What follows belongs to an exercise in optimizing a design on an open flow for small area; a production flow would make more cautious choices.
The RTL was checked by simulation tests, not by an equivalence proof against the original design.
Some runs may be left out. An edit can pass the tests and still lose a function that they never use.

--- flow/design.v: outline only ---
// module Top_FFT: 14190 lines
// module fa1: 24 lines
// module ha1: 12 lines
module Top_FFT(clk, rst, start_FFT, serial_in_r, serial_in_i, serial_out_r, serial_out_i, end_FFT, data_valid_FFT);
  // ...
==> flow/run.sh <==
#!/bin/bash
# synth_recipe.tcl (not shown) runs the flow's synth.tcl, then flattens the netlist and writes it again
# the make line also repeats each setting of config.mk as NAME=value (left out here)
make -C /OpenROAD-flow-scripts/flow DESIGN_CONFIG=/design/flow/config.mk WORK_HOME=/design/flow/orfs CLKGATE_MAP_FILE= SYNTH_SCRIPT=/design/flow/synth_recipe.tcl finish
==> flow/config.mk <==
export PLATFORM = sky130hd
export DESIGN_NAME = Top_FFT
export DESIGN_NICKNAME = Top_FFT
export VERILOG_FILES = /design/flow/design.v
export SDC_FILE = /design/flow/constraint.sdc
export NUM_CORES = 4
export LEC_CHECK = 0
export ABC_AREA = 1
export CAP_MARGIN = 20
export CORE_MARGIN = 2
export CORE_UTILIZATION = 60
export CTS_CLUSTER_DIAMETER = 100
export CTS_CLUSTER_SIZE = 30
export PLACE_DENSITY = 0.72
export SLEW_MARGIN = 20
export SYNTH_HIERARCHICAL = 1
export SYNTH_MINIMUM_KEEP_SIZE = 0
==> flow/constraint.sdc <==
create_clock -name core_clock -period 12.0 [get_ports {clk}]
set_input_delay 2.4000 -clock core_clock [delete_from_list [all_inputs] [get_ports {clk}]]
set_output_delay 2.4000 -clock core_clock [all_outputs]
set_load 0.01 [all_outputs]
Fig. 1: run 1, PDN straps and rails
Pins as bars on the die edge. Tap cells in gray.
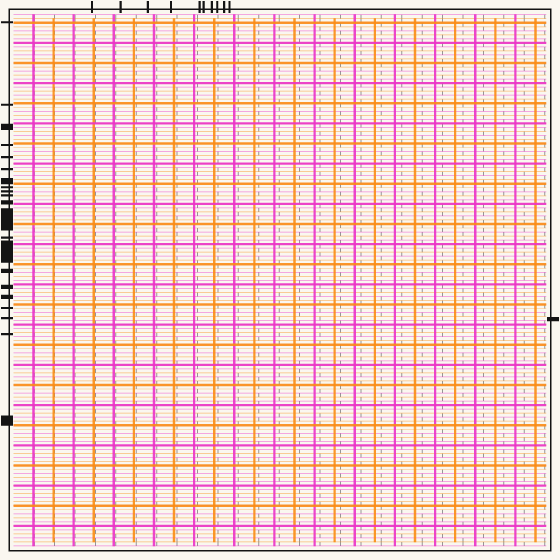
Key: magenta = VSS; orange = VDD
26 straps on met4. 65 signal pins sit on the boundary. 1742 tap cells.
Die W: 365 um
Die Y: 365 um
core area: 129000 um^2

Fig. 2: run 1, cell classes on the final placement
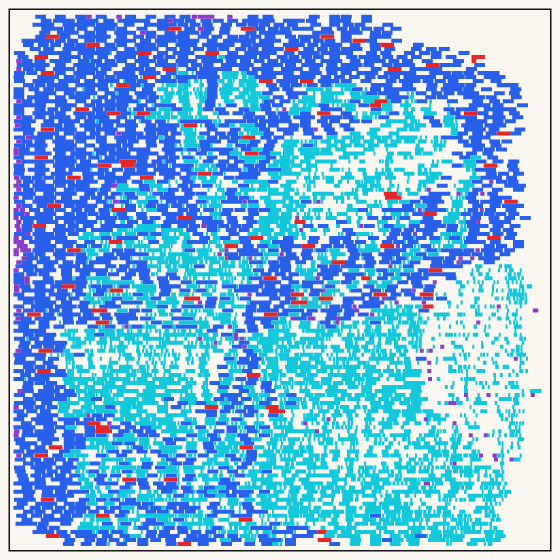
Key: blue = registers [cells 2146, share of their area 53%]; red = clock drivers and dummy loads [cells 97, share of their area 2.9%]; purple = remaining buffers and delay cells [cells 142, share of their area 1.5%]; cyan = remaining logic cells [cells 4035, share of their area 42%]
final instance area: 82700 um^2
# rows: 132
fin util: 63.9%
Seq area share: 52.0%

Fig. 3: run 1, routed clock nets over the placement
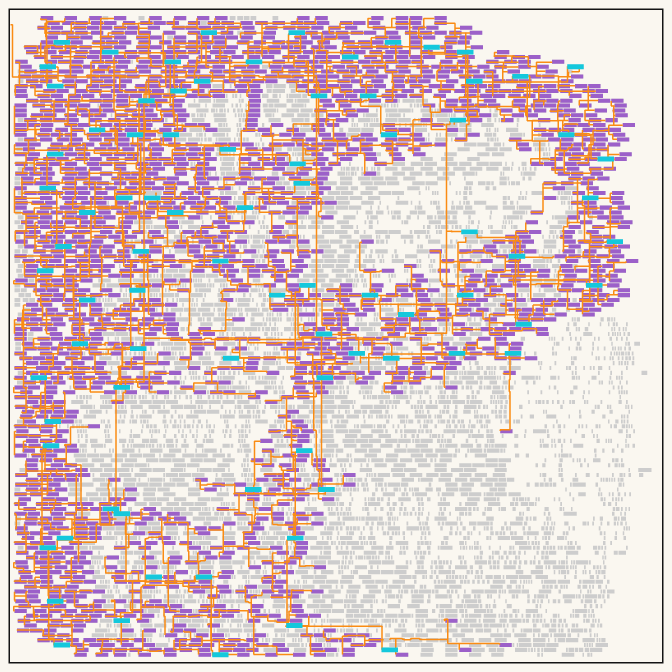
Key: purple = flip-flops [count 2146]; cyan = clock-net drivers [count 83]; orange = clock wires [length 18400 um]
There are 84 routed clock nets. Position of the flops: spread over the die.
Clock Latency Late Sink: 0.74 ns
Final Skew: 0.0713 ns

==> run notes, run 1 <==
* Status: no timing/DRC/antenna violations
* Crit path capture type: register
* Avg Synthesized Cell Area at roughly 12 um^2
* Syn_nets at between 7000 and 8000
* WP data required at around 13 ns
* Congestion Overflow GR at 0
* Non-Filler Instances at 8164
* RSZ-0062 raised after global routing: no
* Placed Cells at a little over 8000
* Root buf cell: clkbuf_16
* Initial DRC Count at between 3000 and 4000
* CP arrival at 10.49 ns
* Die ar. at between 100000 and 150000 um^2
* Reg area at between 40000 and 50000 um^2
* Min Tclk post-route at just under 10 ns
* DRC viols at 0
* #FFs+latches synth at 2146
* DR WL/cell at approximately 20 um
* Initial antenna violation count at 10
* WL final at between 150 and 200 mm
* XOR/XNOR Fraction of Synth Area at less than 1%
* Cell count after synthesis at around 6500
* Post-synth top area cell: dfxtp_1
* Worst hold stages at 0
* Global-route wire length before repair at 262 mm
* Vias in the first global route at about 45000
* Post-CTS setup buffers at 0
* Top Ports at 65
* Met3 wire length at 10.8 mm
* Startpoint Class: register
* Via/cell ratio at about 5.4
* Count leader, synth: dfxtp_1
* Vias post-DR at roughly 44000
* Post-synth EDFFs at 0
* CP delay by family, top: adder cells
* Met1 global-route usage at 35.7%
* Mapped Area at between 70000 and 80000 um^2
* Port bufs at 64
* Fillers at slightly below 10000
* Crit path kind: register to register
* F_max at between 100 and 150 MHz
* Count of cell types in the netlist at roughly 50
* Max-slew headroom at 12.6%
* Gr usage total at 25.9%
* Share of layout cells above drive strength 1 at under 10%
* Bufs on Longest Clock Path at 3
* Post-synthesis sequential area ratio at between 50% and 60%
* Cts repair resizes at 0
* Final setup TNS at 0 ns
* Met2 WL at just under 80 mm
* Maxcap violations at 0
* Post-synthesis mux area share at less than 1%
* Area of the multi-input gates at around 32000 um^2
* Clock-pin slew on the worst setup and hold paths at about 0.11 ns
* Worst path bufs/invs at 1
* Final worst setup slack at 2.09 ns
* Final Hold Viols at 0
* Slowest CP cell: fa_1
* Top Usage Layer GRT: met2
* Commonest cells after routing, fill and taps aside: dfxtp_1 (2137), fa_1 (907), nand2_1 (750)
* TritonCTS clock tree: yes
* GR Util met2 at 41.5%
* Yosys warnings at 7
* R2r setup slk at ~2.1 ns
* Hold-fix buffers, CTS at 0
* # nets final at ~7500
* Routability cong. at roughly 0.96
* Synth top cells by count: dfxtp_1 (2138), fa_1 (907), nand2_1 (751)
* Pin count of the biggest net entering global routing at 64
* Num CTS Buffers at between 80 and 90
* WP depth at 26
* HPWL after detailed placement at 122 mm
* Most area-consuming cells after synthesis: dfxtp_1 (55%), fa_1 (23%), nand2_1 (3.6%), inv_1 (2.5%), o21ai_0 (2.4%)
* Post-place setup slack at 2.07 ns
* Max incr delay on CP at ~0.53 ns
* Largest family of logic cells by synthesized area: adder cells
* Simple-gate share of the synthesized area at about 7.0%
* # setup viols final at 0
* Post-Synth Adder-Cell Area at 25.3%
* Share of the synthesized area in the top cell type at between 50% and 60%
* Min-delay worst type: register to register
* Max reg flops at between 900 and 1000
* Critical path peak fanout at 6
* Routed Antenna Nets at 0
* Highest metal used: met5
* Routing usage on met3 at around 4.2%
* Compound-cell area share of the yosys netlist at about 7.6%
* R2R depth at 26
* Sink Count at between 2000 and 2500
* Top_reg_cell synth: dfxtp_1
* TritonRoute pass-1 iters at 8
* Worst-margin pin slew at around 1.3 ns
* Fraction of registers with async set/reset at less than 1%
* Area Overhead vs Synth at 5.78%
* Slew Limit Fails at 0
* Crit-path most repeated cell: fa_1
* Initial Utilization at between 60% and 70%
* M1 WL at around 71 mm
* Final period util at approximately 83%
* Commonest non-fill, non-tap cell in the layout: dfxtp_1
* Number of H-tree levels at 3
[run 1: worst register-to-register path, delay by kind of cell, from the launching register on]
kind | cells | cell delay (ns)
AO/OA/AOI/OAI | 2 | 0.36
AND/OR/NAND/NOR | 1 | 0.08
adder cells (fa/ha/maj) | 22 | 8.77
flip-flops | 1 | 0.48
buffers and inverters | 1 | 0.06
[run 1: cell type report]
class / count / area share, %
clock inverter: 12 / 0.340
tap: 1742 / 2.64
sequential: 2146 / 52.0
clock buffer: 85 / 2.52
antenna: 2 / 0.00605
multi-input combinational: 3474 / 38.4
timing repair buffer: 142 / 1.49
inverter: 561 / 2.55
[run 1: stage by stage]
step                util (%)  hold WS, ns  area [um^2]
floorplan                  -        0.310        78200
global placement        62.1        0.310        80300
detailed placement      62.1        0.312        80300
CTS                     63.9        0.295        82700
global route            63.9        0.302        82700
finish                  63.9        0.298        82700
[run 1: cells by family (layout without fill, tap and decap cells)]
kind of cell    after synthesis  in the layout
compound gates             1030           1030
xor+xnor                     37             37
fa+ha+maj                  1038           1038
buf+inv                     876            800
flops                      2146           2146
mux                          15             15
other cells                   0              2
simple gates               1354           1354
Fig. 4: run 1, full-chip view from the flow's report step
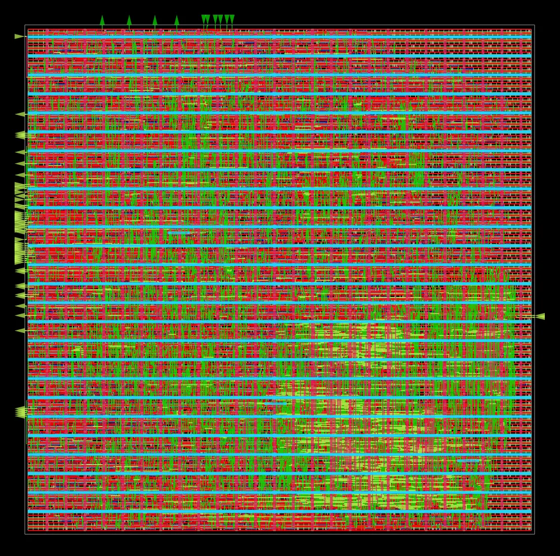

## Run 2: large edit since run 1, in outline
flow/design.v: 14226 -> 14208 lines; modules unchanged: 2
  Top_FFT: edited, 14190 -> 14172 lines
--- a/flow/config.mk
+++ b/flow/config.mk
@@ -12,4 +12,5 @@
 export CTS_CLUSTER_DIAMETER = 100
 export CTS_CLUSTER_SIZE = 30
+export GPL_TIMING_DRIVEN = 0
 export PLACE_DENSITY = 0.72
 export SLEW_MARGIN = 20
Fig. 5: run 2, full-chip view from the flow's report step
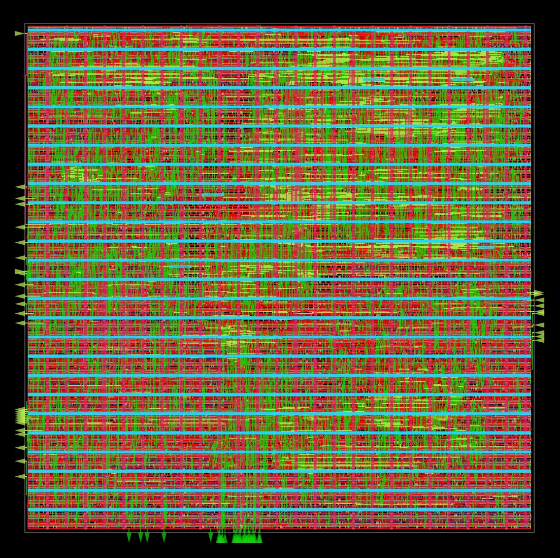
Top Ports: 65
fin util: 64.2%

==> run notes, run 2 <==
* Share of layout cells above drive strength 1 at ~4.0%
* Die ar. at around 130000 um^2
* Core area at ~130000 um^2
* Clock-pin slew on the worst setup and hold paths at approximately 0.11 ns
* Status: no timing/DRC/antenna violations
* Final period util at a little over nine tenths
* Final setup TNS at 0 ns
* Avg Synthesized Cell Area at 12.1 um^2
* Initial antenna violation count at 10
* Critical path peak fanout at 14
* Congestion Overflow GR at 0
* Initial Utilization at around three fifths
* Post-CTS setup buffers at 0
* Number of H-tree levels at 3
* Fillers at 9430
* Met2 WL at 89.2 mm
* Initial DRC Count at between 4000 and 5000
* Min Tclk post-route at approximately 11 ns
* R2r setup slk at 0.57 ns
* Global-route wire length before repair at 297 mm
* Slew Limit Fails at 0
* Routed Antenna Nets at 0
* F_max at between 80 and 90 MHz
* Post-place setup slack at roughly 0.74 ns
* Highest metal used: met5
* Count of cell types in the netlist at between 50 and 60
* Placed Area at just under 80000 um^2
* Routability cong. at between 0.9 and 1
* Crit path kind: register to register
* Vias in the first global route at 46600
* Startpoint Class: register
* Post-synthesis mux area share at less than 1%
* Simple-gate share of the synthesized area at a little over 7%
* Sink Count at around 2100
* Commonest cells after routing, fill and taps aside: dfxtp_1 (2072), fa_1 (907), nand2_1 (726)
* Gr usage total at a little under a third
* M1 WL at around 85 mm
* Slowest CP cell: clkbuf_1
* WP data required at approximately 13 ns
* Final Hold Viols at 0
* Share of the synthesized area in the top cell type at between 50 and 60%
* Min-delay worst type: register to register
* Final instance area at 81600 um^2
* Port bufs at between 60 and 70
* Final worst setup slack at roughly 0.57 ns
* Mapped Area at between 70000 and 80000 um^2
* Commonest non-fill, non-tap cell in the layout: dfxtp_1
* RSZ-0062 raised after global routing: no
* Yosys warnings at 7
* # rows at ~130
* CP delay by family, top: adder cells
* Max incr delay on CP at 0.79 ns
* R2R depth at 29
* WL final at roughly 200 mm
* Cell count after synthesis at ~6300
* DR WL/cell at roughly 24 um
* Crit-path most repeated cell: fa_1
* XOR/XNOR Fraction of Synth Area at less than 1%
* #FFs+latches synth at around 2100
* Vias post-DR at around 45000
* Die W at 361 um
* Via/cell ratio at about 5.5
* Worst path bufs/invs at 7
* Compound-cell area share of the yosys netlist at under 10%
* Max-slew headroom at between 10% and 20%
* Clock Latency Late Sink at ~0.74 ns
* Met3 wire length at between 15 and 20 mm
* Synth top cells by count: dfxtp_1 (2076), fa_1 (907), nand2_1 (726)
* Largest family of logic cells by synthesized area: adder cells
* TritonRoute pass-1 iters at 8
* Met1 global-route usage at a little over two fifths
* DRC viols at 0
* Cts repair resizes at 0
* Top Usage Layer GRT: met2
* Post-synth EDFFs at 0
* Syn_nets at between 7000 and 8000
* Num CTS Buffers at 80
* Worst hold stages at 0
* Die Y at 361 um
* Fraction of registers with async set/reset at 0.384%
* Worst-margin pin slew at 1.22 ns
* Worst Hold Slack at ~0.32 ns
* Post-Synth Adder-Cell Area at around a quarter
* Maxcap violations at 0
* Routing usage on met3 at 6.02%
* Area Overhead vs Synth at 6.58%
* # setup viols final at 0
* HPWL after detailed placement at around 150 mm
* Count leader, synth: dfxtp_1
* Non-Filler Instances at a little over 8000
* Placed Cells at 8035
* Crit path capture type: register
* GR Util met2 at roughly 48%
* Post-synth top area cell: dfxtp_1
* Bufs on Longest Clock Path at 3
* Post-synthesis sequential area ratio at 54.6%
* Hold-fix buffers, CTS at 0
* Max reg flops at between 900 and 1000
* Most area-consuming cells after synthesis: dfxtp_1 (54%), fa_1 (24%), nand2_1 (3.6%), o21ai_0 (2.3%), inv_1 (2.3%)
* TritonCTS clock tree: yes
* Pin count of the biggest net entering global routing at 32
* WP depth at 29
* # nets final at about 7500
* Top_reg_cell synth: dfxtp_1
* Root buf cell: clkbuf_16
* CP arrival at ~12 ns
Fig. 6: run 2, routed clock nets over the placement
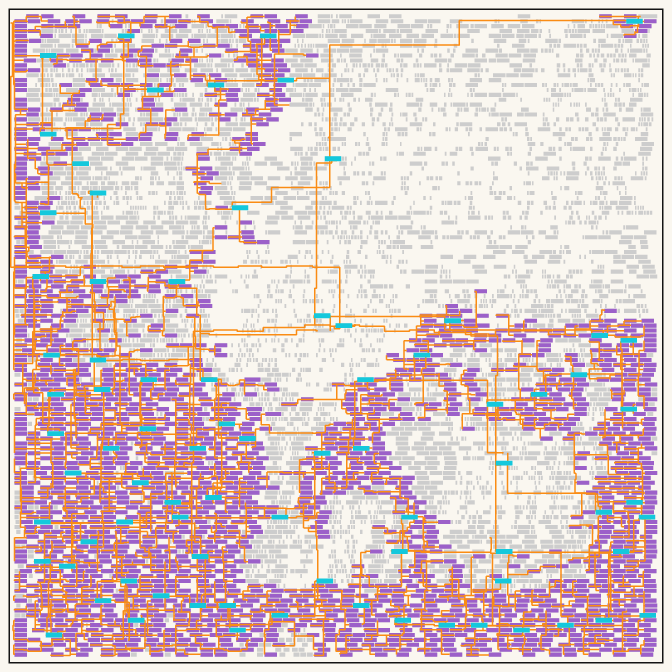
Key: purple = flip-flops [count 2084]; orange = clock wires [length 18200 um]; cyan = clock-net drivers [count 80]
Position of the flops: spread over the die. There are 81 routed clock nets.
Final Skew: 0.0367 ns

run 2: area by class of cell:
| cell class | instances | area, um^2 | area share, % |
|---|---|---|---|
| antenna | 2 | 5.00 | 0.00614 |
| buffer | 304 | 1390 | 1.70 |
| clock buffer | 86 | 2050 | 2.51 |
| clock inverter | 10 | 241 | 0.296 |
| inverter | 499 | 1870 | 2.30 |
| multi-input combinational | 3422 | 31500 | 38.7 |
| sequential | 2084 | 41800 | 51.2 |
| tap | 1662 | 2080 | 2.55 |
| timing repair buffer | 64 | 641 | 0.785 |
run 2: worst register-to-register path: cells and delay by family, from the launching register on:
| family | cells | cell delay (ns) |
|---|---|---|
| flops | 1 | 0.48 |
| fa+ha+maj | 17 | 6.76 |
| xor+xnor | 1 | 0.14 |
| simple gates | 4 | 1.22 |
| buf+inv | 7 | 2.74 |
Fig. 7: run 2, cell classes on the final placement
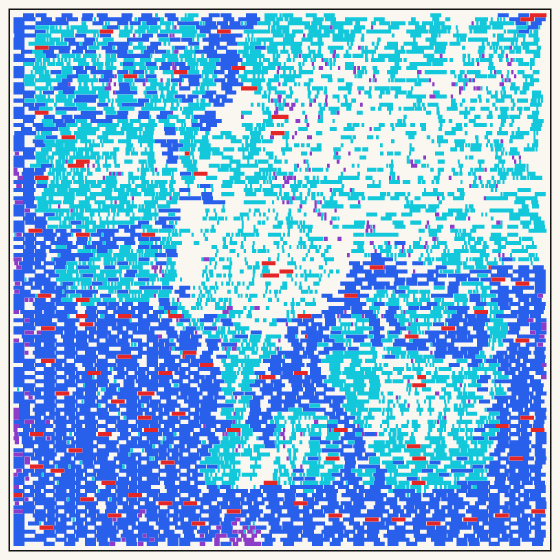

==> run 3, diff against run 2 <==
--- a/flow/config.mk
+++ b/flow/config.mk
@@ -12,5 +12,4 @@
 export CTS_CLUSTER_DIAMETER = 100
 export CTS_CLUSTER_SIZE = 30
-export GPL_TIMING_DRIVEN = 0
 export PLACE_DENSITY = 0.72
 export SLEW_MARGIN = 20
Fig. 8: run 3, cell classes on the final placement
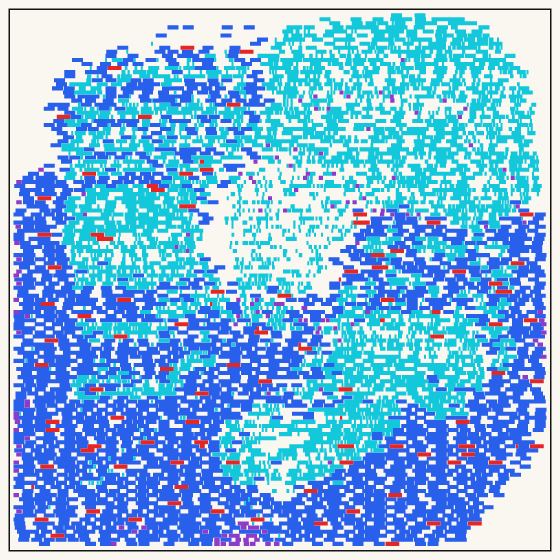
Key: blue = registers [cells 2084, share of their area 53%]; cyan = remaining logic cells [cells 3921, share of their area 42%]; purple = remaining buffers and delay cells [cells 140, share of their area 1.6%]; red = clock drivers and dummy loads [cells 100, share of their area 3.0%]
final instance area: 80900 um^2
fin util: 63.7%
# rows: 131
core area: 127000 um^2
Seq area share: 51.6%

==> run notes, run 3 <==
* Yosys warnings at 7
* Post-synthesis mux area share at less than 1%
* Multi-input gate count at approximately 3400
* CP delay by family, top: adder cells
* F_max at ~99 MHz
* Cell count after synthesis at ~6300
* Simple-gate share of the synthesized area at ~7.1%
* Critical path peak fanout at 6
* Crit path capture type: register
* N_taps at ~1700
* #FFs+latches synth at between 2000 and 2500
* Compound-cell area share of the yosys netlist at 7.86%
* Final worst setup slack at 1.92 ns
* Syn_nets at between 7000 and 8000
* Startpoint Class: register
* Largest class: sequential cells
* Clock-pin slew on the worst setup and hold paths at about 0.12 ns
* Routability cong. at 0.978
* Placed Cells at 7807
* Routed Antenna Nets at 0
* Worst Hold Slack at 0.281 ns
* WL final at about 160 mm
* TritonRoute pass-1 iters at 6
* Final Hold Viols at 0
* Post-synth top area cell: dfxtp_1
* Area of the multi-input gates at roughly 32000 um^2
* Bufs w/o clock at 140
* Proportion of cell area spent on the clock network at about 2.9%
* Area Overhead vs Synth at 5.66%
* Logic inverters at around 500
* Die Y at approximately 360 um
* # nets final at 7304
* Clock Latency Late Sink at 0.75 ns
* Via/cell ratio at ~5.5
* Buffering overhead at around 1.5%
* HPWL after detailed placement at roughly 120 mm
* Sink Count at ~2100
* Min Tclk post-route at roughly 10 ns
* Post-Synth Adder-Cell Area at approximately a quarter
* Initial Utilization at between 60% and 70%
* R2r setup slk at roughly 1.9 ns
* Slowest CP cell: fa_1
* Die W at between 300 and 400 um
* Cts repair resizes at 0
* Synth top cells by count: dfxtp_1 (2076), fa_1 (907), nand2_1 (726)
* Post-synth EDFFs at 0
* Die ar. at about 130000 um^2
* Mapped Area at ~77000 um^2
* Reg area at ~42000 um^2
* Count of cell types in the netlist at around 50
* Crit-path most repeated cell: fa_1
* Non-Filler Instances at 7909
* Vias in the first global route at 44800
* Commonest non-fill, non-tap cell in the layout: dfxtp_1
* DRC viols at 0
* Avg Synthesized Cell Area at 12.1 um^2
* Number of H-tree levels at 3
* Max-slew headroom at approximately a quarter
* Commonest cells after routing, fill and taps aside: dfxtp_1 (2076), fa_1 (907), nand2_1 (724)
* Final Skew at between 0.09 and 0.1 ns
* Global-route wire length before repair at roughly 260 mm
* WP depth at 27
* Post-place setup slack at approximately 1.9 ns
* Initial antenna violation count at 15
* Fraction of registers with async set/reset at less than 1%
* Worst-margin pin slew at 1.13 ns
* Share of the synthesized area in the top cell type at a little over half
* FF+latch count at between 2000 and 2500
* Bufs on Longest Clock Path at 3
* Most area-consuming cells after synthesis: dfxtp_1 (54%), fa_1 (24%), nand2_1 (3.6%), o21ai_0 (2.3%), inv_1 (2.3%)
* Crit path kind: register to register
* Multi-input combinational area share at 39.1%
* Port bufs at 64
* Top_reg_cell synth: dfxtp_1
* Worst hold stages at 0
* Vias post-DR at 43500
* Largest family of logic cells by synthesized area: adder cells
* Max incr delay on CP at about 0.55 ns
* XOR/XNOR Fraction of Synth Area at 0.114%
* Root buf cell: clkbuf_16
* Num CTS Buffers at around 80
* Final setup TNS at 0 ns
* Initial DRC Count at about 4300
* TritonCTS clock tree: yes
* WP data required at roughly 13 ns
* Fillers at about 9500
* Diodes inserted at 2
* Congestion Overflow GR at 0
* Count leader, synth: dfxtp_1
* Max reg flops at 960
* Placed Area at between 70000 and 80000 um^2
* Top Ports at 65
* Worst path bufs/invs at 1
* Min-delay worst type: register to register
* Status: no timing/DRC/antenna violations
* Post-CTS setup buffers at 0
* CP arrival at roughly 11 ns
* RSZ-0062 raised after global routing: no
* Maxcap violations at 0
* Share of layout cells above drive strength 1 at 4.12%
* Hold-fix buffers, CTS at 0
* Pin count of the biggest net entering global routing at 92
* R2R depth at 27
* # clk buffers at 87
* Slew Limit Fails at 0
* Post-synthesis sequential area ratio at 54.6%
* Final period util at 84.0%
* # setup viols final at 0
Fig. 9: run 3, routed metal, one color a layer
Two of the layers only.
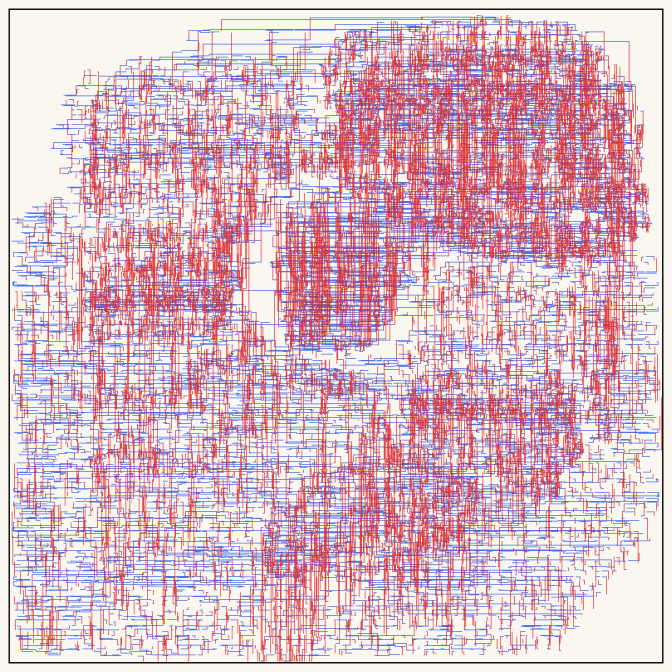
Key: red = M2 [wire length 74.4 mm]; blue = M1 [wire length 70.1 mm]
gr usage total: 25.9%
DR WL/cell: 20.8 um

## run 3: cell counts after synthesis
Identical to the previous run, type by type.
## run 3: worst reg2reg max path: stages, from the launching register on
cell	delay, ns
dfxtp_1	0.51
ha_1	0.35
fa_1	0.44
fa_1	0.39
fa_1	0.39
fa_1	0.47
fa_1	0.46
fa_1	0.55
inv_1	0.06
ha_1	0.28
nand2_1	0.08
o21ai_0	0.12
nand2_1	0.09
o21ai_0	0.16
fa_1	0.48
fa_1	0.39
fa_1	0.39
fa_1	0.40
fa_1	0.39
fa_1	0.38
fa_1	0.38
fa_1	0.39
fa_1	0.39
fa_1	0.39
fa_1	0.39
fa_1	0.38
fa_1	0.39
fa_1	0.44
## run 3: metal layers
layer	share of wire, %	wire length, um	vias to the layer above	global-route usage (%)
met5	0.048	79	-	0
met4	3.6	5980	12	8.71
met3	8.5	14000	399	5.45
met1	43	70100	21400	36.2
met2	45	74400	1808	40.5
li1	-	-	19800	-
Fig. 10: run 3, full-chip view from the flow's report step
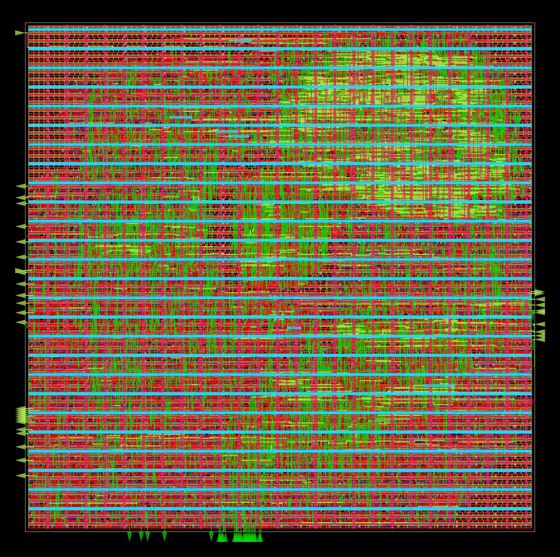

==> run 4, diff against run 3 <==
--- a/flow/config.mk
+++ b/flow/config.mk
@@ -7,5 +7,5 @@
 export LEC_CHECK = 0
 export ABC_AREA = 1
-export CAP_MARGIN = 20
+export CAP_MARGIN = 5
 export CORE_MARGIN = 2
 export CORE_UTILIZATION = 60
@@ -13,5 +13,5 @@
 export CTS_CLUSTER_SIZE = 30
 export PLACE_DENSITY = 0.72
-export SLEW_MARGIN = 20
+export SLEW_MARGIN = 5
 export SYNTH_HIERARCHICAL = 1
 export SYNTH_MINIMUM_KEEP_SIZE = 0
Fig. 11: run 4, full-chip view from the flow's report step
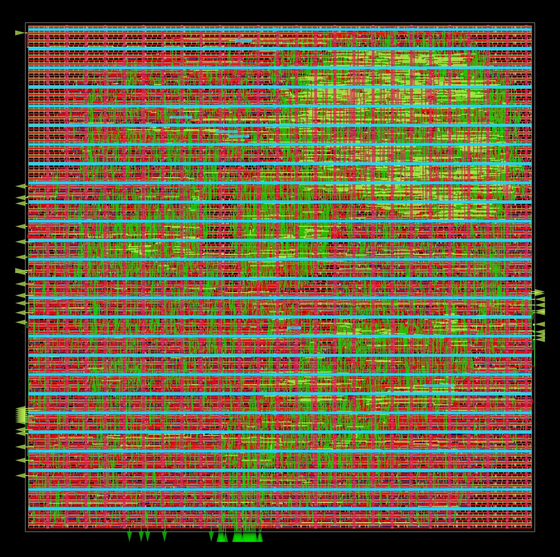
final instance area: 80900 um^2
Non-Filler Instances: 7908
fin util: 63.7%
Die ar.: 130000 um^2
Die W: 361 um

Fig. 12: run 4, PDN straps and rails
Pins as bars on the die edge. Tap cells in gray.
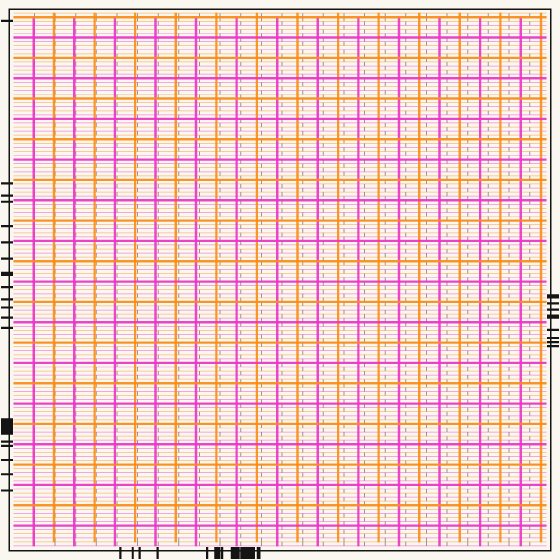
Key: magenta = VSS; orange = VDD
1662 tap cells. 65 signal pins sit on the boundary. The core has 131 rows. 26 straps on met4. 132 met1 rails follow the rows.
Die Y: 361 um

==> run notes, run 4 <==
* R2r setup slk at between 1.5 and 2 ns
* Clock-pin slew on the worst setup and hold paths at 0.11 ns
* WP data required at about 13 ns
* Min-delay worst type: register to register
* Global-route wire length before repair at 257 mm
* Final Skew at 0.0989 ns
* R2R depth at 26
* Met3 wire length at 13.6 mm
* Worst-margin pin slew at around 1.2 ns
* DRC viols at 0
* Final period util at 84.0%
* Max-slew headroom at ~18%
* Final Hold Viols at 0
* Sink Count at between 2000 and 2500
* Max incr delay on CP at around 0.52 ns
* Synth top cells by count: dfxtp_1 (2076), fa_1 (907), nand2_1 (726)
* Highest metal used: met5
* Fraction of registers with async set/reset at less than 1%
* Worst hold stages at 0
* GR Util met2 at about two fifths
* Hold-fix buffers, CTS at 0
* Slowest CP cell: fa_1
* Simple-gate share of the synthesized area at about 7%
* Routing usage on met3 at 5.45%
* Top_reg_cell synth: dfxtp_1
* Commonest non-fill, non-tap cell in the layout: dfxtp_1
* Met2 WL at 74.5 mm
* Pin count of the biggest net entering global routing at 92
* Commonest cells after routing, fill and taps aside: dfxtp_1 (2076), fa_1 (907), nand2_1 (724)
* # setup viols final at 0
* Maxcap violations at 0
* Cts repair resizes at 0
* Port bufs at 64
* Initial DRC Count at approximately 4500
* HPWL after detailed placement at 121 mm
* Root buf cell: clkbuf_16
* Post-synth EDFFs at 0
* Crit-path most repeated cell: fa_1
* Vias in the first global route at approximately 45000
* CP arrival at between 10 and 15 ns
* WP depth at 26
* Cell count after synthesis at approximately 6300
* Worst path bufs/invs at 1
* Routability cong. at between 0.9 and 1
* #FFs+latches synth at around 2100
* Crit path kind: register to register
* Post-synthesis sequential area ratio at approximately 55%
* Post-Synth Adder-Cell Area at between 20% and 30%
* # nets final at between 7000 and 8000
* Post-synthesis mux area share at less than 1%
* Clock Latency Late Sink at 0.75 ns
* F_max at 99.2 MHz
* Status: no timing/DRC/antenna violations
* Most area-consuming cells after synthesis: dfxtp_1 (54%), fa_1 (24%), nand2_1 (3.6%), o21ai_0 (2.3%), inv_1 (2.3%)
* Bufs on Longest Clock Path at 3
* Share of layout cells above drive strength 1 at under 10%
* Num CTS Buffers at 81
* Area Overhead vs Synth at 5.65%
* Largest family of logic cells by synthesized area: adder cells
* Routed Antenna Nets at 0
* Number of H-tree levels at 3
* TritonRoute pass-1 iters at 8
* Final setup TNS at 0 ns
* Syn_nets at 7385
* Share of the synthesized area in the top cell type at a little over half
* Fillers at 9547
* Slew Limit Fails at 0
* Core area at roughly 130000 um^2
* Met1 global-route usage at a little over a third
* RSZ-0062 raised after global routing: no
* M1 WL at roughly 70 mm
* Worst Hold Slack at 0.282 ns
* Post-synth top area cell: dfxtp_1
* Count leader, synth: dfxtp_1
* Avg Synthesized Cell Area at approximately 12 um^2
* WL final at around 160 mm
* XOR/XNOR Fraction of Synth Area at less than 1%
* TritonCTS clock tree: yes
* Min Tclk post-route at between 10 and 15 ns
* Initial Utilization at 60.3%
* Final worst setup slack at 1.92 ns
* # rows at between 100 and 150
* Top Usage Layer GRT: met2
* Count of cell types in the netlist at 51
* Compound-cell area share of the yosys netlist at 7.86%
* Congestion Overflow GR at 0
* Vias post-DR at between 40000 and 50000
* Startpoint Class: register
* Max reg flops at between 900 and 1000
* Via/cell ratio at about 5.5
* Initial antenna violation count at 15
* Yosys warnings at 7
* Top Ports at 65
* Mapped Area at roughly 77000 um^2
* CP delay by family, top: adder cells
* Gr usage total at between 20% and 30%
* Critical path peak fanout at 6
* Post-place setup slack at about 1.9 ns
* Post-CTS setup buffers at 0
* DR WL/cell at about 21 um
* Crit path capture type: register
==> run 4: kinds of logic after synthesis <==
family                   count (synthesis)
AO/OA/AOI/OAI                         1040
XOR/XNOR                                10
adder cells (fa/ha/maj)               1043
buffers and inverters                  803
flip-flops                            2084
multiplexers                            14
AND/OR/NAND/NOR                       1315
==> run 4: stage by stage <==
stage / util [%] / area [um^2] / cells
after floorplan: - / 76500 / 6309
after global placement: 61.8 / 78500 / 7807
after detailed placement: 61.8 / 78500 / 7807
after CTS: 63.7 / 80900 / 7907
after global routing: 63.7 / 80900 / 7907
final: 63.7 / 80900 / 7908
==> run 4: cell type report <==
cell class,count,area (um^2),area share [%]
Tap cell,1662,2080,2.57
Timing Repair Buffer,140,1220,1.51
Clock buffer,87,2050,2.53
Inverter,499,1870,2.32
Clock inverter,13,277,0.342
Multi-Input combinational cell,3422,31600,39.1
Antenna cell,1,2.50,0.00309
Sequential cell,2084,41800,51.6
Fig. 13: run 4, routed clock nets over the placement
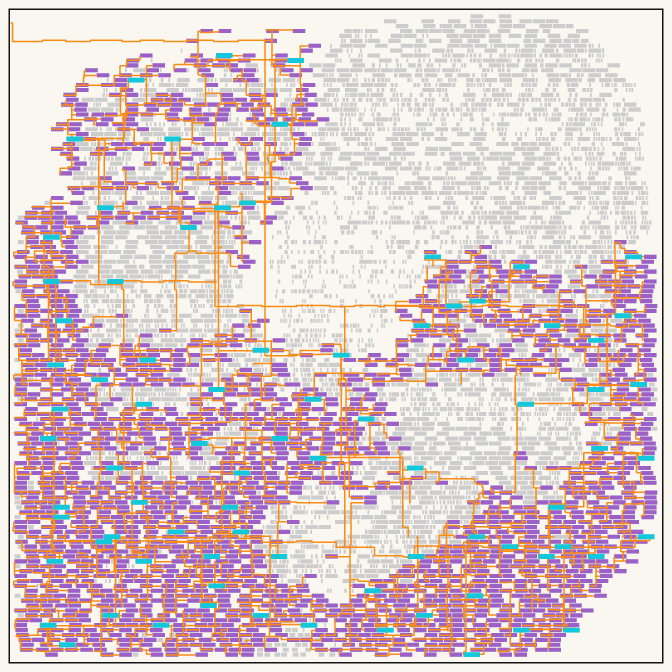

## Run 5: large edit since run 4, in outline
flow/design.v: 14208 -> 14199 lines; modules unchanged: 2
  Top_FFT: edited, 14172 -> 14163 lines
--- a/flow/config.mk
+++ b/flow/config.mk
@@ -7,5 +7,5 @@
 export LEC_CHECK = 0
 export ABC_AREA = 1
-export CAP_MARGIN = 5
+export CAP_MARGIN = 20
 export CORE_MARGIN = 2
 export CORE_UTILIZATION = 60
@@ -13,5 +13,5 @@
 export CTS_CLUSTER_SIZE = 30
 export PLACE_DENSITY = 0.72
-export SLEW_MARGIN = 5
+export SLEW_MARGIN = 20
 export SYNTH_HIERARCHICAL = 1
 export SYNTH_MINIMUM_KEEP_SIZE = 0
Fig. 14: run 5, routed clock nets over the placement
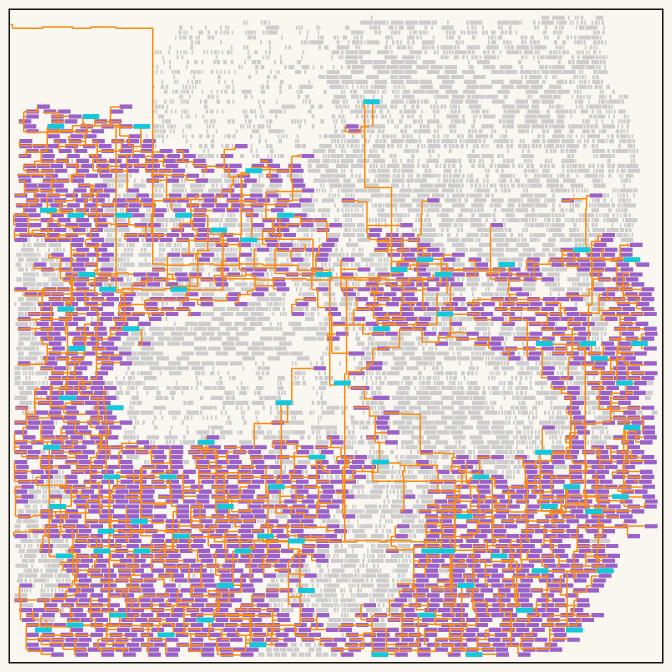
Final Skew: 0.0630 ns

==> run notes, run 5 <==
* Status: no timing/DRC/antenna violations
* Worst-margin pin slew at around 1.1 ns
* Root buf cell: clkbuf_16
* Post-synthesis sequential area ratio at 54.4%
* Sink Count at between 2000 and 2500
* Critical path peak fanout at 45
* Port bufs at 64
* DR WL/cell at approximately 21 um
* Post-synth top area cell: dfxtp_1
* Top Ports at between 60 and 70
* Min-delay worst type: register to register
* Avg Synthesized Cell Area at roughly 12 um^2
* Final worst setup slack at around 1.4 ns
* Routing usage on met3 at under 10%
* Syn_nets at about 7300
* GR Util met2 at 39.3%
* Die W at about 360 um
* TritonCTS clock tree: yes
* WP depth at 19
* Die ar. at approximately 130000 um^2
* Post-synth EDFFs at 0
* Slew Limit Fails at 0
* Startpoint Class: register
* Commonest cells after routing, fill and taps aside: dfxtp_1 (2046), fa_1 (907), nand2_1 (726)
* Crit-path most repeated cell: fa_1
* Area Overhead vs Synth at 6.00%
* R2r setup slk at between 1.5 and 2 ns
* Final Hold Viols at 0
* Congestion Overflow GR at 0
* DRC viols at 0
* Crit path kind: register to output pin
* Final setup TNS at 0 ns
* Post-place setup slack at about 1.7 ns
* Slowest CP cell: dfrtp_4
* Yosys warnings at 7
* # setup viols final at 0
* Fraction of registers with async set/reset at 0.389%
* R2R depth at 28
* Top Usage Layer GRT: met2
* Gr usage total at a little over a quarter
* Mapped Area at 75700 um^2
* CP arrival at around 8.2 ns
* Placed Area at slightly below 80000 um^2
* Share of layout cells above drive strength 1 at 4.07%
* Clock-pin slew on the worst setup and hold paths at 0.11 ns
* Synth top cells by count: dfxtp_1 (2046), fa_1 (907), nand2_1 (726)
* Maxcap violations at 0
* Max reg flops at between 900 and 1000
* Bufs on Longest Clock Path at 3
* Share of the synthesized area in the top cell type at 54.1%
* Vias post-DR at approximately 43000
* Worst path bufs/invs at 3
* # rows at 130
* Hold-fix buffers, CTS at 0
* WL final at 164 mm
* RSZ-0062 raised after global routing: no
* Fillers at approximately 9400
* Most area-consuming cells after synthesis: dfxtp_1 (54%), fa_1 (24%), nand2_1 (3.6%), o21ai_0 (2.4%), inv_1 (2.3%)
* Worst Hold Slack at 0.291 ns
* Met1 global-route usage at 37.9%
* Global-route wire length before repair at around 260 mm
* Routability cong. at between 0.9 and 1
* Worst path cell trace: buf_4, nand2_1, inv_1, ha_1, fa_1, fa_1, fa_1, fa_1, fa_1, fa_1, fa_1, fa_1, fa_1, fa_1, fa_1, fa_1, fa_1, fa_1, clkdlybuf4s50_1
* Pin count of the biggest net entering global routing at 67
* Initial Utilization at between 60% and 70%
* Max-slew headroom at between 20% and 30%
* Commonest non-fill, non-tap cell in the layout: dfxtp_1
* Area of the multi-input gates at roughly 32000 um^2
* Reg area at 41200 um^2
* Count of cell types in the netlist at around 50
* Routed Antenna Nets at 0
* # nets final at roughly 7300
* Die Y at around 360 um
* F_max at ~94 MHz
* Cts repair resizes at 0
* Final period util at 88.3%
* Cell count after synthesis at around 6200
* Min Tclk post-route at around 11 ns
* #FFs+latches synth at roughly 2100
* WP data required at ~9.6 ns
* Top_reg_cell synth: dfxtp_1
* Number of H-tree levels at 3
* Vias in the first global route at 44200
* Crit path capture type: output pin
* Initial antenna violation count at 14
* Worst hold stages at 0
* Clock Latency Late Sink at approximately 0.75 ns
* Initial DRC Count at around 4900
* Via/cell ratio at 5.49
* Max incr delay on CP at a little over 0.6 ns
* HPWL after detailed placement at 122 mm
* CP delay by family, top: adder cells
* Post-CTS setup buffers at 0
* TritonRoute pass-1 iters at 9
* Num CTS Buffers at between 80 and 90
* Count leader, synth: dfxtp_1
Fig. 15: run 5, cell classes on the final placement
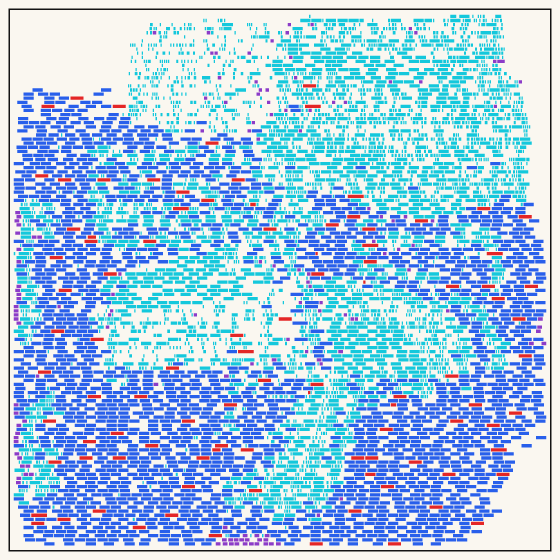
final instance area: 80300 um^2
Seq area share: 51.3%
core area: 125000 um^2

## run 5: cells by family after synthesis
group | after synthesis | synth area share (%)
DFF | 2054 | 54.4
and+or+nand+nor | 1315 | 7.16
buffers and inverters | 773 | 4.01
xor gates and xnor gates | 10 | 0.116
AOI/OAI and AO/OA | 1040 | 7.94
muxes | 14 | 0.185
adders and majority gates | 1043 | 26.2
## run 5: stage by stage
stage	util [%]	instances
final	64.0	7863
after global routing	64.0	7860
after CTS	64.0	7859
after detailed placement	62.1	7762
after global placement	62.1	7762
after floorplan	-	6249
## run 5: area by class of cell
type / instances / area share (%)
Sequential cell: 2054 / 51.3
Multi-Input combinational cell: 3422 / 39.4
Tap cell: 1650 / 2.57
Clock buffer: 84 / 2.54
Inverter: 499 / 2.33
Timing Repair Buffer: 138 / 1.50
Clock inverter: 13 / 0.393
Antenna cell: 3 / 0.00935
## run 5: metal layers
metal	part of all wire, %	up-vias
li1	-	19700
met1	44	21200
met2	44	1861
met3	8.8	397
met4	3.3	16
met5	0.062	-
Fig. 16: run 5, routed metal, one color a layer
Two of the layers only.
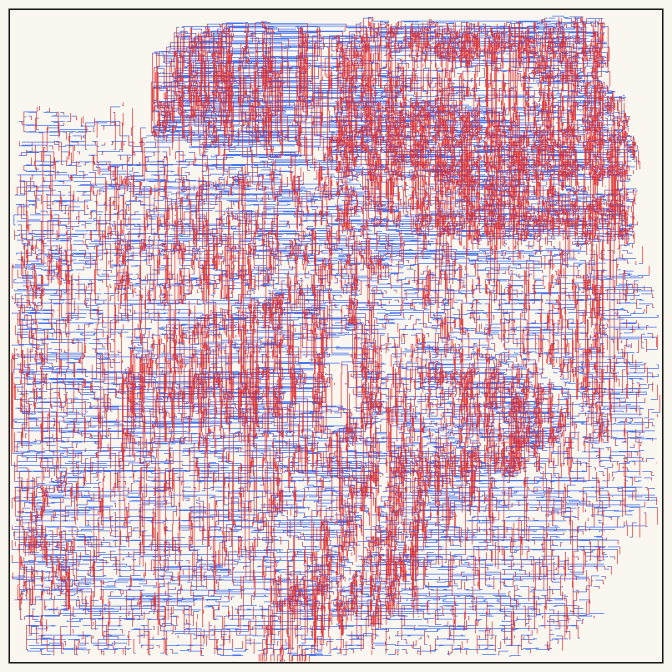

--- run 6: outline of the changes from run 5 ---
flow/design.v: 14199 -> 14256 lines; modules unchanged: 2
  Top_FFT: edited, 14163 -> 14220 lines
Fig. 17: run 6, routed metal, one color a layer
Two of the layers only.
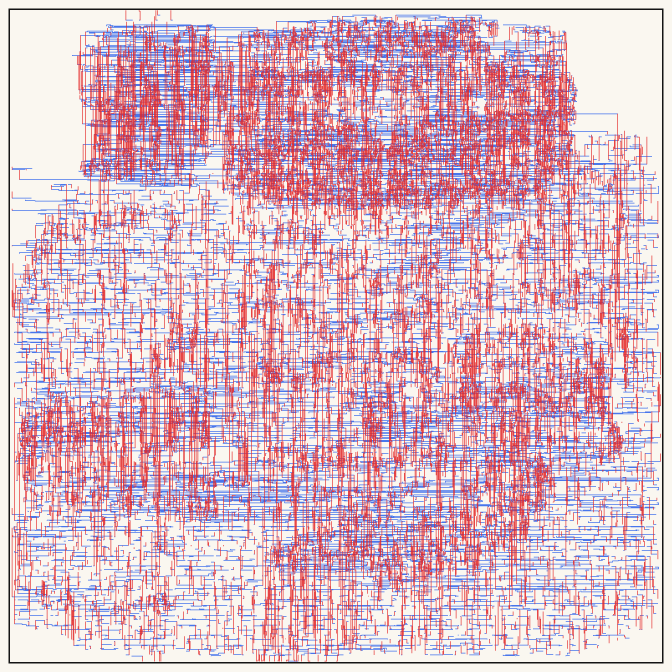
Key: red = M2 [wire length 74.9 mm]; blue = M1 [wire length 70.0 mm]
WL final: 164 mm
gr usage total: 26.3%

==> run notes, run 6 <==
* Status: no timing/DRC/antenna violations
* Bufs w/o clock at about 150
* Commonest non-fill, non-tap cell in the layout: dfxtp_1
* Multi-input combinational area share at about two fifths
* R2r setup slk at roughly 1.8 ns
* Highest metal used: met5
* #FFs+latches synth at around 2000
* Buffering overhead at ~1.6%
* WP data required at ~9.6 ns
* Crit path kind: register to output pin
* Slew Limit Fails at 0
* Largest family of logic cells by synthesized area: adder cells
* Final setup TNS at 0 ns
* Top Usage Layer GRT: met2
* M1 WL at ~70 mm
* CP arrival at 8.10 ns
* Post-synthesis sequential area ratio at between 50% and 60%
* RSZ-0062 raised after global routing: no
* Commonest cells after routing, fill and taps aside: dfxtp_1 (2016), fa_1 (907), nand2_1 (646)
* Global-route wire length before repair at roughly 250 mm
* Avg Synthesized Cell Area at 12.1 um^2
* Root buf cell: clkbuf_16
* Seq area share at between 50 and 60%
* Share of layout cells above drive strength 1 at slightly below 5%
* Reg area at 40600 um^2
* Clock-pin slew on the worst setup and hold paths at 0.11 ns
* Top Ports at 65
* Compound-cell area share of the yosys netlist at under 10%
* Min-delay worst type: register to register
* Post-synthesis mux area share at less than 1%
* Startpoint Class: register
* Port bufs at between 60 and 70
* Clock Latency Late Sink at around 0.7 ns
* Multi-input gate count at 3435
* Share of the synthesized area in the top cell type at between 50% and 60%
* Synth top cells by count: dfxtp_1 (2016), fa_1 (907), nand2_1 (647)
* Post-place setup slack at between 1.5 and 2 ns
* Max-slew headroom at between 20% and 30%
* Slowest CP cell: dfrtp_4
* Area Overhead vs Synth at 5.89%
* Final period util at between 80% and 90%
* # setup viols final at 0
* Min Tclk post-route at 10.50 ns
* Max incr delay on CP at around 0.71 ns
* TritonRoute pass-1 iters at 8
* Cts repair resizes at 0
* Fillers at around 9600
* Logic inverters at 511
* Met1 global-route usage at 36.9%
* Number of H-tree levels at 3
* Met2 WL at roughly 75 mm
* # clk buffers at 83
* Worst-margin pin slew at roughly 1.2 ns
* Cell count after synthesis at approximately 6300
* Num CTS Buffers at 79
* CP delay by family, top: adder cells
* DRC viols at 0
* Hold-fix buffers, CTS at 0
* Proportion of cell area spent on the clock network at 2.77%
* Count leader, synth: dfxtp_1
* Mapped Area at about 75000 um^2
* F_max at between 90 and 100 MHz
* FF+latch count at ~2000
* Initial DRC Count at roughly 4100
* Crit path capture type: output pin
* Via/cell ratio at about 5.5
* Post-Synth Adder-Cell Area at between 20% and 30%
* Congestion Overflow GR at 0
* Met3 wire length at 13.7 mm
* Final Skew at 0.0312 ns
* Fraction of registers with async set/reset at 0.395%
* Worst path bufs/invs at 2
* XOR/XNOR Fraction of Synth Area at less than 1%
* Top_reg_cell synth: dfxtp_1
* Final instance area at 79900 um^2
* Post-synth EDFFs at 0
* Diodes inserted at 3
* Most area-consuming cells after synthesis: dfxtp_1 (53%), fa_1 (24%), nand2_1 (3.2%), o21ai_0 (2.4%), inv_1 (2.4%)
* Sink Count at 2024
* Yosys warnings at 7
* Simple-gate share of the synthesized area at 6.81%
* Initial Utilization at about three fifths
* Initial antenna violation count at 4
* Die ar. at around 130000 um^2
* GR Util met2 at roughly 40%
* # nets final at 7279
* Final Hold Viols at 0
* TritonCTS clock tree: yes
* Worst path cell trace: nand2_1, inv_1, ha_1, fa_1, fa_1, fa_1, fa_1, fa_1, fa_1, fa_1, fa_1, fa_1, fa_1, fa_1, fa_1, fa_1, fa_1, clkdlybuf4s50_1
* Routed Antenna Nets at 0
* Bufs on Longest Clock Path at 3
* Max reg flops at 960
Fig. 18: run 6, PDN straps and rails
Pins as bars on the die edge. Tap cells in gray.
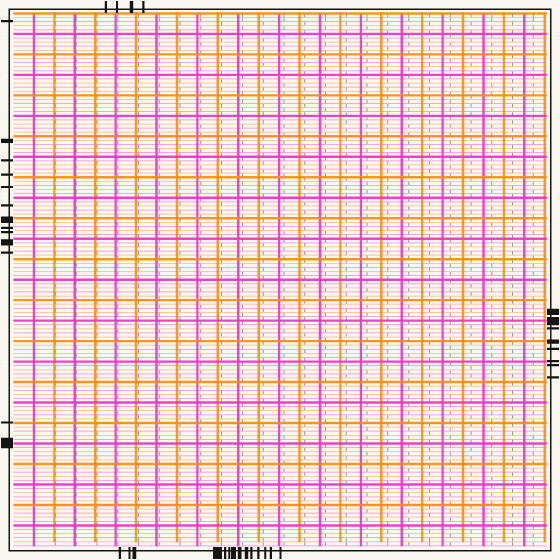
core area: 125000 um^2
Die W: 359 um

run 6: cell types whose count changed in the layout (fill, tap and decap cells not counted), sizes merged, moves of 11 or more:
cell    delta
o221ai    -13
o22ai     +35
inv       +18
mux2      +11
a22oi     +16
nand2     -76
buf       +13
nor2      +21
nand3     +11
dfxtp     -30
a21oi     +20
run 6: logic make-up (layout without fill, tap and decap cells):
group,count (synthesis),count (layout)
adder cells (fa/ha/maj),1044,1044
AO/OA/AOI/OAI,1099,1099
flip-flops,2024,2024
multiplexers,25,25
buffers and inverters,794,757
AND/OR/NAND/NOR,1257,1257
other,0,3
XOR/XNOR,10,10
run 6: stage by stage:
| step | hold slack (ns) | instances | utilization (%) |
|---|---|---|---|
| after floorplan | 0.310 | 6253 | - |
| after global placement | 0.310 | 7771 | 62.0 |
| after detailed placement | 0.312 | 7771 | 62.0 |
| after CTS | 0.317 | 7866 | 63.8 |
| after global routing | 0.328 | 7867 | 63.8 |
| final | 0.320 | 7869 | 63.8 |
Fig. 19: run 6, full-chip view from the flow's report step
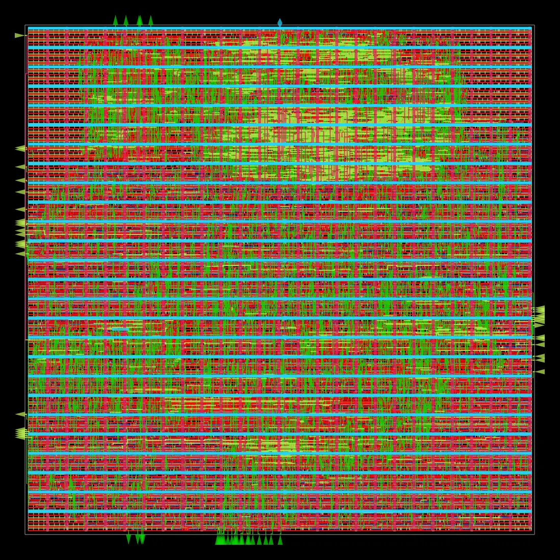

## Run 7: large edit since run 6, in outline
flow/design.v: 14256 -> 14261 lines; modules unchanged: 2
  Top_FFT: edited, 14220 -> 14225 lines
Fig. 20: run 7, full-chip view from the flow's report step
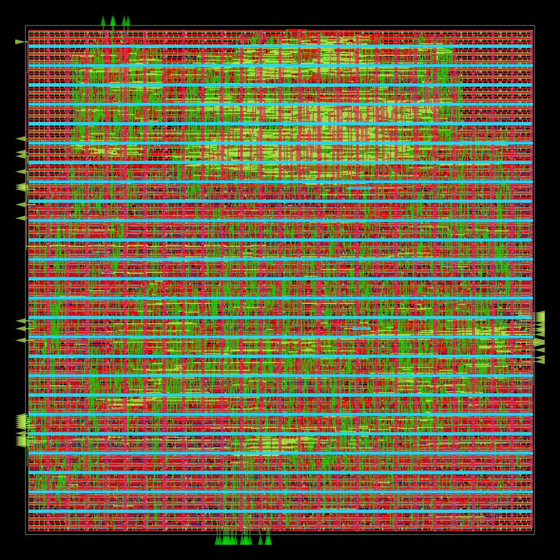
WL final: 168 mm
fin util: 64.0%
Non-Filler Instances: 7828
Die Y: 357 um

Fig. 21: run 7, cell classes on the final placement
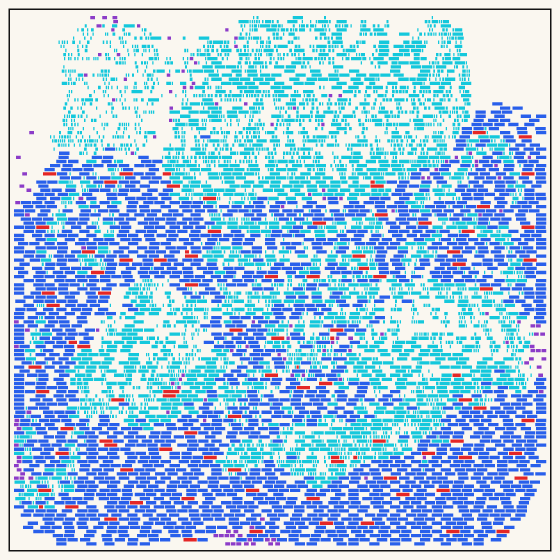
Key: blue = registers [cells 1994, share of their area 52%]; cyan = remaining logic cells [cells 3962, share of their area 44%]; purple = remaining buffers and delay cells [cells 141, share of their area 1.6%]; red = clock drivers and dummy loads [cells 93, share of their area 2.8%]
Seq area share: 50.4%
core area: 124000 um^2
# rows: 129
final instance area: 79200 um^2

==> run notes, run 7 <==
* Clock-pin slew on the worst setup and hold paths at around 0.11 ns
* Num CTS Buffers at 79
* Global-route wire length before repair at 260 mm
* Top_reg_cell synth: dfxtp_1
* Max-slew headroom at between 20 and 25%
* RSZ-0062 raised after global routing: no
* Fraction of registers with async set/reset at less than 1%
* Root buf cell: clkbuf_16
* Post-synth EDFFs at 0
* Mapped Area at ~75000 um^2
* Die W at about 360 um
* Avg Synthesized Cell Area at between 10 and 15 um^2
* Final setup TNS at 0 ns
* Reg area at between 30000 and 40000 um^2
* Bufs w/o clock at between 100 and 150
* Worst hold stages at 0
* Hold-fix buffers, CTS at 0
* Diodes inserted at 1
* Number of H-tree levels at 3
* Initial DRC Count at ~4800
* Crit path capture type: output pin
* R2r setup slk at ~1.8 ns
* Commonest cells after routing, fill and taps aside: dfxtp_1 (1986), fa_1 (907), nand2_1 (649)
* WP data required at about 9.6 ns
* R2R depth at 27
* DRC viols at 0
* Status: no timing/DRC/antenna violations
* Multi-input combinational area share at 40.3%
* CP delay by family, top: adder cells
* Startpoint Class: register
* Simple-gate share of the synthesized area at around 7.1%
* Final period util at 86.1%
* Die ar. at around 130000 um^2
* Cell count after synthesis at 6236
* Clock Latency Late Sink at about 0.68 ns
* Post-synthesis sequential area ratio at between 50% and 60%
* WP depth at 18
* Via/cell ratio at between 5 and 6
* XOR/XNOR Fraction of Synth Area at 0.105%
* Initial Utilization at about three fifths
* Slew Limit Fails at 0
* Routability cong. at about 0.95
* # setup viols final at 0
* Cts repair resizes at 0
* Vias in the first global route at 44400
* Logic inverters at slightly above 500
* Share of the synthesized area in the top cell type at around 53%
* Fillers at 9250
* Max incr delay on CP at just under 0.6 ns
* Worst path bufs/invs at 2
* Min-delay worst type: register to register
* Commonest non-fill, non-tap cell in the layout: dfxtp_1
* Count of cell types in the netlist at 53
* FF+latch count at 1994
* N_taps at around 1600
* Post-Synth Adder-Cell Area at between 20% and 30%
* Yosys warnings at 7
* Gr usage total at ~27%
* Critical path peak fanout at 15
* Area Overhead vs Synth at 5.81%
* Port bufs at 64
* Initial antenna violation count at 3
* Placed Area at 77000 um^2
* Multi-input gate count at approximately 3500
* Final Hold Viols at 0
* Share of layout cells above drive strength 1 at 4.49%
* TritonRoute pass-1 iters at 23
* Post-synth top area cell: dfxtp_1
* Most area-consuming cells after synthesis: dfxtp_1 (53%), fa_1 (24%), nand2_1 (3.3%), a21oi_1 (2.4%), inv_1 (2.4%)
* Compound-cell area share of the yosys netlist at under 10%
* DR WL/cell at around 21 um
* Crit path kind: register to output pin
* Post-synthesis mux area share at less than 1%
* Area of the multi-input gates at 31900 um^2
* Slowest CP cell: dfrtp_2
* # clk buffers at about 80
* Count leader, synth: dfxtp_1
* TritonCTS clock tree: yes
* Crit-path most repeated cell: fa_1
* Min Tclk post-route at ~10 ns
* #FFs+latches synth at roughly 2000
* Largest family of logic cells by synthesized area: adder cells
* Proportion of cell area spent on the clock network at 2.76%
* Synth top cells by count: dfxtp_1 (1986), fa_1 (907), nand2_1 (650)
* Max reg flops at 960
* CP arrival at a little under 8 ns
* Maxcap violations at 0
* # nets final at ~7300
* Bufs on Longest Clock Path at 3
* Top Ports at 65
## run 7: layer usage
metal,wire [um],global-route usage (%),up-vias
met1,72500,38.9,21500
met5,24,0,-
li1,-,-,19800
met4,5310,7.35,4
met2,74800,41.0,1896
met3,15300,6.60,397
## run 7: kinds of logic (layout without fill, tap and decap cells)
family | after synthesis | in the layout
flip-flops | 1994 | 1994
AO/OA/AOI/OAI | 1080 | 1080
buffers and inverters | 789 | 743
adder cells (fa/ha/maj) | 1045 | 1045
XOR/XNOR | 9 | 9
other | 0 | 1
AND/OR/NAND/NOR | 1296 | 1296
multiplexers | 23 | 23
## run 7: stage by stage
| step | setup WS, ns | hold slack [ns] |
|---|---|---|
| 4_1_cts | 1.56 | 0.320 |
| 6_report | 1.67 | 0.321 |
| 2_1_floorplan | 2.14 | 0.310 |
| 5_1_grt | 1.39 | 0.329 |
| 3_5_place_dp | 1.73 | 0.312 |
| 3_3_place_gp | 1.91 | 0.310 |
Fig. 22: run 7, routed metal, one color a layer
Two of the layers only.
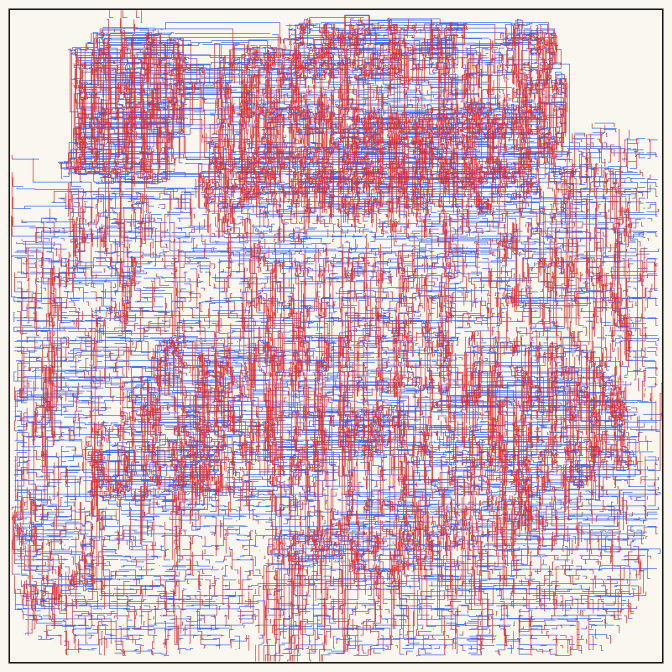

--- run 8: outline of the changes from run 7 ---
flow/design.v: 14261 -> 14249 lines; modules unchanged: 2
  Top_FFT: edited, 14225 -> 14213 lines
Fig. 23: run 8, routed metal, one color a layer
Two of the layers only.
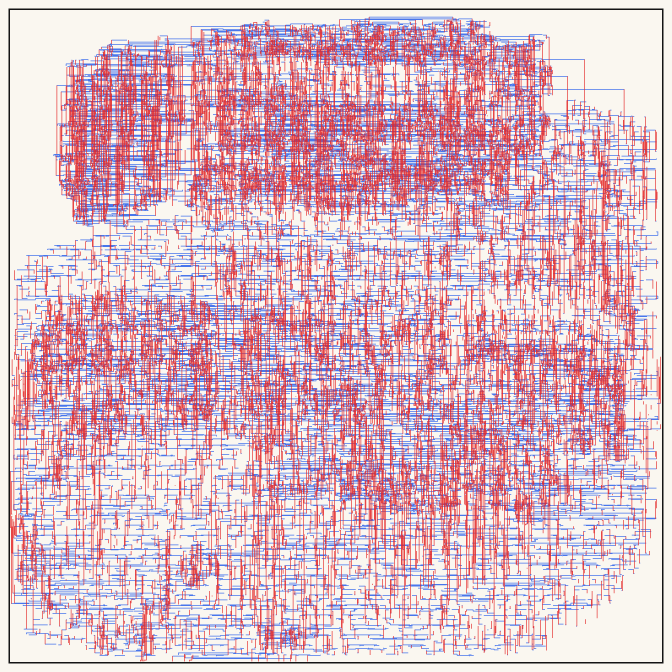
DR WL/cell: 21.4 um
vias post-DR: 43400

==> run notes, run 8 <==
* Status: no timing/DRC/antenna violations
* Share of the synthesized area in the top cell type at a little over half
* WP data required at between 9 and 10 ns
* Fin util at around 64%
* Synth top cells by count: dfxtp_1 (1926), fa_1 (907), nand2_1 (656)
* Initial DRC Count at between 5000 and 6000
* TritonRoute pass-1 iters at 9
* Max-slew headroom at 23.4%
* CP delay by family, top: adder cells
* Placed Area at between 70000 and 80000 um^2
* Pin count of the biggest net entering global routing at 62
* Final Hold Viols at 0
* Congestion Overflow GR at 0
* Avg Synthesized Cell Area at 11.9 um^2
* Fillers at between 9000 and 10000
* Number of H-tree levels at 3
* R2R depth at 27
* Top Ports at 65
* Commonest cells after routing, fill and taps aside: dfxtp_1 (1926), fa_1 (907), nand2_1 (655)
* Die W at 355 um
* WL final at between 150 and 200 mm
* Die ar. at approximately 130000 um^2
* Crit path capture type: output pin
* Port bufs at 64
* Post-CTS setup buffers at 0
* Clock Latency Late Sink at slightly below 0.7 ns
* R2r setup slk at approximately 1.7 ns
* Yosys warnings at 7
* Mapped Area at approximately 74000 um^2
* Slew Limit Fails at 0
* Routability cong. at between 0.9 and 1
* # setup viols final at 0
* Clock-pin slew on the worst setup and hold paths at approximately 0.11 ns
* #FFs+latches synth at 1934
* Hold-fix buffers, CTS at 0
* Core area at between 100000 and 150000 um^2
* Top_reg_cell synth: dfxtp_1
* Sink Count at between 1500 and 2000
* Fraction of registers with async set/reset at 0.414%
* DRC viols at 0
* Startpoint Class: register
* Worst path cell trace: nand2_1, inv_1, ha_1, fa_1, fa_1, fa_1, fa_1, fa_1, fa_1, fa_1, fa_1, fa_1, fa_1, fa_1, fa_1, fa_1, fa_1, clkdlybuf4s50_1
* Placed Cells at just under 8000
* Post-synth top area cell: dfxtp_1
* Final setup TNS at 0 ns
* Routed Antenna Nets at 0
* Crit-path most repeated cell: fa_1
* Final worst setup slack at ~1.6 ns
* Global-route wire length before repair at ~260 mm
* Count of cell types in the netlist at 57
* Final period util at around 86%
* Cts repair resizes at 0
* Final Skew at 0.0313 ns
* Gr usage total at 27.0%
* Area Overhead vs Synth at 5.73%
* Post-synthesis sequential area ratio at ~52%
* F_max at 96.4 MHz
* Min Tclk post-route at ~10 ns
* Post-place setup slack at about 1.8 ns
* Initial antenna violation count at 5
* CP arrival at 7.97 ns
* Slowest CP cell: dfrtp_2
* Num CTS Buffers at 75
* Syn_nets at between 7000 and 8000
* Worst-margin pin slew at between 1 and 1.5 ns
* # nets final at 7228
* TritonCTS clock tree: yes
* Worst hold stages at 0
* Initial Utilization at 60.7%
* Via/cell ratio at 5.57
* Critical path peak fanout at 14
* Reg area at 38800 um^2
* Bufs on Longest Clock Path at 3
* HPWL after detailed placement at 123 mm
* Vias in the first global route at 44600
* Root buf cell: clkbuf_16
* Commonest non-fill, non-tap cell in the layout: dfxtp_1
* Share of layout cells above drive strength 1 at about 4.7%
* Crit path kind: register to output pin
* Worst path bufs/invs at 2
* Min-delay worst type: register to register
* # rows at about 130
* RSZ-0062 raised after global routing: no
* Post-synth EDFFs at 0
* Area of the multi-input gates at approximately 32000 um^2
* Max incr delay on CP at around 0.58 ns
* WP depth at 18
* Maxcap violations at 0
* Worst Hold Slack at about 0.31 ns
* Max reg flops at 960
* Count leader, synth: dfxtp_1
* Most area-consuming cells after synthesis: dfxtp_1 (52%), fa_1 (25%), nand2_1 (3.3%), nor2_1 (2.5%), o21ai_0 (2.5%)
* Cell count after synthesis at roughly 6200
* Non-Filler Instances at approximately 7800
Fig. 24: run 8, full-chip view from the flow's report step
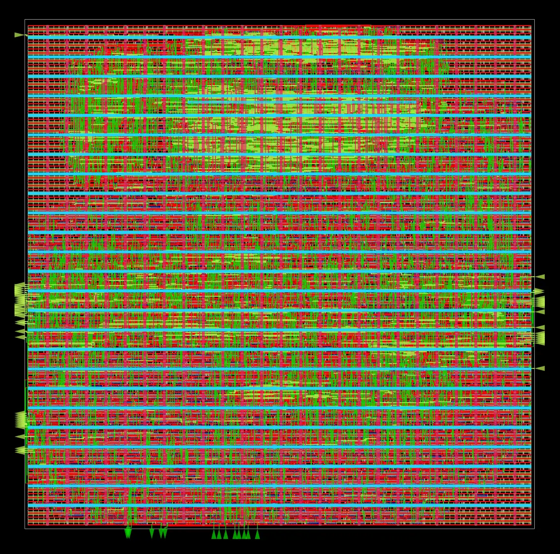
final instance area: 78300 um^2
Die Y: 355 um

## run 8: cell count changes after synthesis, sizes merged, moves of 23 or more
cell / change
a21oi: -33
inv: -29
dfxtp: -60
mux2: +31
a221oi: +23
o21ai: +50
## run 8: cells by family after synthesis
logic type,synth area share [%]
flip-flops,52.4
AND/OR/NAND/NOR,7.33
AO/OA/AOI/OAI,8.49
adder cells (fa/ha/maj),26.8
buffers and inverters,4.13
multiplexers,0.784
XOR/XNOR,0.0710
## run 8: cell type report
cell class / instances / area share, %
diodes: 1 / 0.00320
clock buffers: 82 / 2.51
clock inverters: 8 / 0.145
inverters: 487 / 2.34
multi-input cells: 3507 / 41.3
flip-flops and latches: 1934 / 49.5
well taps: 1625 / 2.60
repair buffers: 146 / 1.60
## run 8: per-layer routing
metal	GRT usage, %	up-vias	routed length (um)
li1	-	19700	-
met1	37.7	21300	69200
met2	41.6	1973	75000
met3	6.82	352	16600
met4	8.21	2	5350
met5	0.906	-	157

==> notes/layouts.md <==
Pictures saved along the way, in no particular order.

Routed metal, one color a layer.
Two of the layers only.
image #1
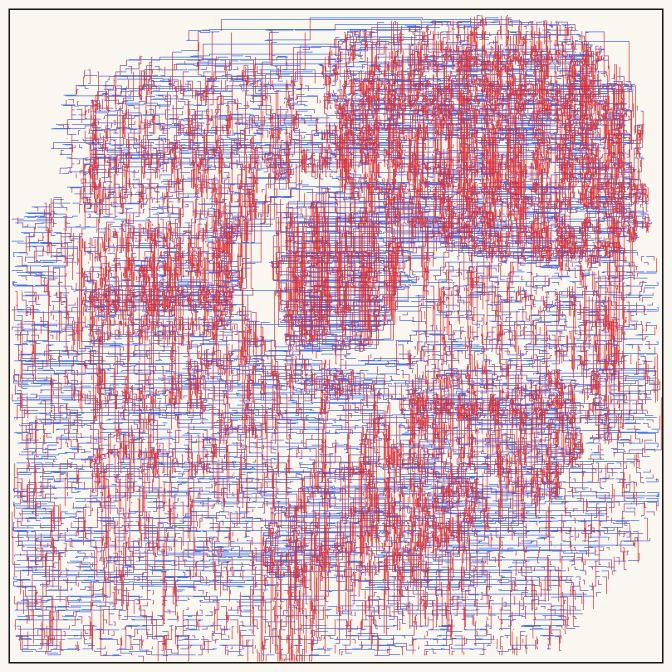
image #2
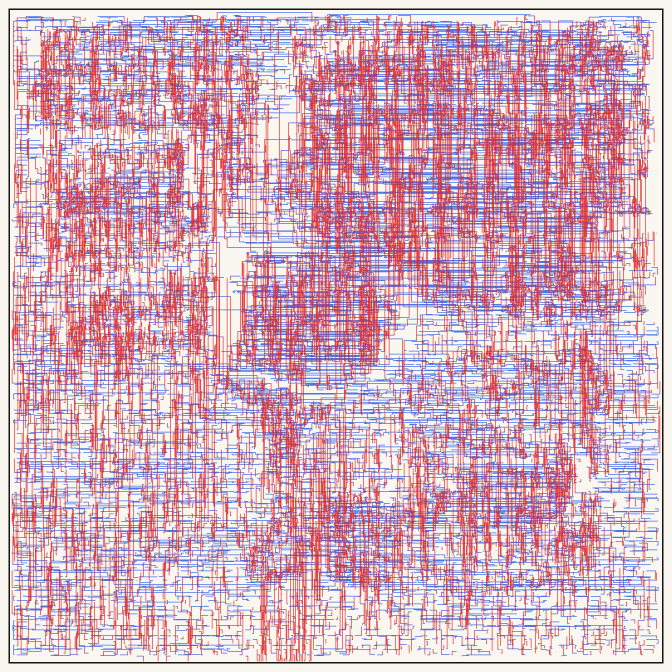
image #3
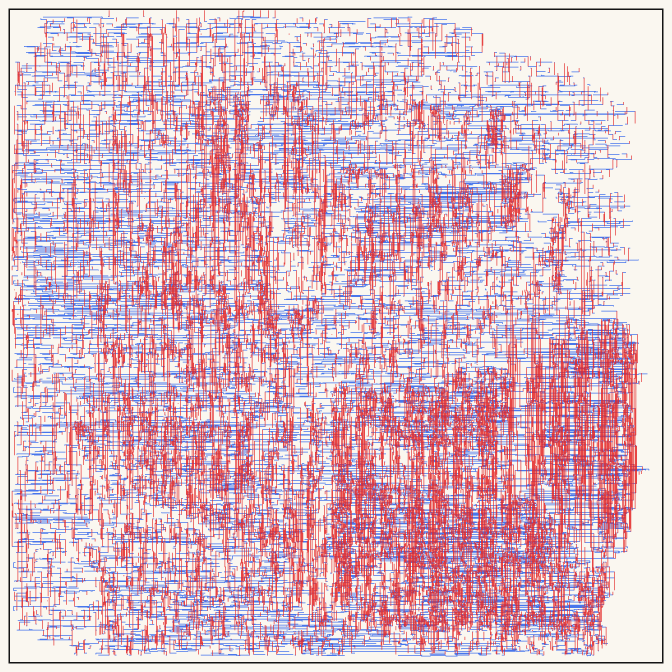
Image #2 comes from run 2.
Image #3 comes from run 1.
Image #1 comes from run 4.

Key to image #2:
Key: blue = M1 [wire length 85.1 mm]; red = M2 [wire length 89.2 mm]

[afterwards: timing with drivers on the ports]
No port has a modelled driver above. Below, the same layouts with a new extraction and two added sets of constraints. Step 1 assumes that a clkbuf_16 drives the clock port and a buf_2 every other input. Step 2 adds t to the input delays and takes it off the output delays; t is the mean of the earliest and latest rising clock arrival at the registers after step 1. Input paths then give back, and output paths get back, about the clock's delay inside the block. a / b / c = ideal / step 1 / step 2; a / b = the first two.
| run | t (ns) | setup slack, ns | worst setup path after step 2 |
|---|---|---|---|
| run 1 | 0.786 | 2.087 / 2.087 / 2.087 | register to register |
| run 2 | 0.805 | 0.574 / 0.574 / 0.574 | register to register |
| run 3 | 0.778 | 1.923 / 1.923 / 1.923 | register to register |
| run 4 | 0.778 | 1.922 / 1.922 / 1.922 | register to register |
| run 5 | 0.792 | 1.400 / 1.321 / 1.751 | input to register |
| run 6 | 0.760 | 1.504 / 1.427 / 1.825 | register to register |
| run 7 | 0.748 | 1.669 / 1.592 / 1.760 | register to register |
| run 8 | 0.740 | 1.626 / 1.545 / 1.734 | register to register |
After both steps setup and hold are still met in every run listed.
